Context: an optimization exercise on an open-source flow, tuned for small area. The choices shown serve that exercise and are no tape-out recipe. Function was checked by simulation only, so behaviour that the tests miss may differ from the original. Some runs may be left out. An edit can pass the tests and still lose a function that they never use.

`run.sh`:
```
#!/bin/bash
# synth_recipe.tcl (not shown) runs the flow's synth.tcl, then flattens the netlist and writes it again
# the make line also repeats each setting of config.mk as NAME=value (left out here)
make -C /OpenROAD-flow-scripts/flow DESIGN_CONFIG=/design/flow/config.mk WORK_HOME=/design/flow/orfs CLKGATE_MAP_FILE= SYNTH_SCRIPT=/design/flow/synth_recipe.tcl finish
```
`config.mk`:
```
export PLATFORM = sky130hd
export DESIGN_NAME = top_CPU
export DESIGN_NICKNAME = top_CPU
export VERILOG_FILES = /design/flow/design.v
export SDC_FILE = /design/flow/constraint.sdc
export NUM_CORES = 4
export LEC_CHECK = 0
export CAP_MARGIN = 20
export CORE_MARGIN = 2
export CORE_UTILIZATION = 30
export PLACE_DENSITY = 0.5
export SETUP_SLACK_MARGIN = 1.0
export SLEW_MARGIN = 20
```
`design.v`:
```
`timescale 1ns / 1ps
module barrelShifter(    
    input [31:0] Shift_Data,  
    input [7:0] Shift_Num,  
    input [2:0] SHIFT_OP,  
    input Carry_flag,
    output reg [31:0] Shift_Out,
    output reg Shift_Carry_Out
);
    always@(*) begin
    case(SHIFT_OP[2:1])
        2'b00: begin
            if (Shift_Num == 0) begin
                Shift_Out = Shift_Data;
                Shift_Carry_Out = Carry_flag;
            end
            else if (Shift_Num >= 1 && Shift_Num <= 32) begin
                Shift_Out = (Shift_Data << Shift_Num);
                Shift_Carry_Out = Shift_Data[32-Shift_Num];
            end
            else begin
                Shift_Out = 0;
                Shift_Carry_Out = 0;
            end
        end
        2'b01: begin
            if (Shift_Num == 0 && SHIFT_OP[0] == 1) begin
                    Shift_Out = Shift_Data;
                    Shift_Carry_Out = Carry_flag;
            end
            else if (Shift_Num == 0 && SHIFT_OP[0] == 0) begin
                Shift_Out = 0;
                Shift_Carry_Out = Shift_Data[31];
            end
            else if (Shift_Num >= 1 && Shift_Num <= 32) begin
                Shift_Out = (Shift_Data >> Shift_Num);
                Shift_Carry_Out = Shift_Data[Shift_Num-1];
            end
            else begin
                Shift_Out = 0;
                Shift_Carry_Out = 0;
            end
        end
        2'b10: begin
            if (Shift_Num == 0 && SHIFT_OP[0] == 1) begin
                Shift_Out = Shift_Data;
                Shift_Carry_Out = Carry_flag;
            end
            if (Shift_Num == 0 && SHIFT_OP[0] == 0) begin
                Shift_Out ={32{Shift_Data[31]}};
                Shift_Carry_Out = Shift_Data[31];
            end
            else if (Shift_Num >= 1 && Shift_Num <= 31) begin
                Shift_Out = ({{32{Shift_Data[31]}},Shift_Data}>>Shift_Num);
                Shift_Carry_Out = Shift_Data[Shift_Num-1];
            end
            else begin
                Shift_Out = {32{Shift_Data[31]}};
                Shift_Carry_Out = Shift_Data[31];
            end
        end
        2'b11: begin
            if (Shift_Num == 0 && SHIFT_OP[0] == 1) begin
                    Shift_Out = Shift_Data;
                    Shift_Carry_Out = Carry_flag;
            end
            else if (Shift_Num == 0 && SHIFT_OP[0] == 0) begin
                    Shift_Out = {Carry_flag, Shift_Data[31:1]};
                    Shift_Carry_Out = Shift_Data[0];
            end
            else if (Shift_Num >= 1 && Shift_Num <= 32) begin
                Shift_Out = ({Shift_Data,Shift_Data}>>Shift_Num);
                Shift_Carry_Out = Shift_Data[Shift_Num-1];
            end
            else begin
                Shift_Out = ({{32{Shift_Data}},Shift_Data}>>Shift_Num[4:0]);
                Shift_Carry_Out = (Shift_Num[4:0] == 5'd0) ? Shift_Data[31] : Shift_Data[Shift_Num[4:0]-1];
            end
        end
    endcase
    end
endmodule
`timescale 1ns / 1ps
module ALU(ALU_OP, A, B, Shift_Carry_Out, CF, VF, NZCV, F);
    input [31:0] A;
    input [3:0] ALU_OP;
    input CF;  
    input VF;  
    input  [31:0] B;
    input  Shift_Carry_Out;
    output reg [31:0] F;  
    output reg [3:0] NZCV;  
    reg C32;
    always@(*) begin
    C32 = 1'b0;
    F = A;
    NZCV = {2'b00, Shift_Carry_Out, VF};
    case(ALU_OP)
         4'b0000:begin
            F = A & B;
            NZCV[1] = Shift_Carry_Out;
            NZCV[0] = VF;end
         4'b0001:begin
            F = A ^ B;
            NZCV[1] = Shift_Carry_Out;
            NZCV[0] = VF;end
         4'b0010:begin 
            {C32, F} = A - B;
            NZCV[1] = ~C32;
            NZCV[0] = C32 ^ F[31];end
         4'b0011:begin 
            {C32, F} = B - A;
            NZCV[1] = ~C32;
            NZCV[0] = C32 ^ F[31];end
         4'b0100:begin 
            {C32, F} = A + B;
            NZCV[1] = C32;
            NZCV[0] = C32 ^ F[31];end
         4'b0101:begin 
            {C32, F} = A + B + CF;
            NZCV[1] = C32;
            NZCV[0] = C32 ^ F[31];end
         4'b0110:begin
            {C32, F} = A - B + CF - 1;
            NZCV[1] = ~C32;
            NZCV[0] = C32 ^ F[31];end
         4'b0111:begin 
            {C32, F} = B - A + CF - 1;
            NZCV[1] = ~C32;
            NZCV[0] = C32 ^ F[31];end
         4'b1000:begin
            F = A;
            NZCV[1] = Shift_Carry_Out;
            NZCV[0] = VF;end
         4'b1010:begin 
            {C32, F} = A - B + 4;
            NZCV[1] = ~C32;
            NZCV[0] = C32 ^ F[31];end
         4'b1100:begin 
            F = A|B;
            NZCV[1] = Shift_Carry_Out;
            NZCV[0] = VF;end
         4'b1101:begin
            F = B;
            NZCV[1] = Shift_Carry_Out;
            NZCV[0] = VF;end
         4'b1110:begin 
            F = A & (~B);
            NZCV[1] = Shift_Carry_Out;
            NZCV[0] = VF;end
         4'b1111:begin 
            F = ~B;
            NZCV[1] = Shift_Carry_Out;
            NZCV[0] = VF;end
         default:begin
            F = A;
            NZCV[1] = Shift_Carry_Out;
            NZCV[0] = VF;end
     endcase
     NZCV[3] = F[31];
     NZCV[2] = (F == 0) ? 1 : 0;
     end
endmodule
`timescale 1ns / 1ps
module ALU_barrelShifter(
    input clk,Rst,LF,S,ALU_A_s,
    input [1:0] ALU_B_s,
    input [31:0] Shift_Data,
    input [7:0] Shift_Num,
    input [2:0] SHIFT_OP,
    input [3:0] ALU_OP,
    input [31:0] A_New,PC,
    input CF,VF,
    input [23:0] imm24,
    input [11:0] imm12,
    output reg [3:0] NZCV,
    output reg [31:0] F,
    output [31:0] Shift_Out
);
    wire Shift_Carry_Out;
    wire [3:0] NZCV_New;
    wire [31:0] F_New,A,B;
    barrelShifter barrelShifter_Instance(.SHIFT_OP(SHIFT_OP),.Shift_Data(Shift_Data),.Shift_Num(Shift_Num),.Carry_flag(CF),.Shift_Out(Shift_Out),.Shift_Carry_Out(Shift_Carry_Out));
    ALU ALU_Instance(.ALU_OP(ALU_OP),.A(A),.B(B),.Shift_Carry_Out(Shift_Carry_Out),.CF(CF),.VF(VF),.NZCV(NZCV_New),.F(F_New));
    assign A = ALU_A_s ? PC:A_New;
    assign B = ALU_B_s[1]?{{20{1'b0}},imm12}:(ALU_B_s[0]?{{6{imm24[23]}},imm24,2'b00}:Shift_Out);
    always@(negedge clk or posedge Rst)
        if (Rst)
            NZCV <= 0;
        else if (S)
            NZCV <= NZCV_New;
    always@(negedge clk or posedge Rst)
        if (Rst)
            F <= 0;
        else if (LF)
            F <= F_New;
endmodule
`timescale 1ns / 1ps
module RegFile(
    input clk,
    input Rst,
    input Write_Reg,
    input LA,LB,LC,
    input [3:0] R_Addr_A, R_Addr_B, R_Addr_C,
    input [3:0] W_Addr,
    input [31:0] W_Data,
    output reg [31:0] R_Data_A, R_Data_B, R_Data_C
);
    reg [31:0] REG_Files[0:15];
    integer i;
    always@(negedge clk or posedge Rst)
        if (Rst)
            for(i = 0; i<16; i=i+1) REG_Files[i] <= 0;
        else if (Write_Reg)
            REG_Files[W_Addr] <= W_Data;
    always@(negedge clk or posedge Rst)
        if (Rst)
            R_Data_A <= 0;
        else if (LA)
            R_Data_A <= REG_Files[R_Addr_A];
    always@(negedge clk or posedge Rst)
        if (Rst)
            R_Data_B <= 0;
        else if (LB)
            R_Data_B <= REG_Files[R_Addr_B];
    always@(negedge clk or posedge Rst)
        if (Rst)
            R_Data_C <= 0;
        else if (LC)
            R_Data_C <= REG_Files[R_Addr_C];
endmodule
`timescale 1ns / 1ps
module PC(
    input clk,
    input Rst,
    input Write_PC,
    input [1:0] PC_s,
    input [31:0] B, F,
    output reg [31:0] PC
);
    wire [31:0] PC_New;
    assign PC_New = PC + 4;
    always@(negedge clk or posedge Rst) begin 
        if(Rst) begin
            PC <= 0;
        end
        else if(Write_PC) begin
            case(PC_s)
                2'b00:PC <= PC_New;
                2'b01:PC <= B;
                2'b10:PC <= F;
            endcase
        end
    end
endmodule
`timescale 1ns / 1ps
module Inst_Reg(
    input clk,
    input Rst,
    input [3:0] NZCV,  
    input [31:0] Inst,  
    input Write_IR,
    output reg flag,
    output reg [31:0] IR_complete
    );
    always@(*)
    begin
        case(Inst[31:28])
            4'b0000: begin flag = NZCV[2];   end
            4'b0001: begin flag = !NZCV[2];  end
            4'b0010: begin flag = NZCV[1];   end
            4'b0011: begin flag = !NZCV[1];  end
            4'b0100: begin flag = NZCV[3];   end
            4'b0101: begin flag = !NZCV[3];  end
            4'b0110: begin flag = NZCV[0];   end
            4'b0111: begin flag = !NZCV[0];  end
            4'b1000: begin flag = NZCV[1] & !NZCV[2]; end
            4'b1001: begin flag = !NZCV[1] | NZCV[2]; end
            4'b1010: begin flag = NZCV[3] ^~ NZCV[0]; end
            4'b1011: begin flag = NZCV[3] ^ NZCV[0];  end
            4'b1100: begin flag = !NZCV[2] & (NZCV[3] ^~ NZCV[0]);  end
            4'b1101: begin flag = NZCV[2] | (NZCV[3] ^ NZCV[0]);    end
            4'b1110: begin flag = 1; end
            4'b1111: begin flag = 0; end
        endcase
    end
    always@(negedge clk)
        if (flag & Write_IR)
            IR_complete <= Inst;
endmodule
`timescale 1ns / 1ps
module Inst_Mod(
    input clk,
    input Rst,
    input Write_PC,
    input Write_IR,
    input [3:0] NZCV,  
    input [31:0] B, F,
    input [1:0] PC_s,
    input [31:0] Inst,  
    output flag,
    output [7:2] Inst_Addr,
    output  [31:28] cond, 
    output [27:0] IR,
    output [31:0] PC
);
wire [31:0] IR_complete;
assign Inst_Addr = PC[7:2];
assign cond = IR_complete[31:28];  
assign IR = IR_complete[27:0]; 
PC PC_Instance(
    .clk(clk),
    .Rst(Rst),
    .Write_PC(Write_PC),
    .PC_s(PC_s),
    .B(B), 
    .F(F),
    .PC(PC)
);
Inst_Reg Inst_Reg_Instance(
    .clk(clk),
    .Rst(Rst),
    .NZCV(NZCV),
    .Write_IR(Write_IR),
    .Inst(Inst),
    .flag(flag),
    .IR_complete(IR_complete)
);
endmodule
`timescale 1ns / 1ps
module top_CPU(
    input clk, Rst,
    output [5:0] Inst_Addr,
    input [31:0] Inst_Data,
    output [6:0] Mem_Addr,
    output [31:0] M_W_Data,
    output reg Mem_Write,
    input [31:0] M_R_Data
);
    wire [31:0] Inst;
    wire [31:0] A, B, C, F, Shift_Out;
    wire [3:0] NZCV;
    wire [31:0] PC;
    reg Write_PC, Write_IR, Write_Reg, S;
    reg rm_imm_s;
    reg [1:0] rs_imm_s, PC_s;
    reg [3:0] ALU_OP;
    reg [2:0] SHIFT_OP;
    reg LA, LB, LC, LF, ALU_A_s, W_Rdata_s, Mem_W_s, Reg_C_s;
    reg [1:0] rd_s, ALU_B_s;
    reg [3:0] DP;
    wire [31:0] W_Data;
    wire flag; 
    wire[31:28] cond; 
    wire [27:0] IR;
    Inst_Mod Inst_Mod_Instance(
    .clk(clk),
    .Rst(Rst),
    .Write_IR(Write_IR),
    .Write_PC(Write_PC),
    .NZCV(NZCV),
    .flag(flag),
    .PC(PC),
    .cond(cond),
    .IR(IR),
    .B(B),
    .F(W_Data),
    .PC_s(PC_s),
    .Inst(Inst_Data));
    assign Inst_Addr = PC[7:2];
    assign Inst = {cond,IR};
    parameter DP0  = 4'd1;
    parameter DP1  = 4'd2;
    parameter DP2  = 4'd3;
    parameter B1   = 4'd4;
    parameter BL   = 4'd5;
    parameter BX   = 4'd6;
    parameter SWP  = 4'd7;
    parameter LDR0 = 4'd8; 
    parameter LDR1 = 4'd9; 
    parameter STR0 = 4'd10; 
    parameter STR1 = 4'd11; 
    parameter Und  = 4'd0; 
    wire [3:0] OP,rn,rd,rs,rm;
    wire [4:0] imm5;
    wire [1:0] sh_type;
    wire [11:0] imm12;
    wire [23:0] imm24;
    wire P,U,W;
    assign OP    = IR[24:21];
    assign rn    = IR[19:16];
    assign rd    = IR[15:12];
    assign imm5  = IR[11:7];
    assign rs    = IR[11:8];
    assign sh_type  = IR[6:5];
    assign rm    = IR[3:0];
    assign imm12 = IR[11:0];
    assign imm24 = IR[23:0];
    assign P     = IR[24];
    assign U     = IR[23];
    assign W     = IR[21];
    wire swp_flag;
    assign swp_flag = (~&rd & ~&rn & ~&rm) && rn != rd && rn != rm;
    always@(*)
    begin
        case(IR[27:25])
            3'b000:
            begin
                if (IR[24:4] == 21'b1_0010_1111_1111_1111_0001)
                    DP = BX;
                else if (IR[24:20] == 5'b1_0000 && IR[11:4] == 8'b0000_1001)
                    DP = SWP;
                else if (!IR[4])
                    DP = DP0;
                else if (!IR[7])
                    DP = DP1;
                else
                    DP = Und;
            end
            3'b001:
            begin
                DP = DP2;
            end
            3'b010:
            begin
                if (IR[22])
                    DP = Und;
                else if (IR[20])
                    DP = LDR0;
                else
                    DP = STR0;
            end
            3'b011:
            begin
                if (IR[22])
                    DP = Und;
                else if (IR[20])
                    DP = LDR1;
                else
                    DP = STR1;
            end
            3'b101:
            begin
                DP = IR[24]?BL:B1;
            end
            default: DP = Und;
        endcase
    end
    wire str_flag;
    assign str_flag = &rm || (W && (&rn || rn == rd));
    reg Und_Ins;
    always@(*)
    begin
        if (DP == Und)
            Und_Ins = 1;
        else if (DP == SWP && !swp_flag)
            Und_Ins = 1;
        else if (DP == LDR0 && W && rn == rd)
            Und_Ins = 1;
        else if (DP >= LDR1 && str_flag)
            Und_Ins = 1;
        else
            Und_Ins = 0;
    end
    wire [3:0] W_Addr,R_Addr_C;
    assign W_Addr = rd_s[1] ? rn : (rd_s[0]?4'b1110:rd);
    assign W_Data = W_Rdata_s ? M_R_Data : F;
    assign R_Addr_C = Reg_C_s ? rd : rs;
    RegFile RegFile_Instance(
    .clk(clk),
    .Rst(Rst),
    .Write_Reg(Write_Reg),
    .LA(LA),
    .LB(LB),
    .LC(LC),
    .R_Addr_A(rn),
    .R_Addr_B(rm),
    .R_Addr_C(R_Addr_C),
    .W_Addr(W_Addr),
    .W_Data(W_Data),
    .R_Data_A(A),
    .R_Data_B(B),
    .R_Data_C(C));
    wire [7:0] Shift_Num;
    wire [31:0] Shift_Data;
    assign Shift_Data = rm_imm_s?{{24{1'b0}},imm12[7:0]}:B;
    assign Shift_Num  = rs_imm_s[1]?{{3{1'b0}},imm12[11:8],1'b0}:(rs_imm_s[0]?C[7:0]:{{3{1'b0}},imm5});
    ALU_barrelShifter ALU_barrelShifter_Instance(
    .clk(clk),
    .Rst(Rst),
    .SHIFT_OP(SHIFT_OP),
    .Shift_Data(Shift_Data),
    .Shift_Num(Shift_Num),
    .ALU_OP(ALU_OP),
    .A_New(A),
    .CF(NZCV[1]),
    .VF(NZCV[0]),
    .NZCV(NZCV),
    .F(F),
    .S(S),
    .LF(LF)
    ,.Shift_Out(Shift_Out),
    .ALU_A_s(ALU_A_s),
    .ALU_B_s(ALU_B_s),
    .PC(PC),
    .imm24(imm24),
    .imm12(imm12));
    assign Mem_Addr = F[6:0];
    assign M_W_Data = Mem_W_s?C:B;
    localparam Idle = 5'd0;
    localparam S0   = 5'd1;
    localparam S1   = 5'd2;
    localparam S2   = 5'd3;
    localparam S3   = 5'd4;
    localparam S7   = 5'd8;
    localparam S8   = 5'd9;
    localparam S9   = 5'd10;
    localparam S10  = 5'd11;
    localparam S11  = 5'd12;
    localparam S12  = 5'd13;
    localparam S13  = 5'd14;
    localparam S14  = 5'd15;
    localparam S15  = 5'd16;
    localparam S16  = 5'd17;
    localparam S17  = 5'd18;
    localparam S18  = 5'd19;
    reg [4:0] ST,Next_ST;
    always@(posedge clk or posedge Rst) 
    begin
        if (Rst)
            ST <= Idle;
        else
            ST <= Next_ST;
    end
    always@(*) 
    begin
        Next_ST = Idle;
        case(ST)
            Idle:    Next_ST = S0;
            S0:
            begin
                if (flag & !Und_Ins)
                    case(DP)
                        B1:Next_ST      = S8;
                        BL:Next_ST      = S10;
                        default:Next_ST = S1;
                    endcase
                else
                    Next_ST = S0;
            end
            S1:
            begin
                if (DP == BX)
                    Next_ST = S7;
                else if (DP[3])
                    Next_ST = S12;
                else if (DP == SWP)
                    Next_ST = S16;
                else
                    Next_ST = S2;
            end
            S2:      Next_ST = S3;
            S8:      Next_ST = S9;
            S10:     Next_ST = S11;
            S11:     Next_ST = S9;
            S12:     Next_ST = DP[1]?S15:S13;
            S13:     Next_ST = S14;
            S15:     Next_ST = S14;
            S16:     Next_ST = S17;
            S17:     Next_ST = S18;
            default: Next_ST = S0;
        endcase
    end
    always@(posedge clk or posedge Rst) 
    begin
        if (Rst)
        begin
            Write_PC  <= 1'b0;
            Write_IR  <= 1'b0;
            Write_Reg <= 1'b0;
            LA        <= 1'b0;
            LB        <= 1'b0;
            LC        <= 1'b0;
            LF        <= 1'b0;
            S         <= 1'b0;
            rm_imm_s  <= 1'b0;
            rs_imm_s  <= 2'b00;
            PC_s      <= 2'b00;
            rd_s      <= 2'b00;
            ALU_A_s   <= 1'b0;
            ALU_B_s   <= 2'b00;
            W_Rdata_s <= 0;
            Reg_C_s   <= 1'b0;
            Mem_Write <= 1'b0;
            Mem_W_s   <= 1'b0;
        end
        else
        begin
            case(Next_ST)
                S0:begin
                    Write_PC    <= 1'b1;
                    Write_IR    <= 1'b1;
                    Write_Reg   <= 1'b0;
                    LA          <= 1'b0;
                    LB          <= 1'b0;
                    LC          <= 1'b0;
                    LF          <= 1'b0;
                    S           <= 1'b0;
                    rm_imm_s    <= 1'b0;
                    rs_imm_s    <= 2'b00;
                    PC_s        <= 2'b00;
                    rd_s        <= 2'b00;
                    ALU_A_s     <= 1'b0;
                    ALU_B_s     <= 2'b00;
                    W_Rdata_s   <= 0;
                    Reg_C_s     <= 1'b0;
                    Mem_Write   <= 1'b0;
                    Mem_W_s     <= 1'b0;
                end
                S1:begin
                    Write_PC    <= 1'b0;
                    Write_IR    <= 1'b0;
                    Write_Reg   <= 1'b0;
                    LA          <= 1'b1;
                    LB          <= 1'b1;
                    LC          <= 1'b1;
                    LF          <= 1'b0;
                    S           <= 1'b0;
                    PC_s        <= 2'b00;
                     rd_s       <= 2'b00;
                    ALU_A_s     <= 1'b0;
                    ALU_B_s     <= 2'b00;
                end
                S2:begin
                    Write_PC    <= 1'b0;
                    Write_IR    <= 1'b0;
                    Write_Reg   <= 1'b0;
                    LA          <= 1'b0;
                    LB          <= 1'b0;
                    LC          <= 1'b0;
                    LF          <= 1'b1;
                    rm_imm_s    <= DP == DP2;
                    rs_imm_s    <= DP[1:0]-2'b01;
                    S           <= IR[20];
                    PC_s        <= 2'b00;
                    rd_s        <= 2'b00;
                    ALU_A_s     <= 1'b0;
                    ALU_B_s     <= 2'b00;
                    if (OP[3] & !OP[2])
                        ALU_OP <= 4'b1000>>(4-OP[1:0]);
                    else
                        ALU_OP <= OP;
                    if (DP == DP2)
                        SHIFT_OP <= 3'b111;
                    else
                        SHIFT_OP <= {sh_type,!DP[0]};
                end
                S3:begin
                    Write_PC    <= 1'b0;
                    Write_IR    <= 1'b0;
                    Write_Reg   <= !OP[3] | OP[2]; 
                    LA          <= 1'b0;
                    LB          <= 1'b0;
                    LC          <= 1'b0;
                    LF          <= 1'b0;
                    S           <= 1'b0;
                    PC_s        <= 2'b00;
                    rd_s        <= 2'b00;
                    ALU_A_s     <= 1'b0;
                    ALU_B_s     <= 2'b00;
                end
                S7:begin
                    Write_PC    <= 1'b1;
                    Write_IR    <= 1'b0;
                    Write_Reg   <= 1'b0;
                    LA          <= 1'b0;
                    LB          <= 1'b0;
                    LC          <= 1'b0;
                    LF          <= 1'b0;
                    S           <= 1'b0;
                    PC_s        <= 2'b01;
                    rd_s        <= 2'b00;
                    ALU_A_s     <= 1'b0;
                    ALU_B_s     <= 2'b00;
                end
                S8:begin
                    Write_PC    <= 1'b0;
                    Write_IR    <= 1'b0;
                    Write_Reg   <= 1'b0;
                    LA          <= 1'b0;
                    LB          <= 1'b0;
                    LC          <= 1'b0;
                    LF          <= 1'b1;
                    S           <= 1'b0;
                    PC_s        <= 2'b00;
                    rd_s        <= 2'b00;
                    ALU_A_s     <= 1'b1;
                    ALU_B_s     <= 2'b01;
                    ALU_OP      <= 4'b0100;
                end
                S9:begin
                    Write_PC    <= 1'b1;
                    Write_IR    <= 1'b0;
                    Write_Reg   <= 1'b0;
                    LA          <= 1'b0;
                    LB          <= 1'b0;
                    LC          <= 1'b0;
                    LF          <= 1'b0;
                    S           <= 1'b0;
                    PC_s        <= 2'b10;
                    rd_s        <= 2'b00;
                    ALU_A_s     <= 1'b0;
                    ALU_B_s     <= 2'b00;
                end
                S10:begin
                    Write_PC    <= 1'b0;
                    Write_IR    <= 1'b0;
                    Write_Reg   <= 1'b0;
                    LA          <= 1'b0;
                    LB          <= 1'b0;
                    LC          <= 1'b0;
                    LF          <= 1'b1;
                    S           <= 1'b0;
                    PC_s        <= 2'b00;
                    rd_s        <= 2'b00;
                    ALU_A_s     <= 1'b1;
                    ALU_B_s     <= 2'b00;
                    ALU_OP      <= 4'b1000;
                end
                S11:begin
                    Write_PC    <= 1'b0;
                    Write_IR    <= 1'b0;
                    Write_Reg   <= 1'b1;
                    LA          <= 1'b0;
                    LB          <= 1'b0;
                    LC          <= 1'b0;
                    LF          <= 1'b1;
                    S           <= 1'b0;
                    PC_s        <= 2'b10;
                    rd_s        <= 2'b01;
                    ALU_A_s     <= 1'b1;
                    ALU_B_s     <= 2'b01;
                    ALU_OP      <= 4'b0100;
                end
                S12:begin
                    Write_PC    <= 1'b0;
                    Write_IR    <= 1'b0;
                    Write_Reg   <= 1'b0;
                    LA          <= 1'b0;
                    LB          <= 1'b0;
                    LC          <= 1'b0;
                    LF          <= 1'b1;
                    S           <= 1'b0;
                    PC_s        <= 2'b00;
                    rd_s        <= 2'b00;
                    ALU_A_s     <= 1'b0;
                    ALU_B_s     <= {!DP[0],1'b0};
                    ALU_OP      <= P?(U?4'b0100:4'b0010):4'b1000;
                    SHIFT_OP    <= {sh_type,1'b0};
                    rm_imm_s    <= 1'b0;
                    rs_imm_s    <= 2'b00;
                end
                S13:begin
                    Write_PC    <= 1'b0;
                    Write_IR    <= 1'b0;
                    Write_Reg   <= 1'b1;
                    LA          <= 1'b0;
                    LB          <= 1'b0;
                    LC          <= 1'b0;
                    LF          <= !P;
                    S           <= 1'b0;
                    PC_s        <= 2'b00;
                    rd_s        <= 2'b00;
                    ALU_A_s     <= 1'b0;
                    ALU_B_s     <= {!DP[0],1'b0};
                    ALU_OP      <= U?4'b0100:4'b0010;
                    SHIFT_OP    <= {sh_type,1'b0};
                    W_Rdata_s   <= 1'b1;
                end
                S14:begin
                    Write_PC    <= 1'b0;
                    Write_IR    <= 1'b0;
                    Write_Reg   <= W | !P;
                    LA          <= 1'b0;
                    LB          <= 1'b0;
                    LC          <= 1'b0;
                    LF          <= 0;
                    S           <= 1'b0;
                    PC_s        <= 2'b00;
                    rd_s        <= 2'b10;
                    ALU_A_s     <= 1'b0;
                    ALU_B_s     <= {!DP[0],1'b0};
                    ALU_OP      <= U?4'b0100:4'b0010;
                    SHIFT_OP    <= {sh_type,1'b0};
                    W_Rdata_s   <= 1'b0;
                    Reg_C_s     <= 1'b0;
                    Mem_Write   <= 1'b0;
                    Mem_W_s     <= 1'b0;
                end
                S15:begin
                    Write_PC    <= 1'b0;
                    Write_IR    <= 1'b0;
                    Write_Reg   <= 1'b0;
                    LA          <= 1'b0;
                    LB          <= 1'b0;
                    LC          <= 1'b1;
                    LF          <= !P;
                    S           <= 1'b0;
                    PC_s        <= 2'b00;
                    rd_s        <= 2'b00;
                    ALU_A_s     <= 1'b0;
                    ALU_B_s     <= {!DP[0],1'b0};
                    ALU_OP      <= U?4'b0100:4'b0010;
                    SHIFT_OP    <= {sh_type,1'b0};
                    W_Rdata_s   <= 1'b1;
                    Reg_C_s     <= 1'b1;
                    Mem_Write   <= 1'b1;
                    Mem_W_s     <= 1'b1;
                end
                S16:begin
                    Write_PC    <= 1'b0;
                    Write_IR    <= 1'b0;
                    Write_Reg   <= 1'b0;
                    LA          <= 1'b0;
                    LB          <= 1'b0;
                    LC          <= 1'b0;
                    LF          <= 1'b1;
                    S           <= 1'b0;
                    PC_s        <= 2'b00;
                    rd_s        <= 2'b00;
                    ALU_A_s     <= 1'b0;
                    ALU_B_s     <= 2'b00;
                    ALU_OP      <= 4'b1000;
                end
                S17:begin
                    Write_PC    <= 1'b0;
                    Write_IR    <= 1'b0;
                    Write_Reg   <= 1'b1;
                    LA          <= 1'b0;
                    LB          <= 1'b0;
                    LC          <= 1'b0;
                    LF          <= 1'b0;
                    S           <= 1'b0;
                    PC_s        <= 2'b00;
                    rd_s        <= 2'b00;
                    ALU_A_s     <= 1'b0;
                    ALU_B_s     <= 2'b00;
                    ALU_OP      <= 4'b1000;
                    W_Rdata_s   <= 1'b1;
                end
                S18:begin
                    Write_PC    <= 1'b0;
                    Write_IR    <= 1'b0;
                    Write_Reg   <= 1'b0;
                    LA          <= 1'b0;
                    LB          <= 1'b0;
                    LC          <= 1'b0;
                    LF          <= 1'b0;
                    S           <= 1'b0;
                    PC_s        <= 2'b00;
                    rd_s        <= 2'b00;
                    ALU_A_s     <= 1'b0;
                    ALU_B_s     <= 2'b00;
                    ALU_OP      <= 4'b1000;
                    W_Rdata_s   <= 1'b1;
                    Mem_Write   <= 1'b1;
                    Mem_W_s     <= 1'b0;
                end
            endcase
        end
    end
endmodule
```
`constraint.sdc`:
```
create_clock -name core_clock -period 22.0 [get_ports {clk}]
set_input_delay 4.4000 -clock core_clock [delete_from_list [all_inputs] [get_ports {clk}]]
set_output_delay 4.4000 -clock core_clock [all_outputs]
set_load 0.01 [all_outputs]
```
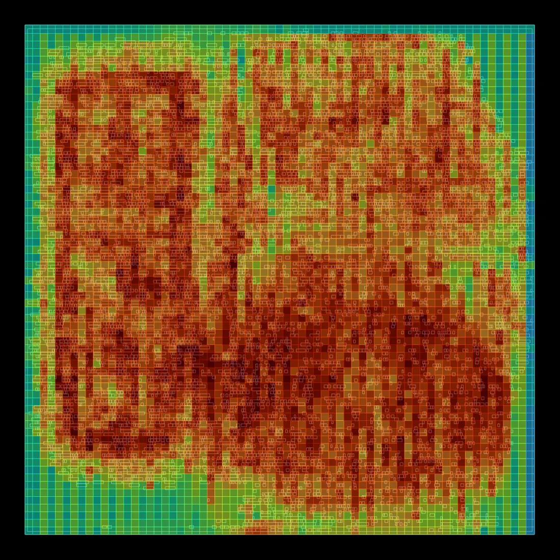
(run_1/congestion.png)
GRT busiest layer: met2
GRT met3 Usage: 0.1678
final core occ: 0.3617
GRT Total Usage: 0.4345
met2 usage: 0.5955

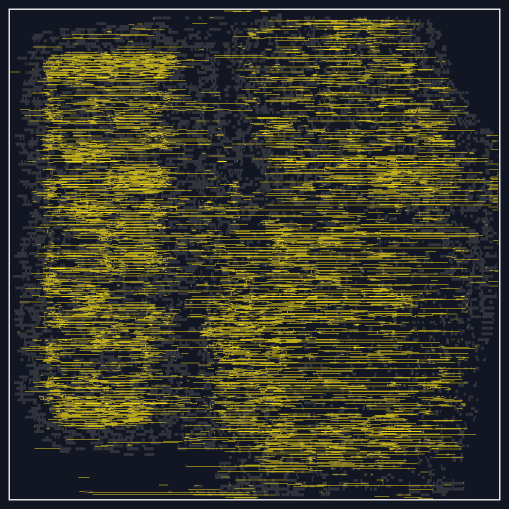
(run_1/layer_met3.png)
Cells faint in the background.
longest straight run: 243 µm
nets with wire on the layer: 1,615
wire length on this layer: 67.4 mm
share of all routed wire: 14%
main direction: horizontal
Via Count: 79,490
Detailed Route WL: 487.0 mm

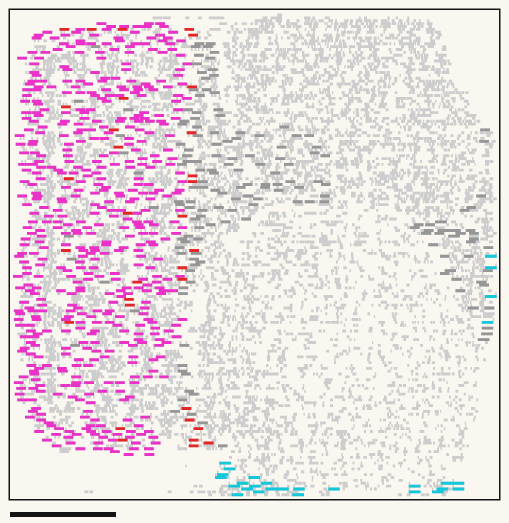
(run_1/flops_by_reg.png)
Bar = 100 µm. Other sequential cells in the stronger grey, the rest of the logic in the fainter grey.
[magenta] `RegFile_Instance.REG_Files` | flops: 512
[red] `RegFile_Instance.R_Data_C` | flops: 32
[cyan] `Inst_Mod_Instance.Inst_Reg_Instance.IR_complete` | flops: 28
not coloured: 165
sequential fraction of total cell area: 0.2458
Reg area: 0.01864 mm²

==> flow_summary.yaml, run 1 <==
finish:
  regMostFlops: "RegFile_Instance.REG_Files"
  drive_gt1_frac: 0.1607
  final_cells: 11350
  final_area_mm2: 0.07580
  area_growth_pct: 19.89
  largest_register_ffs: 512
placement:
  pre_cts_slack_ns: 1.020
  dpl_cell_area_mm2: 0.07212
  place.detailed.hpwl_mm: 349.3
  dp_cells: 11130
  numPortBuffers: 111
  gp_congestion: 1.150
route:
  dr.pass1.iters: 8
  wl_per_cell_um: 42.90
  vias_per_cell: 7.003
  drt_iter0_markers: 14380
  wl_met1_mm: 185.9
  wl_met2_mm: 189.3
  top_layer: "met5"
  wl_met3_mm: 67.39
  ant_nets: 0
critical_path:
  critPathTopFamily: "compound AO/OA/AOI/OAI gates"
  rr_startpoint: "rs_imm_s[1]$_DFFE_PP0P_"
  regToRegSetupSlack_ns: 1.13
  critical-path-slowest-cell: "mux2i_1"
  crit_end: "ALU_barrelShifter_Instance.F[26]$_DFFE_NP0P_"
  cpMostUsedCell: "buf_4"
  cp.arrival_ns: 10.44
  r2r_cells: 29
  cp-start-kind: "register"
  crit_buf_inv: 6
  crit_fanout: 51
  startpoint: "rs_imm_s[1]$_DFFE_PP0P_"
  r2r-end: "ALU_barrelShifter_Instance.F[26]$_DFFE_NP0P_"
timing:
  fin_tns_setup_ns: 0
  hold_viol: 0
  relSlewSlack: 0.1266
  setup_slack_ns: 1.127
  rsz0062_at_grt: "yes"
  slew_violations: 0
  tightestPinTransition_ns: 1.296
  setup_violations: 0
grt:
  grt_pass1_vias: 73720
  gr-total-overflow: 0
  grt_util_met1: 0.5509
  antenna_found_initial: 63
  grt_max_degree: 164
  grt_pass1_wl_mm: 650.8
clock_tree:
  cts_htree_levels: 3
  clkSinkCount: 737
  clockBufferDepth: 3
  cts_tree: "done"
  root_buffer: "clkbuf_16"
  cts_resized: 1
  insertion_delay_ns: 0.77
  cts_setup_buffers: 7
  numCtsBuffers: 89
synth:
  synth_nets: 8333
  yosys.area.top_type: "dfrtn_1"
  syn_area_per_cell_um2: 7.795
  yosys.area_share.adder: 0.03139
  seq_area_frac_synth: 0.2945
  synth_edf_count: 35
  synthSimpleGateAreaFrac: 0.1860
  synth_xor_area_frac: 0.02547
  yosys_warnings: 8
  ys_ff_latch: 737
  ys_types: 123
  synthTopCellsByCount: "1,025 x nor2_1, 1,004 x a21oi_1, 676 x dfrtn_1, 588 x a22oi_1, 535 x clkbuf_1"
  synth_compound_area_frac: 0.3512
  ys_async_sr_fraction: 0.9525
  synth_top_family_by_area: "compound AO/OA/AOI/OAI gates"
  synth_top_area_frac: 0.2676
  synth.most_common_cell: "nor2_1"
  ys_top_cells_by_area: "dfrtn_1 27%, a21oi_1 7.9%, a22oi_1 7.0%, nor2_1 6.1%, o21ai_0 3.7%"
flow_run:
  drv_cap: 0
floorplan:
  fp-row-count: 168
  io_pins: 112
  die_x_um: 463.1
  core_area_mm2: 0.2096
  die_h_um: 463.1
  die-area_mm2: 0.2144
hold_path:
  holdPathStages: 1
  hold_class: "reg2reg"
  hold_end: "Inst_Mod_Instance.PC_Instance.PC[1]$_DFFE_NP0P_"
status:
  status: "no timing/DRC/antenna violations"
==> run 1: placed cells by master (no fill, tap or decap), types with 46 or more instances in the layout <==
cell and n:
o211ai_1 75, mux2i_1 136, nand2_1 460, a31oi_1 56, a221oi_1 109, nand3_1 215, o21ai_0 457, nand4_1 187
xor2_1 49, inv_1 260, mux2_2 50, a22oi_1 587, a22o_1 79, nand2b_1 81, a211oi_1 143, o21a_1 55
clkdlybuf4s50_1 111, a21oi_1 999, nor3_1 137, o22ai_1 92, nor2_4 54, clkbuf_16 89, a21o_1 62, xnor2_1 132
nor2_1 962, o221ai_1 159, dfrtn_1 676, nor2b_1 46, buf_4 820, ha_1 148, nor4_1 47
==> run 1: layout make-up <==
type	count	area (µm²)
antenna	20	50.05
clock buffer	116	2479
clock inverter	76	859.6
fill	22020	133800
inverter	246	928.4
multi-input combinational	6403	41780
sequential	737	18640
tap	2805	3510
timing repair buffer	948	7560
==> run 1: per-stage QoR <==
step / hold WS, ns / util
after global routing: 0.4818 / 0.3615
after CTS: 0.4579 / 0.3605
after detailed placement: 0.4574 / 0.3441
after floorplan: 0.4129 / -
final: 0.4607 / 0.3617
after global placement: 0.4466 / 0.3438
## Run 2: files that changed since run 1, shown whole
==> design.v <==
`timescale 1ns / 1ps
module barrelShifter(
    input [31:0] d,
    input [7:0] n,
    input [1:0] t,
    input r,
    input z,
    input cf,
    output [31:0] q,
    output reg co
);
    wire nz  = (n == 8'd0);
    wire big = |n[7:5];
    wire lsl = (t == 2'b00);
    wire lsr = (t == 2'b01);
    wire asr = (t == 2'b10);
    wire ror = (t == 2'b11);
    wire rrx = ror & nz & ~r;
    wire n32 = (n == 8'd32);
    wire [4:0] k = lsl ? (5'd0 - n[4:0]) : {n[4:1], n[0] | rrx};
    wire [31:0] r0 = k[0] ? {d[0], d[31:1]} : d;
    wire [31:0] r1 = k[1] ? {r0[1:0], r0[31:2]} : r0;
    wire [31:0] r2 = k[2] ? {r1[3:0], r1[31:4]} : r1;
    wire [31:0] r3 = k[3] ? {r2[7:0], r2[31:8]} : r2;
    wire [31:0] rot = k[4] ? {r3[15:0], r3[31:16]} : r3;
    wire fill = asr & d[31];
    genvar i;
    generate
        for (i = 0; i < 32; i = i + 1) begin : m
            wire keep_l = ~big & ~z & (i >= n[4:0]);
            wire keep_r = ~big & ~nz & ((i + n[4:0]) <= 31);
            wire keep = lsl ? keep_l :
                        ror ? 1'b1 :
                        (keep_r | (nz & r & lsr));
            if (i == 31) begin : top
                assign q[i] = rrx ? cf : (keep ? rot[i] : fill);
            end else begin : low
                assign q[i] = keep ? rot[i] : fill;
            end
        end
    endgenerate
    always @(*) begin
        case (t)
            2'b00:   co = nz ? cf : ((big & ~n32) ? 1'b0 : rot[0]);
            2'b01:   co = (nz & r) ? cf : ((big & ~n32) ? 1'b0 : rot[31]);
            2'b10:   co = (nz | big) ? d[31] : rot[31];
            default: co = (nz & r) ? cf : rot[31];
        endcase
    end
endmodule
`timescale 1ns / 1ps
module ALU(
    input [31:0] x, y,
    input xinv, yinv, cin,
    input [3:0] rsel,
    input [31:0] mrd,
    output [31:0] f,
    output [31:0] sum,
    output cout
);
    wire [31:0] xp = x ^ {32{xinv}};
    wire [31:0] yp = y ^ {32{yinv}};
    wire [31:0] p = xp ^ yp;
    wire [31:0] g = xp & yp;
    wire [32:0] c;
    assign c[0] = cin;
    genvar i;
    generate
        for (i = 0; i < 32; i = i + 1) begin : bit_
            assign c[i+1] = g[i] | (p[i] & c[i]);
        end
    endgenerate
    assign sum = p ^ c[31:0];
    assign cout = c[32];
    assign f = (sum & {32{rsel[0]}}) | (p & {32{rsel[1]}}) |
               (g & {32{rsel[2]}}) | (mrd & {32{rsel[3]}});
endmodule
`timescale 1ns / 1ps
`timescale 1ns / 1ps
module RegFile(
    input clk,
    input Rst,
    input we,
    input [3:0] wa,
    input [31:0] wd,
    input [3:0] ra,
    input re,                   
    output [31:0] rq
);
    reg [15:0] valid;
    wire [31:0] q [0:15];
    wire [31:0] part [0:16];
    assign part[0] = 32'd0;
    genvar i;
    generate
        for (i = 0; i < 16; i = i + 1) begin : r
            reg [31:0] data;
            always @(posedge clk)
                if (we && wa == i) data <= wd;
            always @(posedge clk or posedge Rst)
                if (Rst) valid[i] <= 1'b0;
                else if (we && wa == i) valid[i] <= 1'b1;
            wire sel = re && valid[i] && ra == i;
            assign part[i+1] = part[i] | (data & {32{sel}});
        end
    endgenerate
    assign rq = part[16];
endmodule
`timescale 1ns / 1ps
`timescale 1ns / 1ps
`timescale 1ns / 1ps
`timescale 1ns / 1ps
module top_CPU(
    input clk, Rst,
    output [5:0] Inst_Addr,
    input [31:0] Inst_Data,
    output [6:0] Mem_Addr,
    output [31:0] M_W_Data,
    output Mem_Write,
    input [31:0] M_R_Data
);
    localparam [4:0] IDLE = 5'd0,
                     FE   = 5'd1,    
                     D1   = 5'd2,    
                     D2   = 5'd3,
                     D3   = 5'd4,
                     X1   = 5'd5,    
                     X7   = 5'd6,
                     B8   = 5'd7,    
                     J9   = 5'd8,    
                     L10  = 5'd9,    
                     L11  = 5'd10,
                     M1   = 5'd11,   
                     M12  = 5'd12,
                     L13  = 5'd13,   
                     L14  = 5'd14,
                     T15  = 5'd15,   
                     T14  = 5'd16,
                     W1   = 5'd17,   
                     W16  = 5'd18,
                     W17  = 5'd19,
                     W18  = 5'd20;
    reg [4:0] ST;
    reg [4:0] Next_ST;
    reg [27:0] IR;
    reg [3:0]  NZCV;
    reg [31:0] PC;
    reg        pcv;           
    reg [31:0] B;
    reg [7:0]  C8;
    reg [6:0]  F7;
    wire [3:0] rn = IR[19:16];
    wire [3:0] rd = IR[15:12];
    wire [3:0] rs = IR[11:8];
    wire [3:0] rm = IR[3:0];
    wire [3:0] OP = IR[24:21];
    wire P = IR[24];
    wire U = IR[23];
    wire W = IR[21];
    wire Ibit = IR[25];
    wire wb = W | ~P;
    wire sFE  = (ST == FE);
    wire sD1  = (ST == D1);
    wire sD2  = (ST == D2);
    wire sD3  = (ST == D3);
    wire sX1  = (ST == X1);
    wire sX7  = (ST == X7);
    wire sB8  = (ST == B8);
    wire sJ9  = (ST == J9);
    wire sL10 = (ST == L10);
    wire sL11 = (ST == L11);
    wire sM1  = (ST == M1);
    wire sM12 = (ST == M12);
    wire sL13 = (ST == L13);
    wire sL14 = (ST == L14);
    wire sT15 = (ST == T15);
    wire sT14 = (ST == T14);
    wire sW16 = (ST == W16);
    wire sW18 = (ST == W18);
    wire [31:0] I = Inst_Data;
    reg flag;
    always @(*) begin
        case (I[31:28])
            4'b0000: flag = NZCV[2];
            4'b0001: flag = !NZCV[2];
            4'b0010: flag = NZCV[1];
            4'b0011: flag = !NZCV[1];
            4'b0100: flag = NZCV[3];
            4'b0101: flag = !NZCV[3];
            4'b0110: flag = NZCV[0];
            4'b0111: flag = !NZCV[0];
            4'b1000: flag = NZCV[1] & !NZCV[2];
            4'b1001: flag = !NZCV[1] | NZCV[2];
            4'b1010: flag = NZCV[3] ^~ NZCV[0];
            4'b1011: flag = NZCV[3] ^ NZCV[0];
            4'b1100: flag = !NZCV[2] & (NZCV[3] ^~ NZCV[0]);
            4'b1101: flag = NZCV[2] | (NZCV[3] ^ NZCV[0]);
            4'b1110: flag = 1'b1;
            default: flag = 1'b0;
        endcase
    end
    wire [3:0] i_rn = I[19:16];
    wire [3:0] i_rd = I[15:12];
    wire [3:0] i_rm = I[3:0];
    wire i_W = I[21];
    wire i_isBX  = (I[27:25] == 3'b000) && (I[24:4] == 21'b1_0010_1111_1111_1111_0001);
    wire i_isSWP = (I[27:25] == 3'b000) && !i_isBX && (I[24:20] == 5'b1_0000) && (I[11:4] == 8'b0000_1001);
    wire i_isDP01 = (I[27:25] == 3'b000) && !i_isBX && !i_isSWP && (!I[4] || !I[7]);
    wire i_isDP2 = (I[27:25] == 3'b001);
    wire i_isMEM = (I[27:26] == 2'b01) && !I[22];
    wire i_isB   = (I[27:25] == 3'b101);
    wire swp_ok  = (~&i_rd & ~&i_rn & ~&i_rm) && i_rn != i_rd && i_rn != i_rm;
    wire str_bad = &i_rm || (i_W && (&i_rn || i_rn == i_rd));
    wire i_mem_bad = (I[25] | !I[20]) ? str_bad : (i_W && i_rn == i_rd);
    wire go = flag & (i_isDP01 | i_isDP2 | i_isB | (i_isBX) |
                      (i_isSWP & swp_ok) | (i_isMEM & !i_mem_bad));
    always @(*) begin
        Next_ST = FE;
        case (ST)
            IDLE: Next_ST = FE;
            FE: begin
                if (!go)            Next_ST = FE;
                else if (i_isB)     Next_ST = I[24] ? L10 : B8;
                else if (i_isBX)    Next_ST = X1;
                else if (i_isSWP)   Next_ST = W1;
                else if (i_isMEM)   Next_ST = M1;
                else                Next_ST = D1;
            end
            D1:  Next_ST = D2;
            D2:  Next_ST = D3;
            X1:  Next_ST = X7;
            B8:  Next_ST = J9;
            L10: Next_ST = L11;
            L11: Next_ST = J9;
            M1:  Next_ST = M12;
            M12: Next_ST = IR[20] ? L13 : T15;
            L13: Next_ST = L14;
            T15: Next_ST = T14;
            W1:  Next_ST = W16;
            W16: Next_ST = W17;
            W17: Next_ST = W18;
            default: Next_ST = FE;
        endcase
    end
    always @(posedge clk or posedge Rst)
        if (Rst) ST <= IDLE;
        else     ST <= Next_ST;
    always @(posedge clk)
        if (sFE) IR <= Inst_Data[27:0];
    reg [3:0] ra;
    always @(*) begin
        if (sD2)                                     ra = rs;
        else if (sT15)                               ra = rd;
        else if (sD3 | sM12 | sL13 | sT14 | sW16)    ra = rn;
        else                                         ra = rm;
    end
    wire dp_mov = (OP == 4'b1101) | (OP == 4'b1111);
    wire sel_pc  = sFE | sJ9 | sL11;
    wire sel_i24 = sB8 | sL10;
    wire sel_i8  = sD1 & Ibit;
    wire sel_i12 = sM1 & ~Ibit;
    wire sel_rf  = (sD1 & ~Ibit) | sX1 | (sM1 & Ibit) | sW18 | sD2 |
                   (sD3 & ~dp_mov) | sM12 | sL13 | sT14 | sW16 | sT15;
    wire [31:0] rf_q;
    wire        we;
    reg  [3:0]  wa;
    wire [31:0] wdata;
    RegFile RegFile_Instance(
        .clk(clk), .Rst(Rst),
        .we(we), .wa(wa), .wd(wdata),
        .ra(ra), .re(sel_rf), .rq(rf_q));
    wire [31:0] imm = { {8{IR[23] & sel_i24}},
                        IR[23:12] & {12{sel_i24}},
                        IR[11:8] & {4{sel_i24 | sel_i12}},
                        IR[7:0] & {8{sel_i24 | sel_i12 | sel_i8}} };
    wire [31:0] PC_eff = PC & {32{pcv}};
    wire [31:0] bus = rf_q | imm | (PC_eff & {32{sel_pc}});
    assign M_W_Data = bus;
    always @(posedge clk)
        if (sD1 | sX1 | sM1 | sB8 | sL10) B <= bus;
    always @(posedge clk)
        C8 <= bus[7:0];
    reg [1:0] sh_t;
    reg       sh_r;
    reg [7:0] sh_n;
    reg       sh_z;    
    always @(*) begin
        sh_t = 2'b00; sh_r = 1'b1; sh_n = 8'd0; sh_z = 1'b0;
        if (sD3) begin
            if (Ibit) begin
                sh_t = 2'b11; sh_r = 1'b1; sh_n = {3'b000, IR[11:8], 1'b0};
            end else if (IR[4]) begin
                sh_t = IR[6:5]; sh_r = 1'b1; sh_n = C8;
            end else begin
                sh_t = IR[6:5]; sh_r = 1'b0; sh_n = {3'b000, IR[11:7]};
            end
        end else if (sFE | sL11 | sW16 | (sM12 & IR[20] & ~P)) begin
            sh_z = 1'b1;
        end else if ((sM12 | sL13 | sT14) & Ibit) begin
            sh_t = IR[6:5]; sh_r = 1'b0; sh_n = {3'b000, IR[11:7]};
        end else if (sJ9) begin
            sh_n = 8'd2;
        end
    end
    wire [31:0] sh_out;
    wire        sh_c;
    barrelShifter barrelShifter_Instance(
        .d(B), .n(sh_n), .t(sh_t), .r(sh_r), .z(sh_z), .cf(NZCV[1]),
        .q(sh_out), .co(sh_c));
    reg xinv, yinv;
    reg [1:0] cs;         
    reg [3:0] rsel;       
    reg arith;
    always @(*) begin
        xinv = 1'b0; yinv = 1'b0; cs = 2'd0; rsel = 4'b0001; arith = 1'b1;
        if (sD3) begin
            case (OP)
                4'b0000, 4'b1000: begin rsel = 4'b0100; arith = 1'b0; end             
                4'b0001, 4'b1001: begin rsel = 4'b0010; arith = 1'b0; end             
                4'b0010, 4'b1010: begin yinv = 1'b1; cs = 2'd1; end                   
                4'b0011:          begin xinv = 1'b1; cs = 2'd1; end                   
                4'b0100, 4'b1011: begin end                                           
                4'b0101:          begin cs = 2'd2; end                                
                4'b0110:          begin yinv = 1'b1; cs = 2'd2; end                   
                4'b0111:          begin xinv = 1'b1; cs = 2'd2; end                   
                4'b1100:          begin rsel = 4'b0110; arith = 1'b0; end             
                4'b1101:          begin rsel = 4'b0010; arith = 1'b0; end             
                4'b1110:          begin yinv = 1'b1; rsel = 4'b0100; arith = 1'b0; end  
                default:          begin yinv = 1'b1; rsel = 4'b0010; arith = 1'b0; end  
            endcase
        end else if ((sM12 & ~(IR[20] & ~P)) | sL13 | sT14) begin
            if (!U) begin yinv = 1'b1; cs = 2'd1; end
        end else if (sL14 | sW18) begin
            rsel = 4'b1000;
        end
    end
    wire [31:0] alu_f;
    wire [31:0] alu_sum;
    wire        alu_c, alu_v;
    ALU ALU_Instance(
        .x(bus), .y({sh_out[31:3], sh_out[2] | sFE, sh_out[1:0]}),
        .xinv(xinv), .yinv(yinv),
        .cin(cs[1] ? NZCV[1] : cs[0]),
        .rsel(rsel), .mrd(M_R_Data),
        .f(alu_f), .sum(alu_sum), .cout(alu_c));
    assign alu_v = (alu_c ^ (xinv | yinv)) ^ alu_f[31];
    always @(posedge clk or posedge Rst)
        if (Rst) NZCV <= 4'b0000;
        else if (sD3 & IR[20])
            NZCV <= {alu_f[31], alu_f == 32'd0,
                     arith ? alu_c : sh_c,
                     arith ? alu_v : NZCV[0]};
    assign wdata = alu_f;
    assign we = (sD3 & (~OP[3] | OP[2])) | sL11 | (sL13 & wb) |
                (sL14 & ~(wb & (rd == rn))) | (sT14 & wb) | sW18;
    always @(*) begin
        if (sL11)              wa = 4'd14;
        else if (sL13 | sT14)  wa = rn;
        else                   wa = rd;
    end
    always @(posedge clk)
        if (sM12 | sW16) F7 <= alu_f[6:0];
    assign Mem_Addr = F7;
    assign Mem_Write = sT15 | sW18;
    wire pc_we = sFE | sX7 | sJ9;
    always @(posedge clk)
        if (pc_we) PC <= alu_sum;
    always @(posedge clk or posedge Rst)
        if (Rst) pcv <= 1'b0;
        else     pcv <= (ST != IDLE);
    assign Inst_Addr = pc_we ? alu_sum[7:2] : PC_eff[7:2];
endmodule
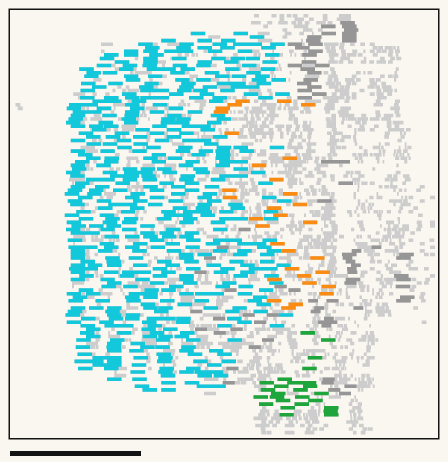
(run_2/flops_by_reg.png)
Bar = 100 µm. Other sequential cells in the stronger grey, the rest of the logic in the fainter grey.
[green] `IR` | flops: 26
[orange] `PC` | flops: 32
[cyan] `RegFile_Instance.r.data` | flops: 512
sequential fraction of total cell area: 0.5212
final core occ: 0.3571

==> flow_summary.yaml, run 2 <==
timing:
  slew_violations: 0
  setup_slack_ns: 3.607
  relSlewSlack: 0.2020
  hold_viol: 0
  rsz0062_at_grt: "no"
  tightestPinTransition_ns: 1.191
  setup_violations: 0
  whs_ns: 0.4741
finish:
  multi_input_area_mm2: 0.01137
  area_growth_pct: 18.17
  final_cells: 3896
  drive_gt1_frac: 0.1264
  largest_register_ffs: 512
  fillers: 10030
  final_area_mm2: 0.03691
  layout_common_cells: "609 x edfxtp_1, 174 x mux2i_1, 140 x a22oi_1, 111 x clkdlybuf4s50_1, 106 x buf_4"
  nonClkBufAreaFrac: 0.05166
  layout_commonest_cell: "edfxtp_1"
  buffers: 217
  n_all_inverters: 78
  nClkBuffers: 94
  largest_class: "registers"
  multi_input_area_share: 0.3080
  clockNetworkAreaShare: 0.06438
  antenna_cells: 0
  regMostFlops: "RegFile_Instance.r.data"
placement:
  place.detailed.hpwl_mm: 81.77
  dpl_cell_area_mm2: 0.03452
  numPortBuffers: 111
  dp_cells: 3766
  pre_cts_slack_ns: 3.737
critical_path:
  crit_buf_inv: 5
  regToRegSetupSlack_ns: 3.61
  startpoint: "ST[1]$_DFF_PP0_"
  crit_end: "NZCV[2]$_DFFE_PP0P_"
  critical-path-slowest-cell: "dfrtp_1"
  cp-start-kind: "register"
  rr_startpoint: "ST[1]$_DFF_PP0_"
  crit_fanout: 32
  r2r_cells: 58
  cp.arrival_ns: 18.94
  critPathTopFamily: "adder cells"
route:
  ant_nets: 0
  drt_iter0_markers: 3037
  vias_per_cell: 5.785
  dr.pass1.iters: 10
  wirelength_mm: 123.0
  wl_per_cell_um: 31.56
clock_tree:
  insertion_delay_ns: 0.65
  cts_setup_buffers: 0
  clkSinkCount: 650
  cts_resized: 0
  numCtsBuffers: 71
  cts_htree_levels: 3
grt:
  antenna_found_initial: 2
  gr-total-overflow: 0
  grt_pass1_wl_mm: 172.2
  grt_pass1_vias: 21980
  grt_max_degree: 49
floorplan:
  die_x_um: 326.7
  taps: 1380
  io_pins: 112
synth:
  ys_types: 91
  syn_area_per_cell_um2: 13.50
  ys_top_cells_by_area: "edfxtp_1 59%, mux2i_1 5.6%, a22oi_1 3.4%, a222oi_1 2.1%, dfrtp_1 2.1%"
  synth.most_common_cell: "edfxtp_1"
  yosys.area.top_type: "edfxtp_1"
  synth_nets: 2454
  synthTopCellsByCount: "609 x edfxtp_1, 174 x mux2i_1, 140 x a22oi_1, 102 x nand2_1"
  synth_edf_count: 609
  ys_async_sr_fraction: 0.04000
flow_run:
  drv_cap: 0
hold_path:
  holdPathStages: 1
  hold_class: "reg2reg"
status:
  status: "no timing/DRC/antenna violations"
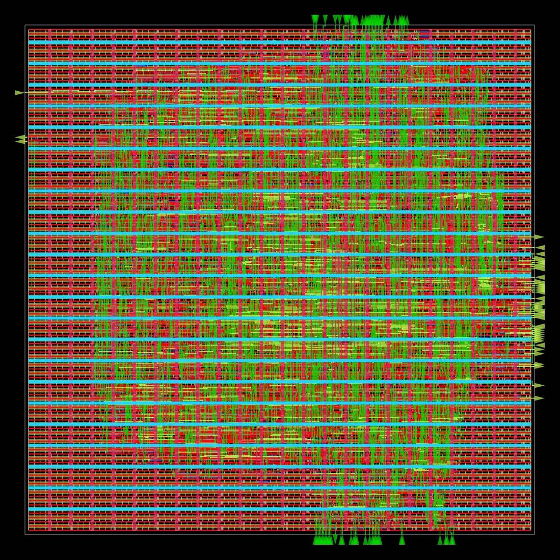
(run_2/chip.png)
die height: 326.7 µm
die area: 0.1067 mm²

[run 2: cell count changes in the layout (fill, tap and decap cells not counted), moves of 141 or more]
cell | previous run | this run
a21oi_1 | 999 | 73
nor2_1 | 962 | 71
buf_4 | 820 | 106
dfrtn_1 | 676 | 0
edfxtp_1 | 35 | 609
a22oi_1 | 587 | 140
o21ai_0 | 457 | 62
nand2_1 | 460 | 101
inv_1 | 260 | 74
o221ai_1 | 159 | 5
nand3_1 | 215 | 74
[run 2: cells by family after synthesis]
group                    synth area share
AO/OA/AOI/OAI                      0.1374
XOR/XNOR                          0.03445
adder cells (fa/ha/maj)           0.03773
buffers and inverters             0.02956
flip-flops                         0.6159
multiplexers                      0.06405
AND/OR/NAND/NOR                   0.08084
[run 2: metal layers]
metal	up-vias	part of all wire	global-route usage
met5	-	0	0
met4	0	0.033	0.07509
met3	176	0.072	0.03006
met2	1123	0.49	0.3802
met1	11750	0.41	0.3014
li1	9485	-	-
[run 2: per-stage QoR]
| stage | utilization |
|---|---|
| finish | 0.3571 |
| global route | 0.3571 |
| CTS | 0.3570 |
| detailed placement | 0.3340 |
| global placement | 0.3340 |
| floorplan | - |
==> run 3: a larger rewrite; changed files in full <==
removed: run.sh
==> design.v <==
`timescale 1ns / 1ps
module barrelShifter(
    input [31:0] d,
    input [7:0] n,
    input [1:0] t,
    input r,
    input z,
    input cf,
    output [31:0] q,
    output co
);
    wire [4:0] s = n[4:0];
    wire nz  = (n == 8'd0);
    wire big = |n[7:5];
    wire n32 = big & (n[7:6] == 2'b00) & (s == 5'd0);
    wire lsl = (t == 2'b00);
    wire lsr = (t == 2'b01);
    wire asr = (t == 2'b10);
    wire ror = (t == 2'b11);
    wire rrx = ror & nz & ~r;
    wire sign = d[31];
    wire zero_all = z | (lsr & ((nz & ~r) | big)) | (lsl & big & ~n32);
    wire sign_all = asr & (nz | big);
    wire [31:0] hi_d = (lsl | ror) ? d : {32{asr & sign}};
    wire [31:0] hi = zero_all ? 32'd0 : sign_all ? {32{sign}} :
                     {hi_d[31:1], rrx ? cf : hi_d[0]};
    wire [31:0] lo = zero_all ? 32'd0 : sign_all ? {32{sign}} :
                     (lsl & ~nz) ? 32'd0 : d;
    wire dn = sign & ~(lsr & big & ~n32);
    wire [4:0] k = lsl ? (5'd0 - s) : {s[4:1], s[0] | rrx};
    wire [64:0] v = {hi, lo, dn};
    wire [48:0] v4 = k[4] ? v[64:16] : v[48:0];
    wire [40:0] v3 = k[3] ? v4[48:8] : v4[40:0];
    wire [36:0] v2 = k[2] ? v3[40:4] : v3[36:0];
    wire [34:0] v1 = k[1] ? v2[36:2] : v2[34:0];
    wire [33:0] w  = k[0] ? v1[34:1] : v1[33:0];
    assign q = w[32:1];
    assign co = (nz & (lsl | (r & ~asr))) ? cf : (lsl ? w[33] : w[0]);
endmodule
`timescale 1ns / 1ps
module ALU(
    input [31:0] x, y,
    input yinv, cin,
    input [4:0] rs,
    input [31:0] mrd,
    output [31:0] f,
    output [31:0] sum,
    output cout
);
    wire [31:0] yp = y ^ {32{yinv}};
    wire [31:0] p = x ^ yp;
    wire [31:0] g = x & yp;
    wire [32:0] c;
    assign c[0] = cin;
    genvar i;
    generate
        for (i = 0; i < 32; i = i + 1) begin : bit_
            assign c[i+1] = g[i] | (p[i] & c[i]);
        end
    endgenerate
    assign sum = p ^ c[31:0];
    assign cout = c[32];
    assign f = (sum & {32{rs[0]}}) | (~sum & {32{rs[1]}}) | (p & {32{rs[2]}}) |
               (g & {32{rs[3]}}) | (mrd & {32{rs[4]}});
endmodule
`timescale 1ns / 1ps
`timescale 1ns / 1ps
module RegFile(
    input clk,
    input Rst,
    input we,
    input [3:0] wa,
    input [31:0] wd,
    input [3:0] ra,
    input re,                   
    output [31:0] rq
);
    reg [15:0] valid;
    wire [31:0] q [0:15];
    wire [31:0] part [0:16];
    assign part[0] = 32'd0;
    genvar i;
    generate
        for (i = 0; i < 16; i = i + 1) begin : r
            reg [31:0] data;
            always @(posedge clk)
                if (we && wa == i) data <= wd;
            always @(posedge clk or posedge Rst)
                if (Rst) valid[i] <= 1'b0;
                else if (we && wa == i) valid[i] <= 1'b1;
            wire sel = re && valid[i] && ra == i;
            assign part[i+1] = part[i] | (data & {32{sel}});
        end
    endgenerate
    assign rq = part[16];
endmodule
`timescale 1ns / 1ps
`timescale 1ns / 1ps
`timescale 1ns / 1ps
`timescale 1ns / 1ps
module top_CPU(
    input clk, Rst,
    output [5:0] Inst_Addr,
    input [31:0] Inst_Data,
    output [6:0] Mem_Addr,
    output [31:0] M_W_Data,
    output Mem_Write,
    input [31:0] M_R_Data
);
    localparam [4:0] IDLE = 5'd0,
                     FE   = 5'd1,    
                     D1   = 5'd2,    
                     D2   = 5'd3,
                     D3   = 5'd4,
                     X1   = 5'd5,    
                     X7   = 5'd6,
                     B8   = 5'd7,    
                     J9   = 5'd8,    
                     L10  = 5'd9,    
                     L11  = 5'd10,
                     M1   = 5'd11,   
                     M12  = 5'd12,
                     L13  = 5'd13,   
                     L14  = 5'd14,
                     T15  = 5'd15,   
                     T14  = 5'd16,
                     W1   = 5'd17,   
                     W16  = 5'd18,
                     W17  = 5'd19,
                     W18  = 5'd20;
    reg [4:0] ST;
    reg [4:0] Next_ST;
    reg [27:0] IR;
    reg [3:0]  NZCV;
    reg [31:0] PC;
    reg        pcv;           
    reg [31:0] B;
    reg [7:0]  C8;            
    wire [3:0] rn = IR[19:16];
    wire [3:0] rd = IR[15:12];
    wire [3:0] rs = IR[11:8];
    wire [3:0] rm = IR[3:0];
    wire [3:0] OP = IR[24:21];
    wire P = IR[24];
    wire U = IR[23];
    wire W = IR[21];
    wire Ibit = IR[25];
    wire wb = W | ~P;
    wire sFE  = (ST == FE);
    wire sD1  = (ST == D1);
    wire sD2  = (ST == D2);
    wire sD3  = (ST == D3);
    wire sX1  = (ST == X1);
    wire sX7  = (ST == X7);
    wire sB8  = (ST == B8);
    wire sJ9  = (ST == J9);
    wire sL10 = (ST == L10);
    wire sL11 = (ST == L11);
    wire sM1  = (ST == M1);
    wire sM12 = (ST == M12);
    wire sL13 = (ST == L13);
    wire sL14 = (ST == L14);
    wire sT15 = (ST == T15);
    wire sT14 = (ST == T14);
    wire sW16 = (ST == W16);
    wire sW18 = (ST == W18);
    wire [31:0] I = Inst_Data;
    reg flag;
    always @(*) begin
        case (I[31:28])
            4'b0000: flag = NZCV[2];
            4'b0001: flag = !NZCV[2];
            4'b0010: flag = NZCV[1];
            4'b0011: flag = !NZCV[1];
            4'b0100: flag = NZCV[3];
            4'b0101: flag = !NZCV[3];
            4'b0110: flag = NZCV[0];
            4'b0111: flag = !NZCV[0];
            4'b1000: flag = NZCV[1] & !NZCV[2];
            4'b1001: flag = !NZCV[1] | NZCV[2];
            4'b1010: flag = NZCV[3] ^~ NZCV[0];
            4'b1011: flag = NZCV[3] ^ NZCV[0];
            4'b1100: flag = !NZCV[2] & (NZCV[3] ^~ NZCV[0]);
            4'b1101: flag = NZCV[2] | (NZCV[3] ^ NZCV[0]);
            4'b1110: flag = 1'b1;
            default: flag = 1'b0;
        endcase
    end
    wire [3:0] i_rn = I[19:16];
    wire [3:0] i_rd = I[15:12];
    wire [3:0] i_rm = I[3:0];
    wire i_W = I[21];
    wire i_isBX  = (I[27:25] == 3'b000) && (I[24:4] == 21'b1_0010_1111_1111_1111_0001);
    wire i_isSWP = (I[27:25] == 3'b000) && !i_isBX && (I[24:20] == 5'b1_0000) && (I[11:4] == 8'b0000_1001);
    wire i_isDP01 = (I[27:25] == 3'b000) && !i_isBX && !i_isSWP && (!I[4] || !I[7]);
    wire i_isDP2 = (I[27:25] == 3'b001);
    wire i_isMEM = (I[27:26] == 2'b01) && !I[22];
    wire i_isB   = (I[27:25] == 3'b101);
    wire swp_ok  = (~&i_rd & ~&i_rn & ~&i_rm) && i_rn != i_rd && i_rn != i_rm;
    wire str_bad = &i_rm || (i_W && (&i_rn || i_rn == i_rd));
    wire i_mem_bad = (I[25] | !I[20]) ? str_bad : (i_W && i_rn == i_rd);
    wire go = flag & (i_isDP01 | i_isDP2 | i_isB | (i_isBX) |
                      (i_isSWP & swp_ok) | (i_isMEM & !i_mem_bad));
    always @(*) begin
        Next_ST = FE;
        case (ST)
            IDLE: Next_ST = FE;
            FE: begin
                if (!go)            Next_ST = FE;
                else if (i_isB)     Next_ST = I[24] ? L10 : B8;
                else if (i_isBX)    Next_ST = X1;
                else if (i_isSWP)   Next_ST = W1;
                else if (i_isMEM)   Next_ST = M1;
                else                Next_ST = D1;
            end
            D1:  Next_ST = D2;
            D2:  Next_ST = D3;
            X1:  Next_ST = X7;
            B8:  Next_ST = J9;
            L10: Next_ST = L11;
            L11: Next_ST = J9;
            M1:  Next_ST = M12;
            M12: Next_ST = IR[20] ? L13 : T15;
            L13: Next_ST = L14;
            T15: Next_ST = T14;
            W1:  Next_ST = W16;
            W16: Next_ST = W17;
            W17: Next_ST = W18;
            default: Next_ST = FE;
        endcase
    end
    always @(posedge clk or posedge Rst)
        if (Rst) ST <= IDLE;
        else     ST <= Next_ST;
    always @(posedge clk)
        if (sFE) IR <= Inst_Data[27:0];
    reg [3:0] ra;
    always @(*) begin
        if (sD2)                                     ra = rs;
        else if (sT15)                               ra = rd;
        else if (sD3 | sM12 | sL13 | sT14 | sW16)    ra = rn;
        else                                         ra = rm;
    end
    wire dp_mov = (OP == 4'b1101) | (OP == 4'b1111);
    wire sel_pc  = sFE | sJ9 | sL11;
    wire sel_i24 = sB8 | sL10;
    wire sel_i8  = sD1 & Ibit;
    wire sel_i12 = sM1 & ~Ibit;
    wire sel_rf  = (sD1 & ~Ibit) | sX1 | (sM1 & Ibit) | sW18 | sD2 |
                   (sD3 & ~dp_mov) | sM12 | sL13 | sT14 | sW16 | sT15;
    wire [31:0] rf_q;
    wire        we;
    reg  [3:0]  wa;
    wire [31:0] wdata;
    RegFile RegFile_Instance(
        .clk(clk), .Rst(Rst),
        .we(we), .wa(wa), .wd(wdata),
        .ra(ra), .re(sel_rf), .rq(rf_q));
    wire [31:0] imm = { {8{IR[23] & sel_i24}},
                        IR[23:12] & {12{sel_i24}},
                        IR[11:8] & {4{sel_i24 | sel_i12}},
                        IR[7:0] & {8{sel_i24 | sel_i12 | sel_i8}} };
    wire [31:0] PC_eff = PC & {32{pcv}};
    wire [31:0] bus = rf_q | imm | (PC_eff & {32{sel_pc}});
    assign M_W_Data = bus;
    always @(posedge clk)
        if (sD1 | sX1 | sM1 | sB8 | sL10) B <= bus;
    reg [1:0] sh_t;
    reg       sh_r;
    reg [7:0] sh_n;
    reg       sh_z;    
    always @(*) begin
        sh_t = 2'b00; sh_r = 1'b1; sh_n = 8'd0; sh_z = 1'b0;
        if (sD3) begin
            if (Ibit) begin
                sh_t = 2'b11; sh_r = 1'b1; sh_n = {3'b000, IR[11:8], 1'b0};
            end else if (IR[4]) begin
                sh_t = IR[6:5]; sh_r = 1'b1; sh_n = C8;
            end else begin
                sh_t = IR[6:5]; sh_r = 1'b0; sh_n = {3'b000, IR[11:7]};
            end
        end else if (sFE | sD2 | sL11 | sW16 | (sM12 & IR[20] & ~P)) begin
            sh_z = 1'b1;
        end else if ((sM12 | sL13 | sT14) & Ibit) begin
            sh_t = IR[6:5]; sh_r = 1'b0; sh_n = {3'b000, IR[11:7]};
        end else if (sJ9) begin
            sh_n = 8'd2;
        end
    end
    wire [31:0] sh_out;
    wire        sh_c;
    barrelShifter barrelShifter_Instance(
        .d(B), .n(sh_n), .t(sh_t), .r(sh_r), .z(sh_z), .cf(NZCV[1]),
        .q(sh_out), .co(sh_c));
    wire [15:0] opd = 16'd1 << OP;
    wire d_and   = opd[0] | opd[8] | opd[14];               
    wire d_xor   = opd[1] | opd[9] | opd[13] | opd[15];     
    wire d_orr   = opd[12];
    wire d_nsum  = opd[3] | opd[7];                         
    wire d_arith = ~(d_and | d_xor | d_orr);
    wire d_yinv  = opd[2] | opd[10] | opd[3] | opd[6] | opd[7] | opd[14] | opd[15];
    wire d_cin   = opd[2] | opd[10] | ((opd[5] | opd[6] | opd[7]) & (NZCV[1] ^ opd[7]));
    wire mem_u   = (sM12 & ~(IR[20] & ~P)) | sL13 | sT14;   
    wire use_mrd = sL14 | sW18;
    wire yinv = sD3 ? d_yinv : (mem_u & ~U);
    wire cin  = sD3 ? d_cin  : (mem_u & ~U);
    wire [4:0] rsl = sD3 ? {1'b0, d_and | d_orr, d_xor | d_orr, d_nsum, d_arith & ~d_nsum}
                         : {use_mrd, 3'b000, ~use_mrd};
    wire arith = d_arith;
    wire [31:0] alu_f;
    wire [31:0] alu_sum;
    wire        alu_c, alu_v;
    ALU ALU_Instance(
        .x(bus), .y({sh_out[31:3], sh_out[2] | sFE, sh_out[1:0]}),
        .yinv(yinv),
        .cin(cin),
        .rs(rsl), .mrd(M_R_Data),
        .f(alu_f), .sum(alu_sum), .cout(alu_c));
    wire c32 = alu_c ^ (yinv & ~rsl[1]);
    assign alu_v = c32 ^ alu_f[31];
    wire alu_cflag = alu_c ^ rsl[1];
    always @(posedge clk or posedge Rst)
        if (Rst) NZCV <= 4'b0000;
        else if (sD3 & IR[20])
            NZCV <= {alu_f[31], alu_f == 32'd0,
                     arith ? alu_cflag : sh_c,
                     arith ? alu_v : NZCV[0]};
    assign wdata = alu_f;
    assign we = (sD3 & (~OP[3] | OP[2])) | sL11 | (sL13 & wb) |
                (sL14 & ~(wb & (rd == rn))) | (sT14 & wb) | sW18;
    always @(*) begin
        if (sL11)              wa = 4'd14;
        else if (sL13 | sT14)  wa = rn;
        else                   wa = rd;
    end
    always @(posedge clk)
        if (sD2 | sM12 | sW16) C8 <= alu_f[7:0];
    assign Mem_Addr = C8[6:0];
    assign Mem_Write = sT15 | sW18;
    wire pc_we = sFE | sX7 | sJ9;
    always @(posedge clk)
        if (pc_we) PC <= alu_sum;
    always @(posedge clk or posedge Rst)
        if (Rst) pcv <= 1'b0;
        else     pcv <= (ST != IDLE);
    assign Inst_Addr = pc_we ? alu_sum[7:2] : PC_eff[7:2];
endmodule
==> flow/run.sh <==
#!/bin/bash
# The standard layout (standard.sh), with two changes:
#  - the input and output ports are buffered with the smallest buffer (buf_1);
#  - clock tree synthesis clusters up to 25 sinks within 100 um per leaf
#    buffer and inserts no dummy loads.
# Each tool's full output is in orfs/logs/ (one log per step); make's own
# output is in standard.log.
set -euo pipefail
export BUFFER_PORTS_ARGS="-buffer_cell sky130_fd_sc_hd__buf_1"
export CTS_ARGS="-sink_clustering_enable -repair_clock_nets -sink_clustering_size 25 -sink_clustering_max_diameter 100 -dont_use_dummy_load"
bash standard.sh > standard.log 2>&1
==> standard.sh <==
#!/bin/bash
# synth_recipe.tcl (not shown) runs the flow's synth.tcl, then flattens the netlist and writes it again
# the make line also repeats each setting of config.mk as NAME=value (left out here)
make -C /OpenROAD-flow-scripts/flow DESIGN_CONFIG=/design/flow/config.mk WORK_HOME=/design/flow/orfs CLKGATE_MAP_FILE= SYNTH_SCRIPT=/design/flow/synth_recipe.tcl "${@:-finish}"
==> config.mk <==
export PLATFORM = sky130hd
export DESIGN_NAME = top_CPU
export DESIGN_NICKNAME = top_CPU
export VERILOG_FILES = /design/flow/design.v
export SDC_FILE = /design/flow/constraint.sdc
export NUM_CORES = 4
export LEC_CHECK = 0
export CAP_MARGIN = 20
export CORE_MARGIN = 2
export CORE_UTILIZATION = 45
export PLACE_DENSITY = 0.7
export SETUP_SLACK_MARGIN = 1.0
export SLEW_MARGIN = 20
export SYNTH_HIERARCHICAL = 1
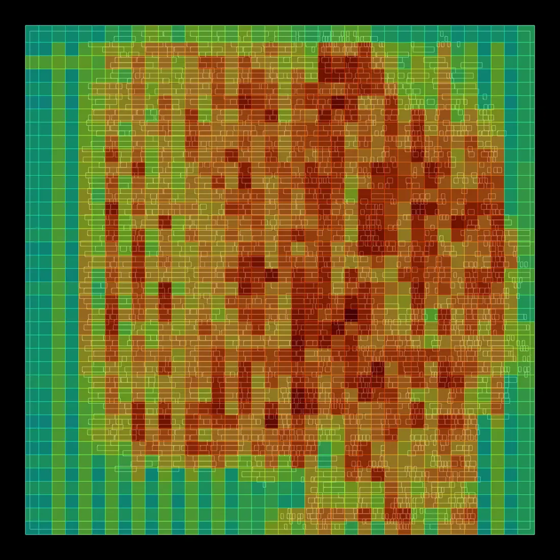
(run_3/congestion.png)
GRT met3 Usage: 0.05611
final core occ: 0.4852
met1 usage: 0.3745

==> flow_summary.yaml, run 3 <==
route:
  wl_met3_mm: 11.28
  dr.pass1.iters: 8
  ant_nets: 0
timing:
  slew_violations: 0
  setup_violations: 0
  hold_viol: 0
  fin_tns_setup_ns: 0
  tightestPinTransition_ns: 1.078
status:
  status: "no timing/DRC/antenna violations"
critical_path:
  cp-start-kind: "register"
  crit_fanout: 33
  cpMostUsedCell: "fa_1"
  r2r-end: "NZCV[0]$_DFFE_PP0P_"
  crit_buf_inv: 4
  regToRegSetupSlack_ns: 1.96
  rr_startpoint: "ST[3]$_DFF_PP0_"
  crit_end: "NZCV[0]$_DFFE_PP0P_"
  critical-path-slowest-cell: "dfrtp_1"
  cp.arrival_ns: 20.57
  critPathTopFamily: "adder cells"
finish:
  flops_and_latches: 636
  layout_commonest_cell: "edfxtp_1"
  multi_input_area_share: 0.3297
  largest_register_ffs: 512
  largest_class: "registers"
  area_growth_pct: 6.878
  drive_gt1_frac: 0.09739
  n_all_inverters: 24
  fillers: 5702
  clockNetworkAreaShare: 0.02385
  final_area_mm2: 0.03253
  nonClkBufAreaFrac: 0.02681
  multi_input_area_mm2: 0.01072
  layout_common_cells: "610 x edfxtp_1, 129 x a22o_1, 111 x buf_1, 99 x nand2_1, 96 x mux2i_1"
synth:
  seq_area_frac_synth: 0.6233
  syn_area_per_cell_um2: 14.18
  synth_top_family_by_area: "compound AO/OA/AOI/OAI gates"
  yosys.area_share.adder: 0.03667
  ys_async_sr_fraction: 0.04088
  synth.most_common_cell: "edfxtp_1"
  synthMuxAreaShare: 0.03708
  synth_compound_area_frac: 0.1747
  ys_ff_latch: 636
  synthSimpleGateAreaFrac: 0.08157
  yosys_warnings: 8
  ys_top_cells_by_area: "edfxtp_1 60%, a22o_1 3.7%, mux2i_1 3.2%, a221oi_1 2.5%, dfrtp_1 2.1%"
  synth_nets: 2283
hold_path:
  hold_class: "reg2reg"
  holdPathStages: 1
placement:
  gp_congestion: 1.000
clock_tree:
  cts_tree: "done"
  cts_setup_buffers: 0
  clkSinkCount: 636
  root_buffer: "clkbuf_16"
  cts_htree_levels: 1
  numCtsBuffers: 31
  clockBufferDepth: 3
grt:
  grt-busiest-layer: "met2"
  grt_pass1_vias: 20710
  grt_max_degree: 36
floorplan:
  fp-row-count: 95
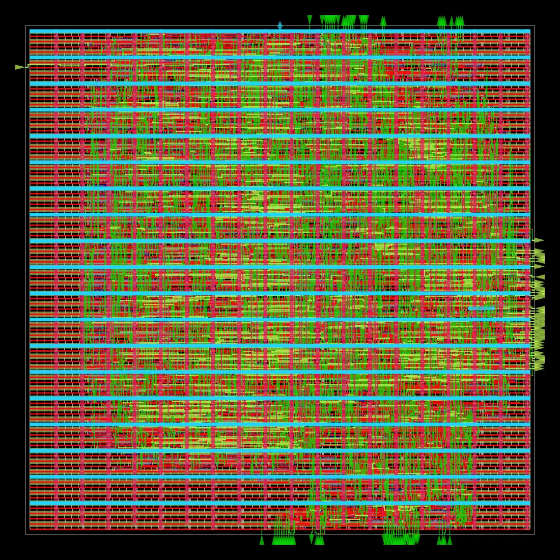
(run_3/chip.png)
die height: 264.1 µm
# IOs: 112
die area: 0.06973 mm²
Die X: 264.1 µm

[run 3: changes by cell type in the layout (fill, tap and decap cells not counted), sizes merged, moves of 33 or more]
cell,before,now
clkdlybuf4s50,111,0
a22oi,140,31
a22o,33,129
a221oi,36,114
mux2i,174,97
buf,106,169
clkbuf,94,31
inv,77,24
xnor2,63,13
o21ai,102,62
nand3,74,36
a222oi,65,32
[run 3: metrics by stage]
stage	setup WS (ns)	cells	util
after CTS	2.058	3059	0.4846
final	1.960	3062	0.4852
after global placement	2.278	3028	0.4730
after floorplan	4.534	2147	-
after global routing	1.024	3060	0.4851
after detailed placement	2.040	3028	0.4730
[run 3: what timing repair did]
item	4_1_cts	5_1_grt
endpoints found under the setup margin	0	2
resized for setup	0	2
hold endpoints to repair	0	0
[run 3: Yosys stat by module (local to each module, per instance)]
module | times used | flip-flops and latches | cells | cell area [µm²]
RegFile | 1 | 528 | 958 | 19220
top_CPU | 1 | 108 | 480 | 5674
barrelShifter | 1 | 0 | 493 | 3327
ALU | 1 | 0 | 216 | 2215
## Run 4: what changed since run 3
==> run.sh (new file) <==
#!/bin/bash
# synth_recipe.tcl (not shown) runs the flow's synth.tcl, then flattens the netlist and writes it again
# the make line also repeats each setting of config.mk as NAME=value (left out here)
make -C /OpenROAD-flow-scripts/flow DESIGN_CONFIG=/design/flow/config.mk WORK_HOME=/design/flow/orfs CLKGATE_MAP_FILE= SYNTH_SCRIPT=/design/flow/synth_recipe.tcl finish
--- a/config.mk
+++ b/config.mk
@@ -8,7 +8,8 @@
 export CAP_MARGIN = 20
 export CORE_MARGIN = 2
 export CORE_UTILIZATION = 45
+export CTS_CLUSTER_DIAMETER = 100
+export CTS_CLUSTER_SIZE = 25
 export PLACE_DENSITY = 0.7
 export SETUP_SLACK_MARGIN = 1.0
 export SLEW_MARGIN = 20
-export SYNTH_HIERARCHICAL = 1
removed: flow/run.sh
removed: standard.sh
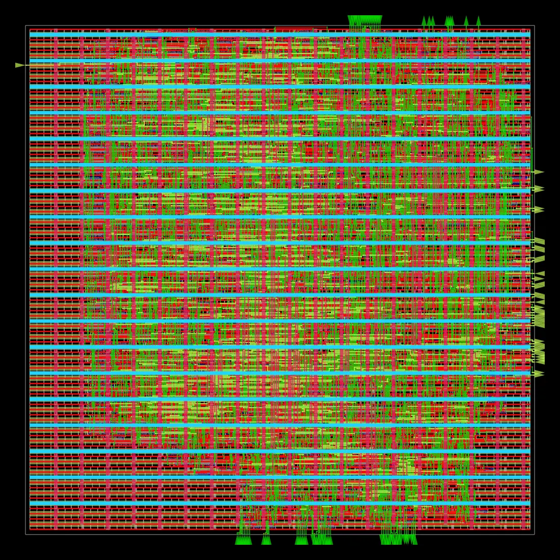
(run_4/chip.png)
final core occ: 0.5049
Detailed Route WL: 107.5 mm
fin cells: 3,324

==> flow_summary.yaml, run 4 <==
critical_path:
  startpoint: "ST[3]$_DFF_PP0_"
  crit_end: "NZCV[2]$_DFFE_PP0P_"
  cp.arrival_ns: 20.64
  crit_fanout: 23
  r2r-end: "NZCV[2]$_DFFE_PP0P_"
  regToRegSetupSlack_ns: 1.87
  r2r_cells: 59
  cpMostUsedCell: "fa_1"
grt:
  grt_use_met2: 0.4695
  antenna_found_initial: 0
  grt-busiest-layer: "met2"
finish:
  buffers: 209
  fillers: 5761
  largest_register_ffs: 512
  sh_seq_area: 0.5508
  largest_class: "registers"
  multi_input_area_mm2: 0.01126
  multi_input_comb_cells: 1496
  layout_commonest_cell: "edfxtp_1"
  layout_common_cells: "610 x edfxtp_1, 178 x nand2_1, 142 x a22oi_1, 111 x clkdlybuf4s50_1, 87 x buf_4"
status:
  status: "no timing/DRC/antenna violations"
timing:
  relSlewSlack: 0.2398
  slew_violations: 0
  fin_tns_setup_ns: 0
  tightestPinTransition_ns: 1.130
  rsz0062_at_grt: "no"
route:
  top_layer: "met4"
  wl_met2_mm: 48.78
  vias_per_cell: 6.800
  num_vias: 22600
synth:
  seq_area_frac_synth: 0.6145
  yosys.area.top_type: "edfxtp_1"
  ys_top_cells_by_area: "edfxtp_1 59%, a22oi_1 3.5%, a222oi_1 2.6%, nand2_1 2.2%, dfrtp_1 2.1%"
  ys_ff_latch: 636
  yosys_warnings: 2
  synthTopCellsByCount: "610 x edfxtp_1, 180 x nand2_1, 143 x a22oi_1, 114 x clkbuf_1, 97 x nor2_1"
  synth_nets: 2486
  ys_async_sr_fraction: 0.04088
placement:
  numPortBuffers: 111
  place.detailed.hpwl_mm: 71.89
hold_path:
  hold_end: "RegFile_Instance.valid[1]$_DFFE_PP0P_"
clock_tree:
  cts_resized: 0
  insertion_delay_ns: 0.60
  clockBufferDepth: 3
floorplan:
  taps: 882
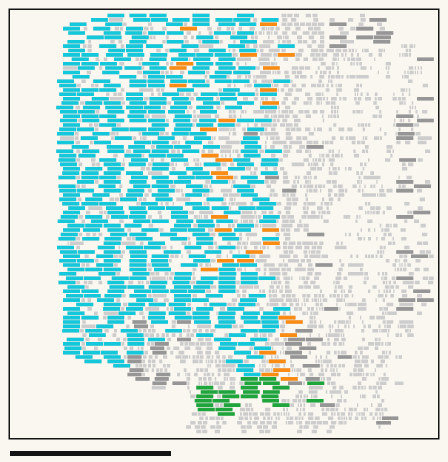
(run_4/flops_by_reg.png)
Bar = 100 µm. Other sequential cells in the stronger grey, the rest of the logic in the fainter grey.
[cyan] `RegFile_Instance.r.data` | flops: 512
[orange] `PC` | flops: 32 | where: a vertical strip down the middle
[green] `IR` | flops: 26 | where: bottom centre
not coloured: 66
Reg area: 0.01897 mm²

run 4: kinds of logic (layout without fill, tap and decap cells):
family                   after synthesis  count (layout)  synth area share
flip-flops                           636             636            0.6145
multiplexers                          82              82           0.02935
other                                  0               1                 0
buffers and inverters                219             309           0.02971
adder cells (fa/ha/maj)               70              70           0.03616
XOR/XNOR                              87              87           0.02554
AO/OA/AOI/OAI                        656             656            0.1643
AND/OR/NAND/NOR                      600             601            0.1004
run 4: metrics by stage:
step,setup WS [ns],hold WS [ns],util,cells
floorplan,3.354,0.4302,-,2350
global placement,1.287,0.4429,0.4861,3255
detailed placement,1.198,0.4467,0.4865,3258
CTS,1.127,0.4692,0.5024,3311
global route,1.015,0.4877,0.5049,3323
finish,1.866,0.4662,0.5049,3324
## Run 5: what changed since run 4
--- a/design.v
+++ b/design.v
@@ -107,27 +107,27 @@
     output Mem_Write,
     input [31:0] M_R_Data
 );
-    localparam [4:0] IDLE = 5'd0,
-                     FE   = 5'd1,    
-                     D1   = 5'd2,    
-                     D2   = 5'd3,
-                     D3   = 5'd4,
-                     X1   = 5'd5,    
-                     X7   = 5'd6,
-                     B8   = 5'd7,    
-                     J9   = 5'd8,    
-                     L10  = 5'd9,    
-                     L11  = 5'd10,
-                     M1   = 5'd11,   
-                     M12  = 5'd12,
-                     L13  = 5'd13,   
-                     L14  = 5'd14,
-                     T15  = 5'd15,   
-                     T14  = 5'd16,
-                     W1   = 5'd17,   
-                     W16  = 5'd18,
-                     W17  = 5'd19,
-                     W18  = 5'd20;
+    localparam [4:0] IDLE = 5'b10011,
+                     FE   = 5'b01000,    
+                     D1   = 5'b10000,    
+                     D2   = 5'b11001,
+                     D3   = 5'b11000,
+                     X1   = 5'b10001,    
+                     X7   = 5'b01010,
+                     B8   = 5'b10110,    
+                     J9   = 5'b01001,    
+                     L10  = 5'b10111,    
+                     L11  = 5'b01011,
+                     M1   = 5'b10010,   
+                     M12  = 5'b11100,
+                     L13  = 5'b11101,   
+                     L14  = 5'b01100,
+                     T15  = 5'b11010,   
+                     T14  = 5'b11110,
+                     W1   = 5'b10100,   
+                     W16  = 5'b11111,
+                     W17  = 5'b10101,
+                     W18  = 5'b11011;
     reg [4:0] ST;
     reg [4:0] Next_ST;
     reg [27:0] IR;
@@ -146,24 +146,30 @@
     wire W = IR[21];
     wire Ibit = IR[25];
     wire wb = W | ~P;
-    wire sFE  = (ST == FE);
-    wire sD1  = (ST == D1);
-    wire sD2  = (ST == D2);
-    wire sD3  = (ST == D3);
-    wire sX1  = (ST == X1);
-    wire sX7  = (ST == X7);
-    wire sB8  = (ST == B8);
-    wire sJ9  = (ST == J9);
-    wire sL10 = (ST == L10);
-    wire sL11 = (ST == L11);
-    wire sM1  = (ST == M1);
-    wire sM12 = (ST == M12);
-    wire sL13 = (ST == L13);
-    wire sL14 = (ST == L14);
-    wire sT15 = (ST == T15);
-    wire sT14 = (ST == T14);
-    wire sW16 = (ST == W16);
-    wire sW18 = (ST == W18);
+    wire q01 = ~ST[4];                  
+    wire q10 = ST[4] & ~ST[3];          
+    wire q11 = ST[4] & ST[3];           
+    wire [3:0] lo = 4'b0001 << ST[1:0];
+    wire sFE  = q01 & ~ST[2] & lo[0];
+    wire sJ9  = q01 & ~ST[2] & lo[1];
+    wire sX7  = q01 & ~ST[2] & lo[2];
+    wire sL11 = q01 & ~ST[2] & lo[3];
+    wire sL14 = q01 & ST[2];
+    wire sD1  = q10 & ~ST[2] & lo[0];
+    wire sX1  = q10 & ~ST[2] & lo[1];
+    wire sM1  = q10 & ~ST[2] & lo[2];
+    wire sW17 = q10 & ST[2] & lo[1];
+    wire sB8  = q10 & ST[2] & lo[2];
+    wire sL10 = q10 & ST[2] & lo[3];
+    wire sD3  = q11 & ~ST[2] & lo[0];
+    wire sD2  = q11 & ~ST[2] & lo[1];
+    wire sT15 = q11 & ~ST[2] & lo[2];
+    wire sW18 = q11 & ~ST[2] & lo[3];
+    wire sM12 = q11 & ST[2] & lo[0];
+    wire sL13 = q11 & ST[2] & lo[1];
+    wire sT14 = q11 & ST[2] & lo[2];
+    wire sW16 = q11 & ST[2] & lo[3];
+    wire sWA  = sW16 | sW17;            
     wire [31:0] I = Inst_Data;
     reg flag;
     always @(*) begin
@@ -238,16 +244,16 @@
     always @(*) begin
         if (sD2)                                     ra = rs;
         else if (sT15)                               ra = rd;
-        else if (sD3 | sM12 | sL13 | sT14 | sW16)    ra = rn;
+        else if (sD3 | sM12 | sL13 | sT14 | sWA)     ra = rn;
         else                                         ra = rm;
     end
     wire dp_mov = (OP == 4'b1101) | (OP == 4'b1111);
-    wire sel_pc  = sFE | sJ9 | sL11;
+    wire sel_pc  = q01 & ~ST[2] & (~ST[1] | ST[0]);   
     wire sel_i24 = sB8 | sL10;
     wire sel_i8  = sD1 & Ibit;
     wire sel_i12 = sM1 & ~Ibit;
     wire sel_rf  = (sD1 & ~Ibit) | sX1 | (sM1 & Ibit) | sW18 | sD2 |
-                   (sD3 & ~dp_mov) | sM12 | sL13 | sT14 | sW16 | sT15;
+                   (sD3 & ~dp_mov) | sM12 | sL13 | sT14 | sWA | sT15;
     wire [31:0] rf_q;
     wire        we;
     reg  [3:0]  wa;
@@ -264,7 +270,7 @@
     wire [31:0] bus = rf_q | imm | (PC_eff & {32{sel_pc}});
     assign M_W_Data = bus;
     always @(posedge clk)
-        if (sD1 | sX1 | sM1 | sB8 | sL10) B <= bus;
+        if (q10) B <= bus;    
     reg [1:0] sh_t;
     reg       sh_r;
     reg [7:0] sh_n;
@@ -279,7 +285,7 @@
             end else begin
                 sh_t = IR[6:5]; sh_r = 1'b0; sh_n = {3'b000, IR[11:7]};
             end
-        end else if (sFE | sD2 | sL11 | sW16 | (sM12 & IR[20] & ~P)) begin
+        end else if (sFE | sD2 | sL11 | sWA | (sM12 & IR[20] & ~P)) begin
             sh_z = 1'b1;
         end else if ((sM12 | sL13 | sT14) & Ibit) begin
             sh_t = IR[6:5]; sh_r = 1'b0; sh_n = {3'b000, IR[11:7]};
@@ -334,10 +340,10 @@
         else                   wa = rd;
     end
     always @(posedge clk)
-        if (sD2 | sM12 | sW16) C8 <= alu_f[7:0];
+        C8 <= alu_f[7:0];
     assign Mem_Addr = C8[6:0];
-    assign Mem_Write = sT15 | sW18;
-    wire pc_we = sFE | sX7 | sJ9;
+    assign Mem_Write = q11 & ~ST[2] & ST[1];          
+    wire pc_we = q01 & ~ST[2] & ~(ST[1] & ST[0]);    
     always @(posedge clk)
         if (pc_we) PC <= alu_sum;
     always @(posedge clk or posedge Rst)
==> flow/run.sh (new file) <==
#!/bin/bash
# The standard layout (standard.sh), with two changes:
#  - the input and output ports are buffered with the smallest buffer (buf_1);
#  - clock tree synthesis clusters up to 25 sinks within 100 um per leaf
#    buffer and inserts no dummy loads.
# Each tool's full output is in orfs/logs/ (one log per step); make's own
# output is in standard.log.
set -euo pipefail
export BUFFER_PORTS_ARGS="-buffer_cell sky130_fd_sc_hd__buf_1"
export CTS_ARGS="-sink_clustering_enable -repair_clock_nets -sink_clustering_size 25 -sink_clustering_max_diameter 100 -dont_use_dummy_load"
bash standard.sh > standard.log 2>&1
==> standard.sh (new file) <==
#!/bin/bash
# synth_recipe.tcl (not shown) runs the flow's synth.tcl, then flattens the netlist and writes it again
# the make line also repeats each setting of config.mk as NAME=value (left out here)
make -C /OpenROAD-flow-scripts/flow DESIGN_CONFIG=/design/flow/config.mk WORK_HOME=/design/flow/orfs CLKGATE_MAP_FILE= SYNTH_SCRIPT=/design/flow/synth_recipe.tcl "${@:-finish}"
--- a/config.mk
+++ b/config.mk
@@ -8,8 +8,7 @@
 export CAP_MARGIN = 20
 export CORE_MARGIN = 2
 export CORE_UTILIZATION = 45
-export CTS_CLUSTER_DIAMETER = 100
-export CTS_CLUSTER_SIZE = 25
 export PLACE_DENSITY = 0.7
 export SETUP_SLACK_MARGIN = 1.0
 export SLEW_MARGIN = 20
+export SYNTH_HIERARCHICAL = 1
removed: run.sh
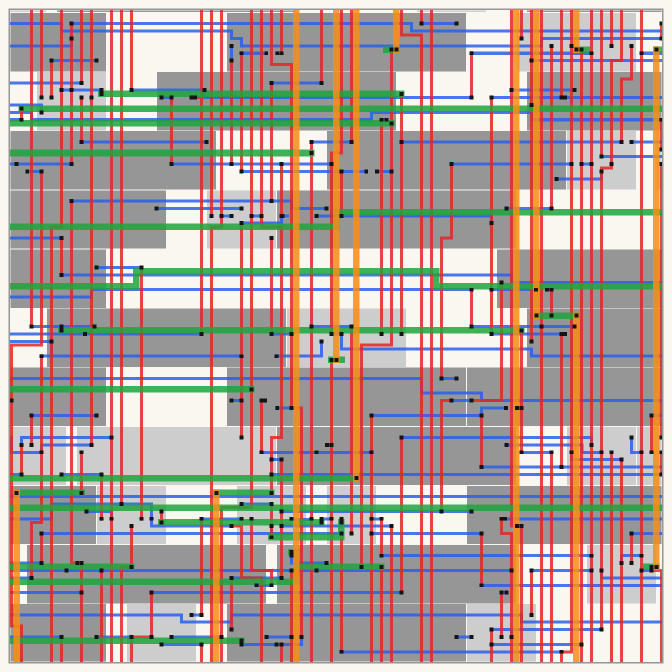
(run_5/detail.png)
Region (117, 117) to (147, 147) µm. Cells in grey, sequential cells in the stronger grey; small squares are vias.
[green] metal 3
[red] metal 2
[blue] metal 1
[orange] metal 4
cells with their middle in the window: 31
sequential cells in the window: 17
most frequent: edfxtp_1 (17), a22o_1 (6), a221oi_1 (4)
netlist names of flops here include: `RegFile_Instance.r.data` (17)

==> flow_summary.yaml, run 5 <==
grt:
  grt_max_degree: 45
  grt_pass1_vias: 20250
  antenna_found_initial: 1
  grt_usage: 0.2822
  met3_usage: 0.03994
  grt_pass1_wl_mm: 142.9
  gr-total-overflow: 0
  grt-busiest-layer: "met2"
  grt_util_met1: 0.3665
  grt_use_met2: 0.4727
synth:
  syn_area_per_cell_um2: 14.00
  synth_nets: 2298
  ys_ff_latch: 636
  yosys.area.top_type: "edfxtp_1"
  ys_types: 102
  seq_area_frac_synth: 0.6243
  synthTopCellsByCount: "602 x edfxtp_1, 141 x nand2_1, 128 x a22o_1, 97 x mux2i_1, 89 x a221oi_1"
  ys_top_cells_by_area: "edfxtp_1 60%, a22o_1 3.7%, mux2i_1 3.2%, a221oi_1 2.6%, fa_1 2.1%"
  synth.most_common_cell: "edfxtp_1"
  synth_edf_count: 602
  ys_async_sr_fraction: 0.04088
route:
  vias_per_cell: 6.766
  top_layer: "met5"
  wl_met2_mm: 48.00
  num_vias: 20860
  wl_met3_mm: 9.038
  ant_nets: 0
  drt_iter0_markers: 2577
  dr.pass1.iters: 7
  wirelength_mm: 99.53
  wl_met1_mm: 37.80
  wl_per_cell_um: 32.28
finish:
  regMostFlops: "RegFile_Instance.r.data"
  fillers: 5695
  layout_common_cells: "602 x edfxtp_1, 141 x nand2_1, 128 x a22o_1, 111 x buf_1, 96 x mux2i_1"
  final_cells: 3083
  final_util: 0.4847
  drive_gt1_frac: 0.1009
  largest_register_ffs: 512
  antenna_cells: 0
  final_area_mm2: 0.03243
  area_growth_pct: 7.178
  layout_commonest_cell: "edfxtp_1"
critical_path:
  cpMostUsedCell: "fa_1"
  r2r_cells: 58
  crit_fanout: 30
  cp-start-kind: "register"
  critPathTopFamily: "adder cells"
  crit_buf_inv: 4
  critical-path-slowest-cell: "o2bb2ai_1"
  cp.arrival_ns: 20.46
  path_depth: 58
timing:
  relSlewSlack: 0.2143
  hold_viol: 0
  setup_slack_ns: 2.018
  tightestPinTransition_ns: 1.149
  fin_tns_setup_ns: 0
  slew_violations: 0
  whs_ns: 0.4671
  rsz0062_at_grt: "no"
  setup_violations: 0
placement:
  numPortBuffers: 111
  dpl_cell_area_mm2: 0.03158
  gp_congestion: 0.9716
  pre_cts_slack_ns: 2.134
  place.detailed.hpwl_mm: 62.74
  dp_cells: 3049
clock_tree:
  cts_htree_levels: 2
  cts_resized: 0
  cts_tree: "done"
  insertion_delay_ns: 0.60
  clkSinkCount: 636
  clockBufferDepth: 3
  cts_setup_buffers: 0
  numCtsBuffers: 34
floorplan:
  die-area_mm2: 0.06934
  die_x_um: 263.3
hold_path:
  hold_class: "reg2reg"
  holdPathStages: 1
flow_run:
  drv_cap: 0
status:
  status: "no timing/DRC/antenna violations"
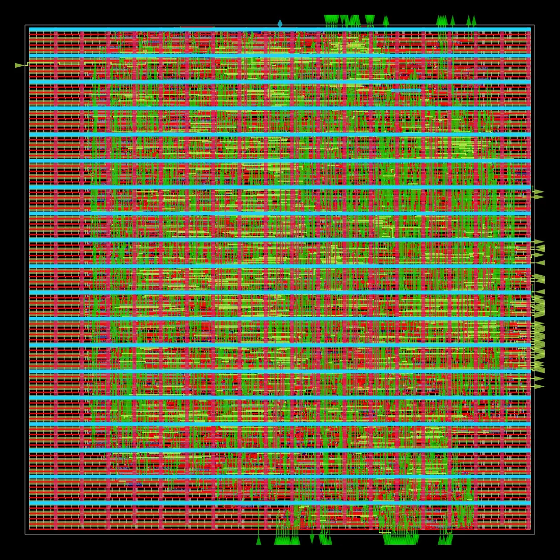
(run_5/chip.png)
die height: 263.3 µm
row cnt: 95

run 5: final timing paths:
path,slack [ns],from,to
worst max-delay path,2.02,ST[0]$_DFF_PP1_,NZCV[2]$_DFFE_PP0P_
worst min-delay path,0.47,RegFile_Instance.valid[1]$_DFFE_PP0P_,RegFile_Instance.valid[1]$_DFFE_PP0P_
worst max register to register,2.02,ST[0]$_DFF_PP1_,NZCV[2]$_DFFE_PP0P_
worst min register to register,0.47,RegFile_Instance.valid[1]$_DFFE_PP0P_,RegFile_Instance.valid[1]$_DFFE_PP0P_
max in group asynchronous,17.63,Rst,RegFile_Instance.valid[7]$_DFFE_PP0P_
min in group asynchronous,3.88,Rst,ST[3]$_DFF_PP0_
run 5: cell type report:
class,count,area [µm²],share of cell area
inverters,29,108.9,0.003356
repair buffers,174,889.6,0.02743
well taps,873,1092,0.03368
clock buffers,34,850.8,0.02623
multi-input cells,1337,10600,0.3269
flip-flops and latches,636,18890,0.5825
run 5: cell families after synthesis:
logic type | synth area share
AO/OA/AOI/OAI | 0.1715
XOR/XNOR | 0.01592
adder cells (fa/ha/maj) | 0.03721
buffers and inverters | 0.03217
flip-flops | 0.6243
multiplexers | 0.03543
AND/OR/NAND/NOR | 0.08352
## Run 6: what changed since run 5
--- a/design.v
+++ b/design.v
@@ -67,16 +67,11 @@
 `timescale 1ns / 1ps
 module RegFile(
     input clk,
-    input Rst,
-    input we,
-    input [3:0] wa,
+    input [15:0] wsel,          
     input [31:0] wd,
-    input [3:0] ra,
-    input re,                   
+    input [15:0] rsel,          
     output [31:0] rq
 );
-    reg [15:0] valid;
-    wire [31:0] q [0:15];
     wire [31:0] part [0:16];
     assign part[0] = 32'd0;
     genvar i;
@@ -84,12 +79,8 @@
         for (i = 0; i < 16; i = i + 1) begin : r
             reg [31:0] data;
             always @(posedge clk)
-                if (we && wa == i) data <= wd;
-            always @(posedge clk or posedge Rst)
-                if (Rst) valid[i] <= 1'b0;
-                else if (we && wa == i) valid[i] <= 1'b1;
-            wire sel = re && valid[i] && ra == i;
-            assign part[i+1] = part[i] | (data & {32{sel}});
+                if (wsel[i]) data <= wd;
+            assign part[i+1] = part[i] | (data & {32{rsel[i]}});
         end
     endgenerate
     assign rq = part[16];
@@ -133,7 +124,6 @@
     reg [27:0] IR;
     reg [3:0]  NZCV;
     reg [31:0] PC;
-    reg        pcv;           
     reg [31:0] B;
     reg [7:0]  C8;            
     wire [3:0] rn = IR[19:16];
@@ -156,6 +146,7 @@
     wire sL11 = q01 & ~ST[2] & lo[3];
     wire sL14 = q01 & ST[2];
     wire sD1  = q10 & ~ST[2] & lo[0];
+    wire sIDLE = q10 & ~ST[2] & lo[3];
     wire sX1  = q10 & ~ST[2] & lo[1];
     wire sM1  = q10 & ~ST[2] & lo[2];
     wire sW17 = q10 & ST[2] & lo[1];
@@ -258,16 +249,17 @@
     wire        we;
     reg  [3:0]  wa;
     wire [31:0] wdata;
+    wire [15:0] rf_wsel = ({15'd0, we} << wa) | {16{sIDLE}};
+    wire [15:0] rf_rsel = {15'd0, sel_rf} << ra;
     RegFile RegFile_Instance(
-        .clk(clk), .Rst(Rst),
-        .we(we), .wa(wa), .wd(wdata),
-        .ra(ra), .re(sel_rf), .rq(rf_q));
+        .clk(clk),
+        .wsel(rf_wsel), .wd(wdata),
+        .rsel(rf_rsel), .rq(rf_q));
     wire [31:0] imm = { {8{IR[23] & sel_i24}},
                         IR[23:12] & {12{sel_i24}},
                         IR[11:8] & {4{sel_i24 | sel_i12}},
                         IR[7:0] & {8{sel_i24 | sel_i12 | sel_i8}} };
-    wire [31:0] PC_eff = PC & {32{pcv}};
-    wire [31:0] bus = rf_q | imm | (PC_eff & {32{sel_pc}});
+    wire [31:0] bus = rf_q | imm | (PC & {32{sel_pc}});
     assign M_W_Data = bus;
     always @(posedge clk)
         if (q10) B <= bus;    
@@ -285,7 +277,7 @@
             end else begin
                 sh_t = IR[6:5]; sh_r = 1'b0; sh_n = {3'b000, IR[11:7]};
             end
-        end else if (sFE | sD2 | sL11 | sWA | (sM12 & IR[20] & ~P)) begin
+        end else if (sFE | sIDLE | sD2 | sL11 | sWA | (sM12 & IR[20] & ~P)) begin
             sh_z = 1'b1;
         end else if ((sM12 | sL13 | sT14) & Ibit) begin
             sh_t = IR[6:5]; sh_r = 1'b0; sh_n = {3'b000, IR[11:7]};
@@ -343,11 +335,8 @@
         C8 <= alu_f[7:0];
     assign Mem_Addr = C8[6:0];
     assign Mem_Write = q11 & ~ST[2] & ST[1];          
-    wire pc_we = q01 & ~ST[2] & ~(ST[1] & ST[0]);    
+    wire pc_we = (q01 & ~ST[2] & ~(ST[1] & ST[0])) | sIDLE;
     always @(posedge clk)
         if (pc_we) PC <= alu_sum;
-    always @(posedge clk or posedge Rst)
-        if (Rst) pcv <= 1'b0;
-        else     pcv <= (ST != IDLE);
-    assign Inst_Addr = pc_we ? alu_sum[7:2] : PC_eff[7:2];
+    assign Inst_Addr = pc_we ? alu_sum[7:2] : PC[7:2];
 endmodule
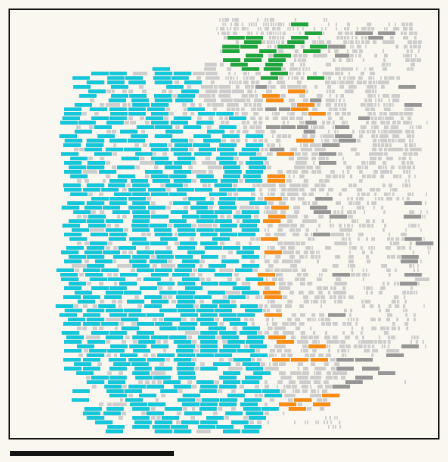
(run_6/flops_by_reg.png)
Bar = 100 µm. Other sequential cells in the stronger grey, the rest of the logic in the fainter grey.
[orange] `PC` | flops: 32
[green] `IR` | flops: 26 | where: top centre
[cyan] `RegFile_Instance.r.data` | flops: 512
sequential fraction of total cell area: 0.5785
Reg area: 0.01848 mm²
final core occ: 0.4938

==> flow_summary.yaml, run 6 <==
status:
  status: "no timing/DRC/antenna violations"
synth:
  synth_nets: 2192
  yosys.area.top_type: "edfxtp_1"
  synth_edf_count: 602
  yosys_warnings: 8
  seq_area_frac_synth: 0.6247
  ys_async_sr_fraction: 0.01454
  ys_ff_latch: 619
  ys_top_cells_by_area: "edfxtp_1 61%, a22o_1 4.0%, a221oi_1 3.9%, mux2i_1 3.2%, fa_1 2.2%"
  syn_area_per_cell_um2: 14.38
  synth.most_common_cell: "edfxtp_1"
route:
  wl_met3_mm: 9.278
  wirelength_mm: 94.36
  top_layer: "met4"
  vias_per_cell: 6.866
  wl_met1_mm: 35.42
  dr.pass1.iters: 11
  num_vias: 20410
  wl_met2_mm: 44.63
  drt_iter0_markers: 2934
  ant_nets: 0
finish:
  layout_commonest_cell: "edfxtp_1"
  layout_common_cells: "602 x edfxtp_1, 134 x a22o_1, 132 x a221oi_1, 111 x buf_1, 95 x nand2_1"
  area_growth_pct: 8.068
  final_cells: 2972
  largest_register_ffs: 512
  regMostFlops: "RegFile_Instance.r.data"
  multi_input_area_mm2: 0.01060
critical_path:
  rr_startpoint: "ST[0]$_DFF_PP1_"
  crit_buf_inv: 3
  r2r_cells: 56
  cp-start-kind: "register"
  cpMostUsedCell: "fa_1"
  critPathTopFamily: "adder cells"
  crit_fanout: 35
  regToRegSetupSlack_ns: 1.93
timing:
  rsz0062_at_grt: "no"
  whs_ns: 0.6711
  slew_violations: 0
  setup_slack_ns: 1.933
  fin_tns_setup_ns: 0
  setup_violations: 0
  hold_viol: 0
  relSlewSlack: 0.2901
  tightestPinTransition_ns: 1.056
hold_path:
  holdPathStages: 2
  min_from: "NZCV[1]$_DFFE_PP0P_"
grt:
  grt_max_degree: 39
  grt_pass1_wl_mm: 134.5
  grt_usage: 0.2724
  gr-total-overflow: 0
  met3_usage: 0.04953
  grt_pass1_vias: 19830
  antenna_found_initial: 0
placement:
  place.detailed.hpwl_mm: 60.54
  dp_cells: 2938
  dpl_cell_area_mm2: 0.03107
  gp_congestion: 0.9883
  pre_cts_slack_ns: 0.8697
  numPortBuffers: 111
clock_tree:
  cts_tree: "done"
  numCtsBuffers: 31
  root_buffer: "clkbuf_16"
  clkSinkCount: 619
  insertion_delay_ns: 0.64
  clockBufferDepth: 3
  cts_htree_levels: 1
floorplan:
  core_area_mm2: 0.06470
  die-area_mm2: 0.06775
  fp-row-count: 93
flow_run:
  drv_cap: 0
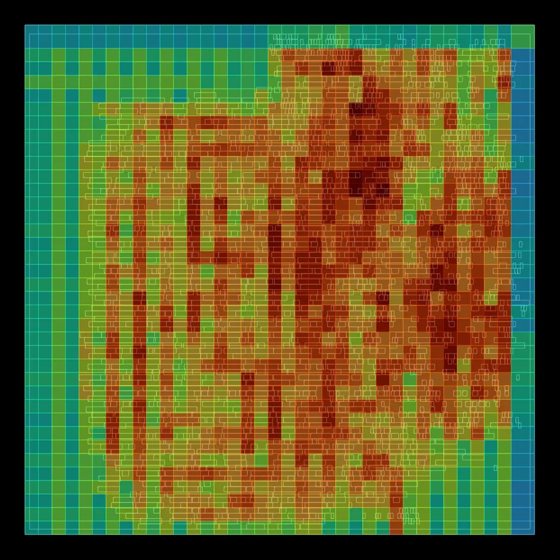
(run_6/congestion.png)
met2 usage: 0.4441
DR WL/cell: 31.75 µm

==> run 6: cell count changes after synthesis, moves of 22 or more <==
cell | before | now
a22oi_1 | 30 | 8
o31ai_1 | 5 | 29
nor2_1 | 53 | 76
a221oi_2 | 26 | 2
nand2_1 | 141 | 96
a221oi_1 | 89 | 132
buf_2 | 58 | 29
==> run 6: final cells by class <==
class	count	share of cell area
clock buffers	31	0.02428
well taps	855	0.03349
repair buffers	178	0.02902
inverters	26	0.003055
flip-flops and latches	619	0.5785
multi-input cells	1263	0.3317
==> run 6: cells by family (layout without fill, tap and decap cells) <==
kind of cell	count (synthesis)	after routing	synth area share
compound gates	630	630	0.1735
xor+xnor	56	56	0.01685
fa+ha+maj	71	71	0.03810
buf+inv	174	235	0.03310
flops	619	619	0.6247
mux	122	122	0.04554
simple gates	384	384	0.06823
==> run 6: Yosys stat by module (local to each module, per instance) <==
module	flops+latches	copies in the design	cell area, µm²	cells
ALU	0	1	2215	216
RegFile	512	1	18190	848
top_CPU	107	1	5801	503
barrelShifter	0	1	3357	489
==> run 6: what timing repair did <==
action | in CTS | in global routing
gates resized for setup | 2 | 15
buffers inserted | 0 | 2
pin swaps | 0 | 1
setup endpoints to repair | 1 | 20
cloned | 0 | 0
## Run 7: what changed since run 6
--- a/design.v
+++ b/design.v
@@ -98,7 +98,7 @@
     output Mem_Write,
     input [31:0] M_R_Data
 );
-    localparam [4:0] IDLE = 5'b10011,
+    localparam [4:0] IDLE = 5'b00000,
                      FE   = 5'b01000,    
                      D1   = 5'b10000,    
                      D2   = 5'b11001,
@@ -136,7 +136,8 @@
     wire W = IR[21];
     wire Ibit = IR[25];
     wire wb = W | ~P;
-    wire q01 = ~ST[4];                  
+    wire sIDLE = ~ST[4] & ~ST[3];
+    wire q01 = ~ST[4] & ST[3];          
     wire q10 = ST[4] & ~ST[3];          
     wire q11 = ST[4] & ST[3];           
     wire [3:0] lo = 4'b0001 << ST[1:0];
@@ -146,7 +147,6 @@
     wire sL11 = q01 & ~ST[2] & lo[3];
     wire sL14 = q01 & ST[2];
     wire sD1  = q10 & ~ST[2] & lo[0];
-    wire sIDLE = q10 & ~ST[2] & lo[3];
     wire sX1  = q10 & ~ST[2] & lo[1];
     wire sM1  = q10 & ~ST[2] & lo[2];
     wire sW17 = q10 & ST[2] & lo[1];
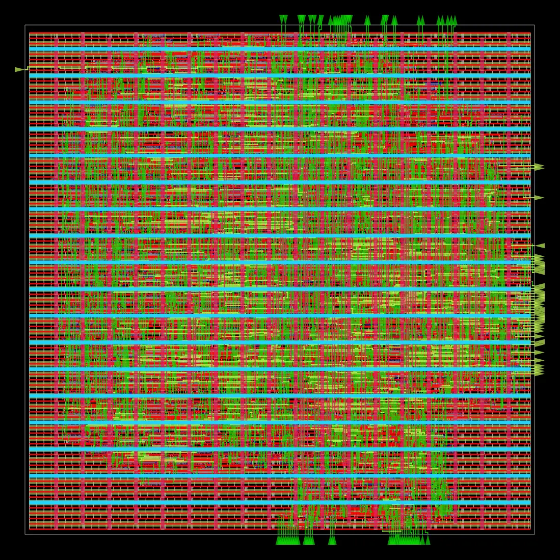
(run_7/chip.png)
fin cells: 3,013
Detailed Route WL: 96.87 mm
final core occ: 0.4947
row cnt: 93

==> flow_summary.yaml, run 7 <==
grt:
  grt_usage: 0.2823
  grt_use_met2: 0.4582
  grt_util_met1: 0.3644
  grt_max_degree: 39
  gr-total-overflow: 0
  grt_pass1_vias: 19960
  grt-busiest-layer: "met2"
  antenna_found_initial: 3
  grt_pass1_wl_mm: 138.3
finish:
  drive_gt1_frac: 0.1061
  final_area_mm2: 0.03195
  fillers: 5459
  multi_input_area_mm2: 0.01047
  area_growth_pct: 8.554
  regMostFlops: "RegFile_Instance.r.data"
  seq_area_mm2: 0.01847
  layout_commonest_cell: "edfxtp_1"
  layout_common_cells: "602 x edfxtp_1, 134 x a22o_1, 133 x a221oi_1, 119 x nand2_1, 111 x buf_1"
floorplan:
  die-area_mm2: 0.06746
  io_pins: 112
  core_area_mm2: 0.06458
  die_h_um: 259.7
  die_x_um: 259.7
critical_path:
  rr_startpoint: "ST[4]$_DFF_PP0_"
  critical-path-slowest-cell: "fa_1"
  path_depth: 59
  cp-start-kind: "register"
  r2r-end: "NZCV[2]$_DFFE_PP0P_"
  crit_fanout: 21
  cp.arrival_ns: 20.92
  crit_end: "NZCV[2]$_DFFE_PP0P_"
  startpoint: "ST[4]$_DFF_PP0_"
  r2r_cells: 59
  crit_buf_inv: 5
timing:
  whs_ns: 0.6830
  setup_slack_ns: 1.616
  slew_violations: 0
  rsz0062_at_grt: "no"
  tightestPinTransition_ns: 1.082
  fin_tns_setup_ns: 0
  setup_violations: 0
hold_path:
  min_from: "ST[4]$_DFF_PP0_"
synth:
  synth_compound_area_frac: 0.1690
  synth_edf_count: 602
  synthSimpleGateAreaFrac: 0.06892
  ys_async_sr_fraction: 0.01454
  syn_area_per_cell_um2: 14.17
  synth_top_family_by_area: "compound AO/OA/AOI/OAI gates"
  synthMuxAreaShare: 0.04685
  synth_xor_area_frac: 0.01637
  ys_top_cells_by_area: "edfxtp_1 61%, a22o_1 4.0%, a221oi_1 4.0%, mux2i_1 3.2%, fa_1 2.2%"
  yosys_warnings: 8
  synth_top_area_frac: 0.6143
  synth_area_mm2: 0.02943
  ys_types: 97
  yosys.area_share.adder: 0.03793
  seq_area_frac_synth: 0.6274
placement:
  pre_cts_slack_ns: 0.9711
  dpl_cell_area_mm2: 0.03106
  place.detailed.hpwl_mm: 64.28
  dp_cells: 2976
status:
  status: "no timing/DRC/antenna violations"
route:
  vias_per_cell: 6.811
  wl_met2_mm: 45.26
  wl_met1_mm: 36.13
  ant_nets: 0
  top_layer: "met4"
  drt_iter0_markers: 2919
  wl_per_cell_um: 32.15
  dr.pass1.iters: 6
flow_run:
  drv_cap: 0
clock_tree:
  clkSinkCount: 619
  clockBufferDepth: 3
  root_buffer: "clkbuf_16"
  clk_pin_slew_ns: 0.10
  numCtsBuffers: 31
  insertion_delay_ns: 0.65
  cts_htree_levels: 1
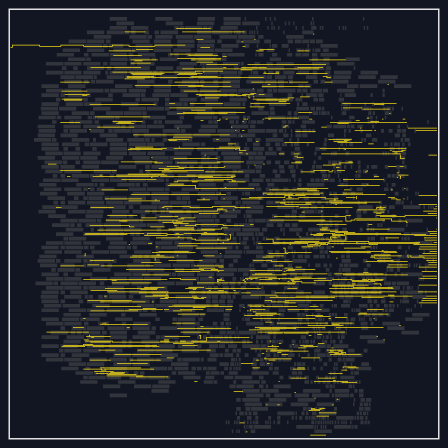
(run_7/layer_met3.png)
Cells faint in the background.
main direction: horizontal
longest straight run: 82.8 µm
wire length on this layer: 9,000 µm
GRT met3 Usage: 0.04074
Via Count: 20,520

## run 7: cell types whose count changed after synthesis, sizes merged, moves of 6 or more
| cell | previous run | this run |
|---|---|---|
| o21ai | 50 | 76 |
| a21oi | 54 | 65 |
| nand2 | 97 | 120 |
| nor3 | 49 | 32 |
| a211o | 12 | 3 |
| o31ai | 29 | 10 |
| nor2 | 78 | 87 |
| xor2 | 49 | 43 |
## run 7: layout make-up
| type | instances | area share |
|---|---|---|
| inverter | 29 | 0.003407 |
| timing repair buffer | 196 | 0.03314 |
| multi-input combinational | 1283 | 0.3277 |
| sequential | 619 | 0.5780 |
| tap | 855 | 0.03349 |
| clock buffer | 31 | 0.02428 |
## run 7: worst register-to-register path: cells and delay by family (launching register included)
family / cells / cell delay, ns
adder cells (fa/ha/maj): 34 / 14.47
multiplexers: 3 / 0.92
buffers and inverters: 5 / 0.75
AND/OR/NAND/NOR: 8 / 1.53
flip-flops: 1 / 0.51
AO/OA/AOI/OAI: 8 / 1.96
XOR/XNOR: 1 / 0.20
## run 7: timing repair
item	CTS	global route
pin swaps	0	1
setup endpoints to repair	1	19
resized for setup	2	17
buffers inserted	0	5
gates cloned	0	1
endpoints found under the hold margin	0	0

==> notes/layouts.md <==
Pictures saved along the way, in no particular order.

A small window of the routed layout.
panel A
Region (117, 117) to (147, 147) µm. Cells in grey, sequential cells in the stronger grey; small squares are vias.
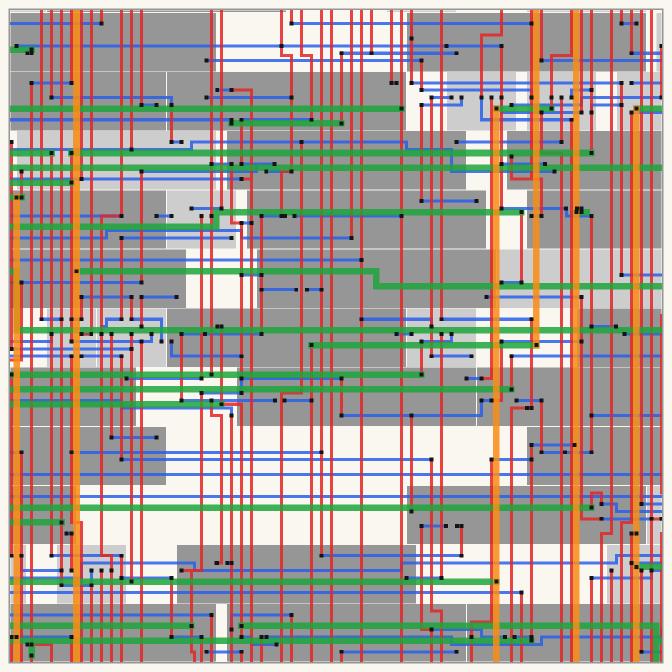
panel B
Region (148, 148) to (178, 178) µm. Cells in grey, sequential cells in the stronger grey; small squares are vias.
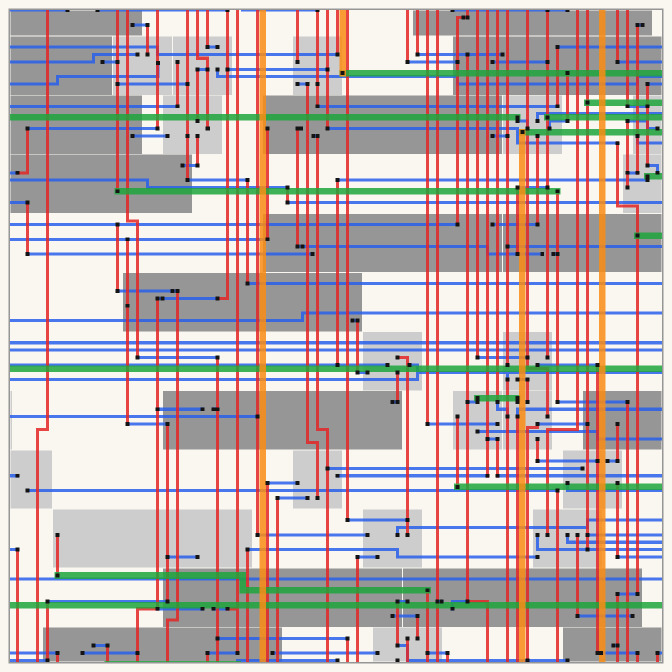
panel C
Region (115, 115) to (145, 145) µm. Cells in grey, sequential cells in the stronger grey; small squares are vias.
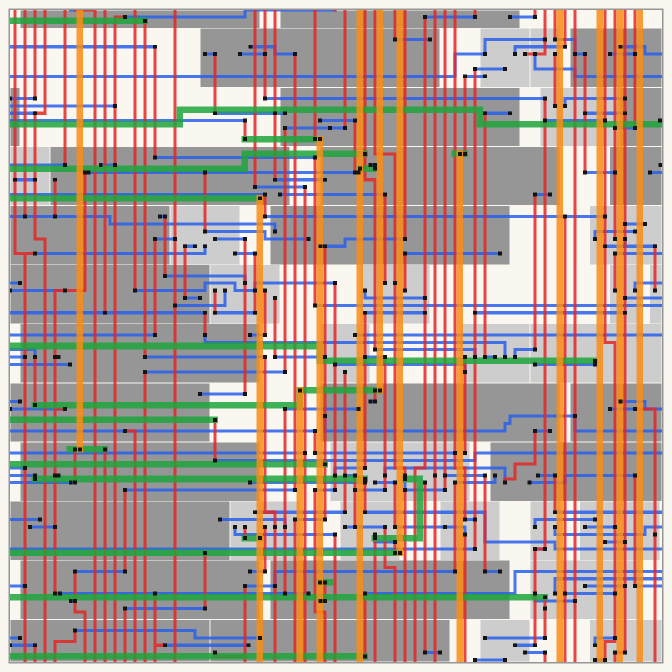
panel D
Region (118, 118) to (148, 148) µm. Cells in grey, sequential cells in the stronger grey; small squares are vias.
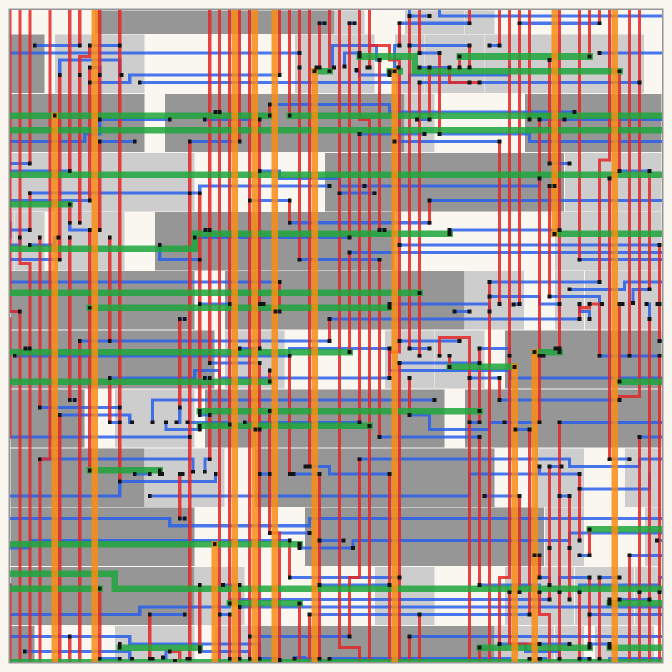
panel E
Region (115, 115) to (145, 145) µm. Cells in grey, sequential cells in the stronger grey; small squares are vias.
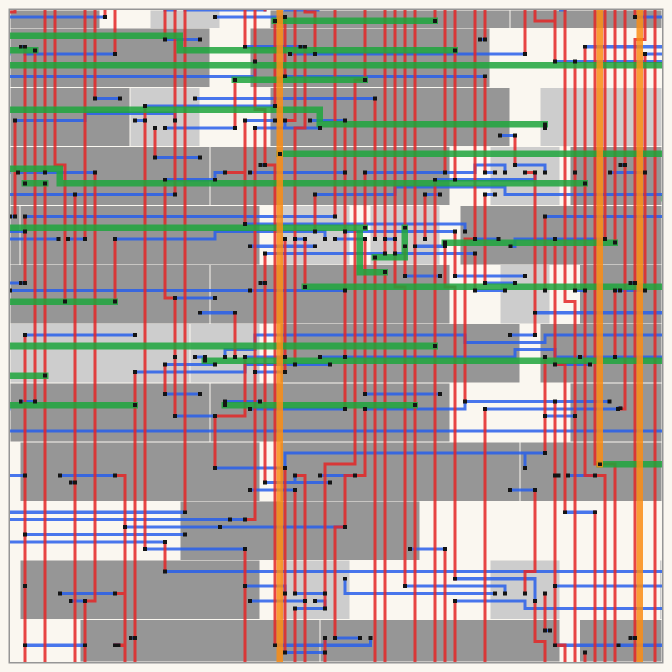
panel F
Region (217, 217) to (247, 247) µm. Cells in grey, sequential cells in the stronger grey; small squares are vias.
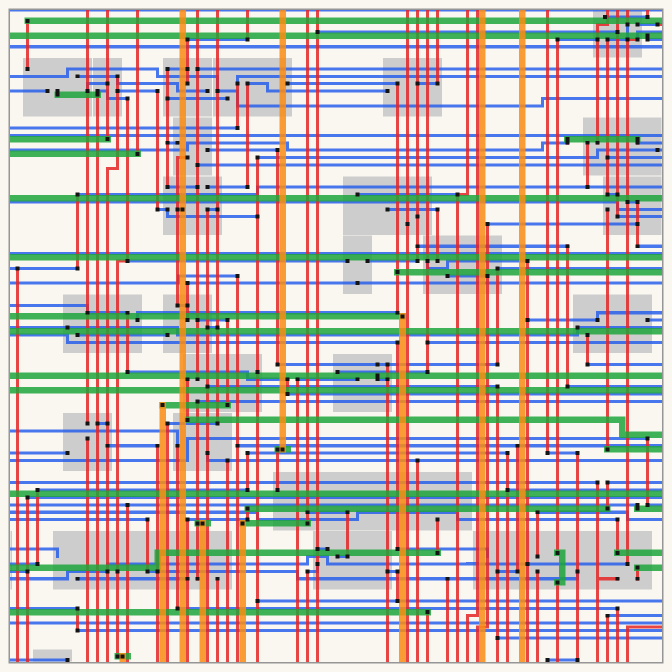
| from | picture |
|---|---|
| run 4 | panel D |
| run 7 | panel C |
| run 6 | panel E |
| run 3 | panel A |
| run 2 | panel B |
| run 1 | panel F |

Key to panel B:
[blue] metal 1
[green] metal 3
[orange] metal 4
[red] metal 2
netlist names of flops here include: `RegFile_Instance.r.data` (11)
sequential cells in the window: 11
most frequent: edfxtp_1 (11), a22oi_1 (5), nor4_1 (3)
cells with their middle in the window: 29


==> gallery <==
Routing congestion map.
Plate I
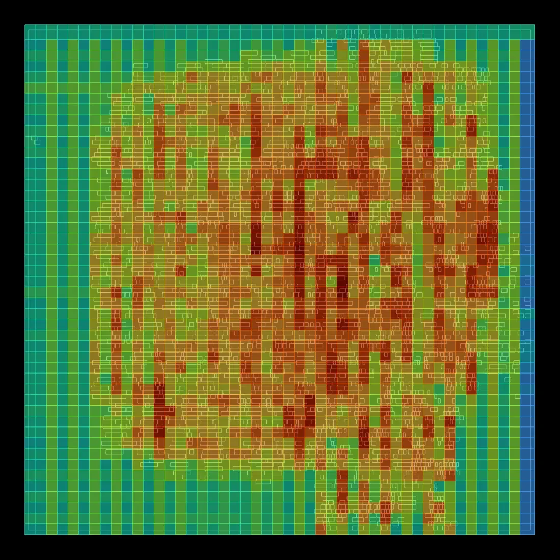
Plate II
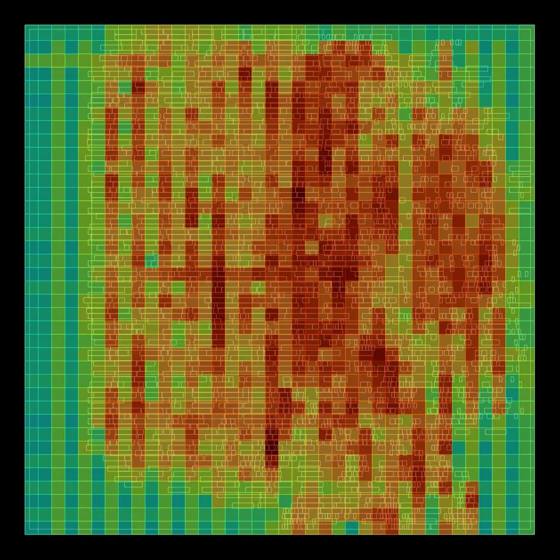
Plate II comes from run 5.
Plate I comes from run 2.
Of these, highest track usage: Plate II
Of these, highest utilization: Plate II

==> static timing again, ports no longer ideal <==
The flow's constraints put no driver on any port. The routed layouts listed below were extracted and timed again, unchanged, in two steps. Step 1 assumes that a clkbuf_16 drives the clock port and a buf_2 every other input. Step 2 also shifts input and output timing later by t, the mid clock arrival at the registers, as if the neighbouring blocks saw the same clock. Slacks: ideal ports / drivers / drivers and shift; pairs: ideal ports / drivers.
run | t (ns) | slack for setup (ns) | worst register clock-pin slew, ns
run 2 | 0.695 | 3.607 / 3.607 / 3.607 | 0.07 / 0.07
run 3 | 0.675 | 1.960 / 1.960 / 1.960 | 0.10 / 0.10
run 4 | 0.653 | 1.866 / 1.866 / 1.866 | 0.10 / 0.10
run 5 | 0.616 | 2.018 / 2.018 / 2.018 | 0.10 / 0.10
run 6 | 0.665 | 1.933 / 1.933 / 1.933 | 0.10 / 0.10
run 7 | 0.682 | 1.616 / 1.616 / 1.616 | 0.10 / 0.10
After both steps setup and hold are still met in every run listed.
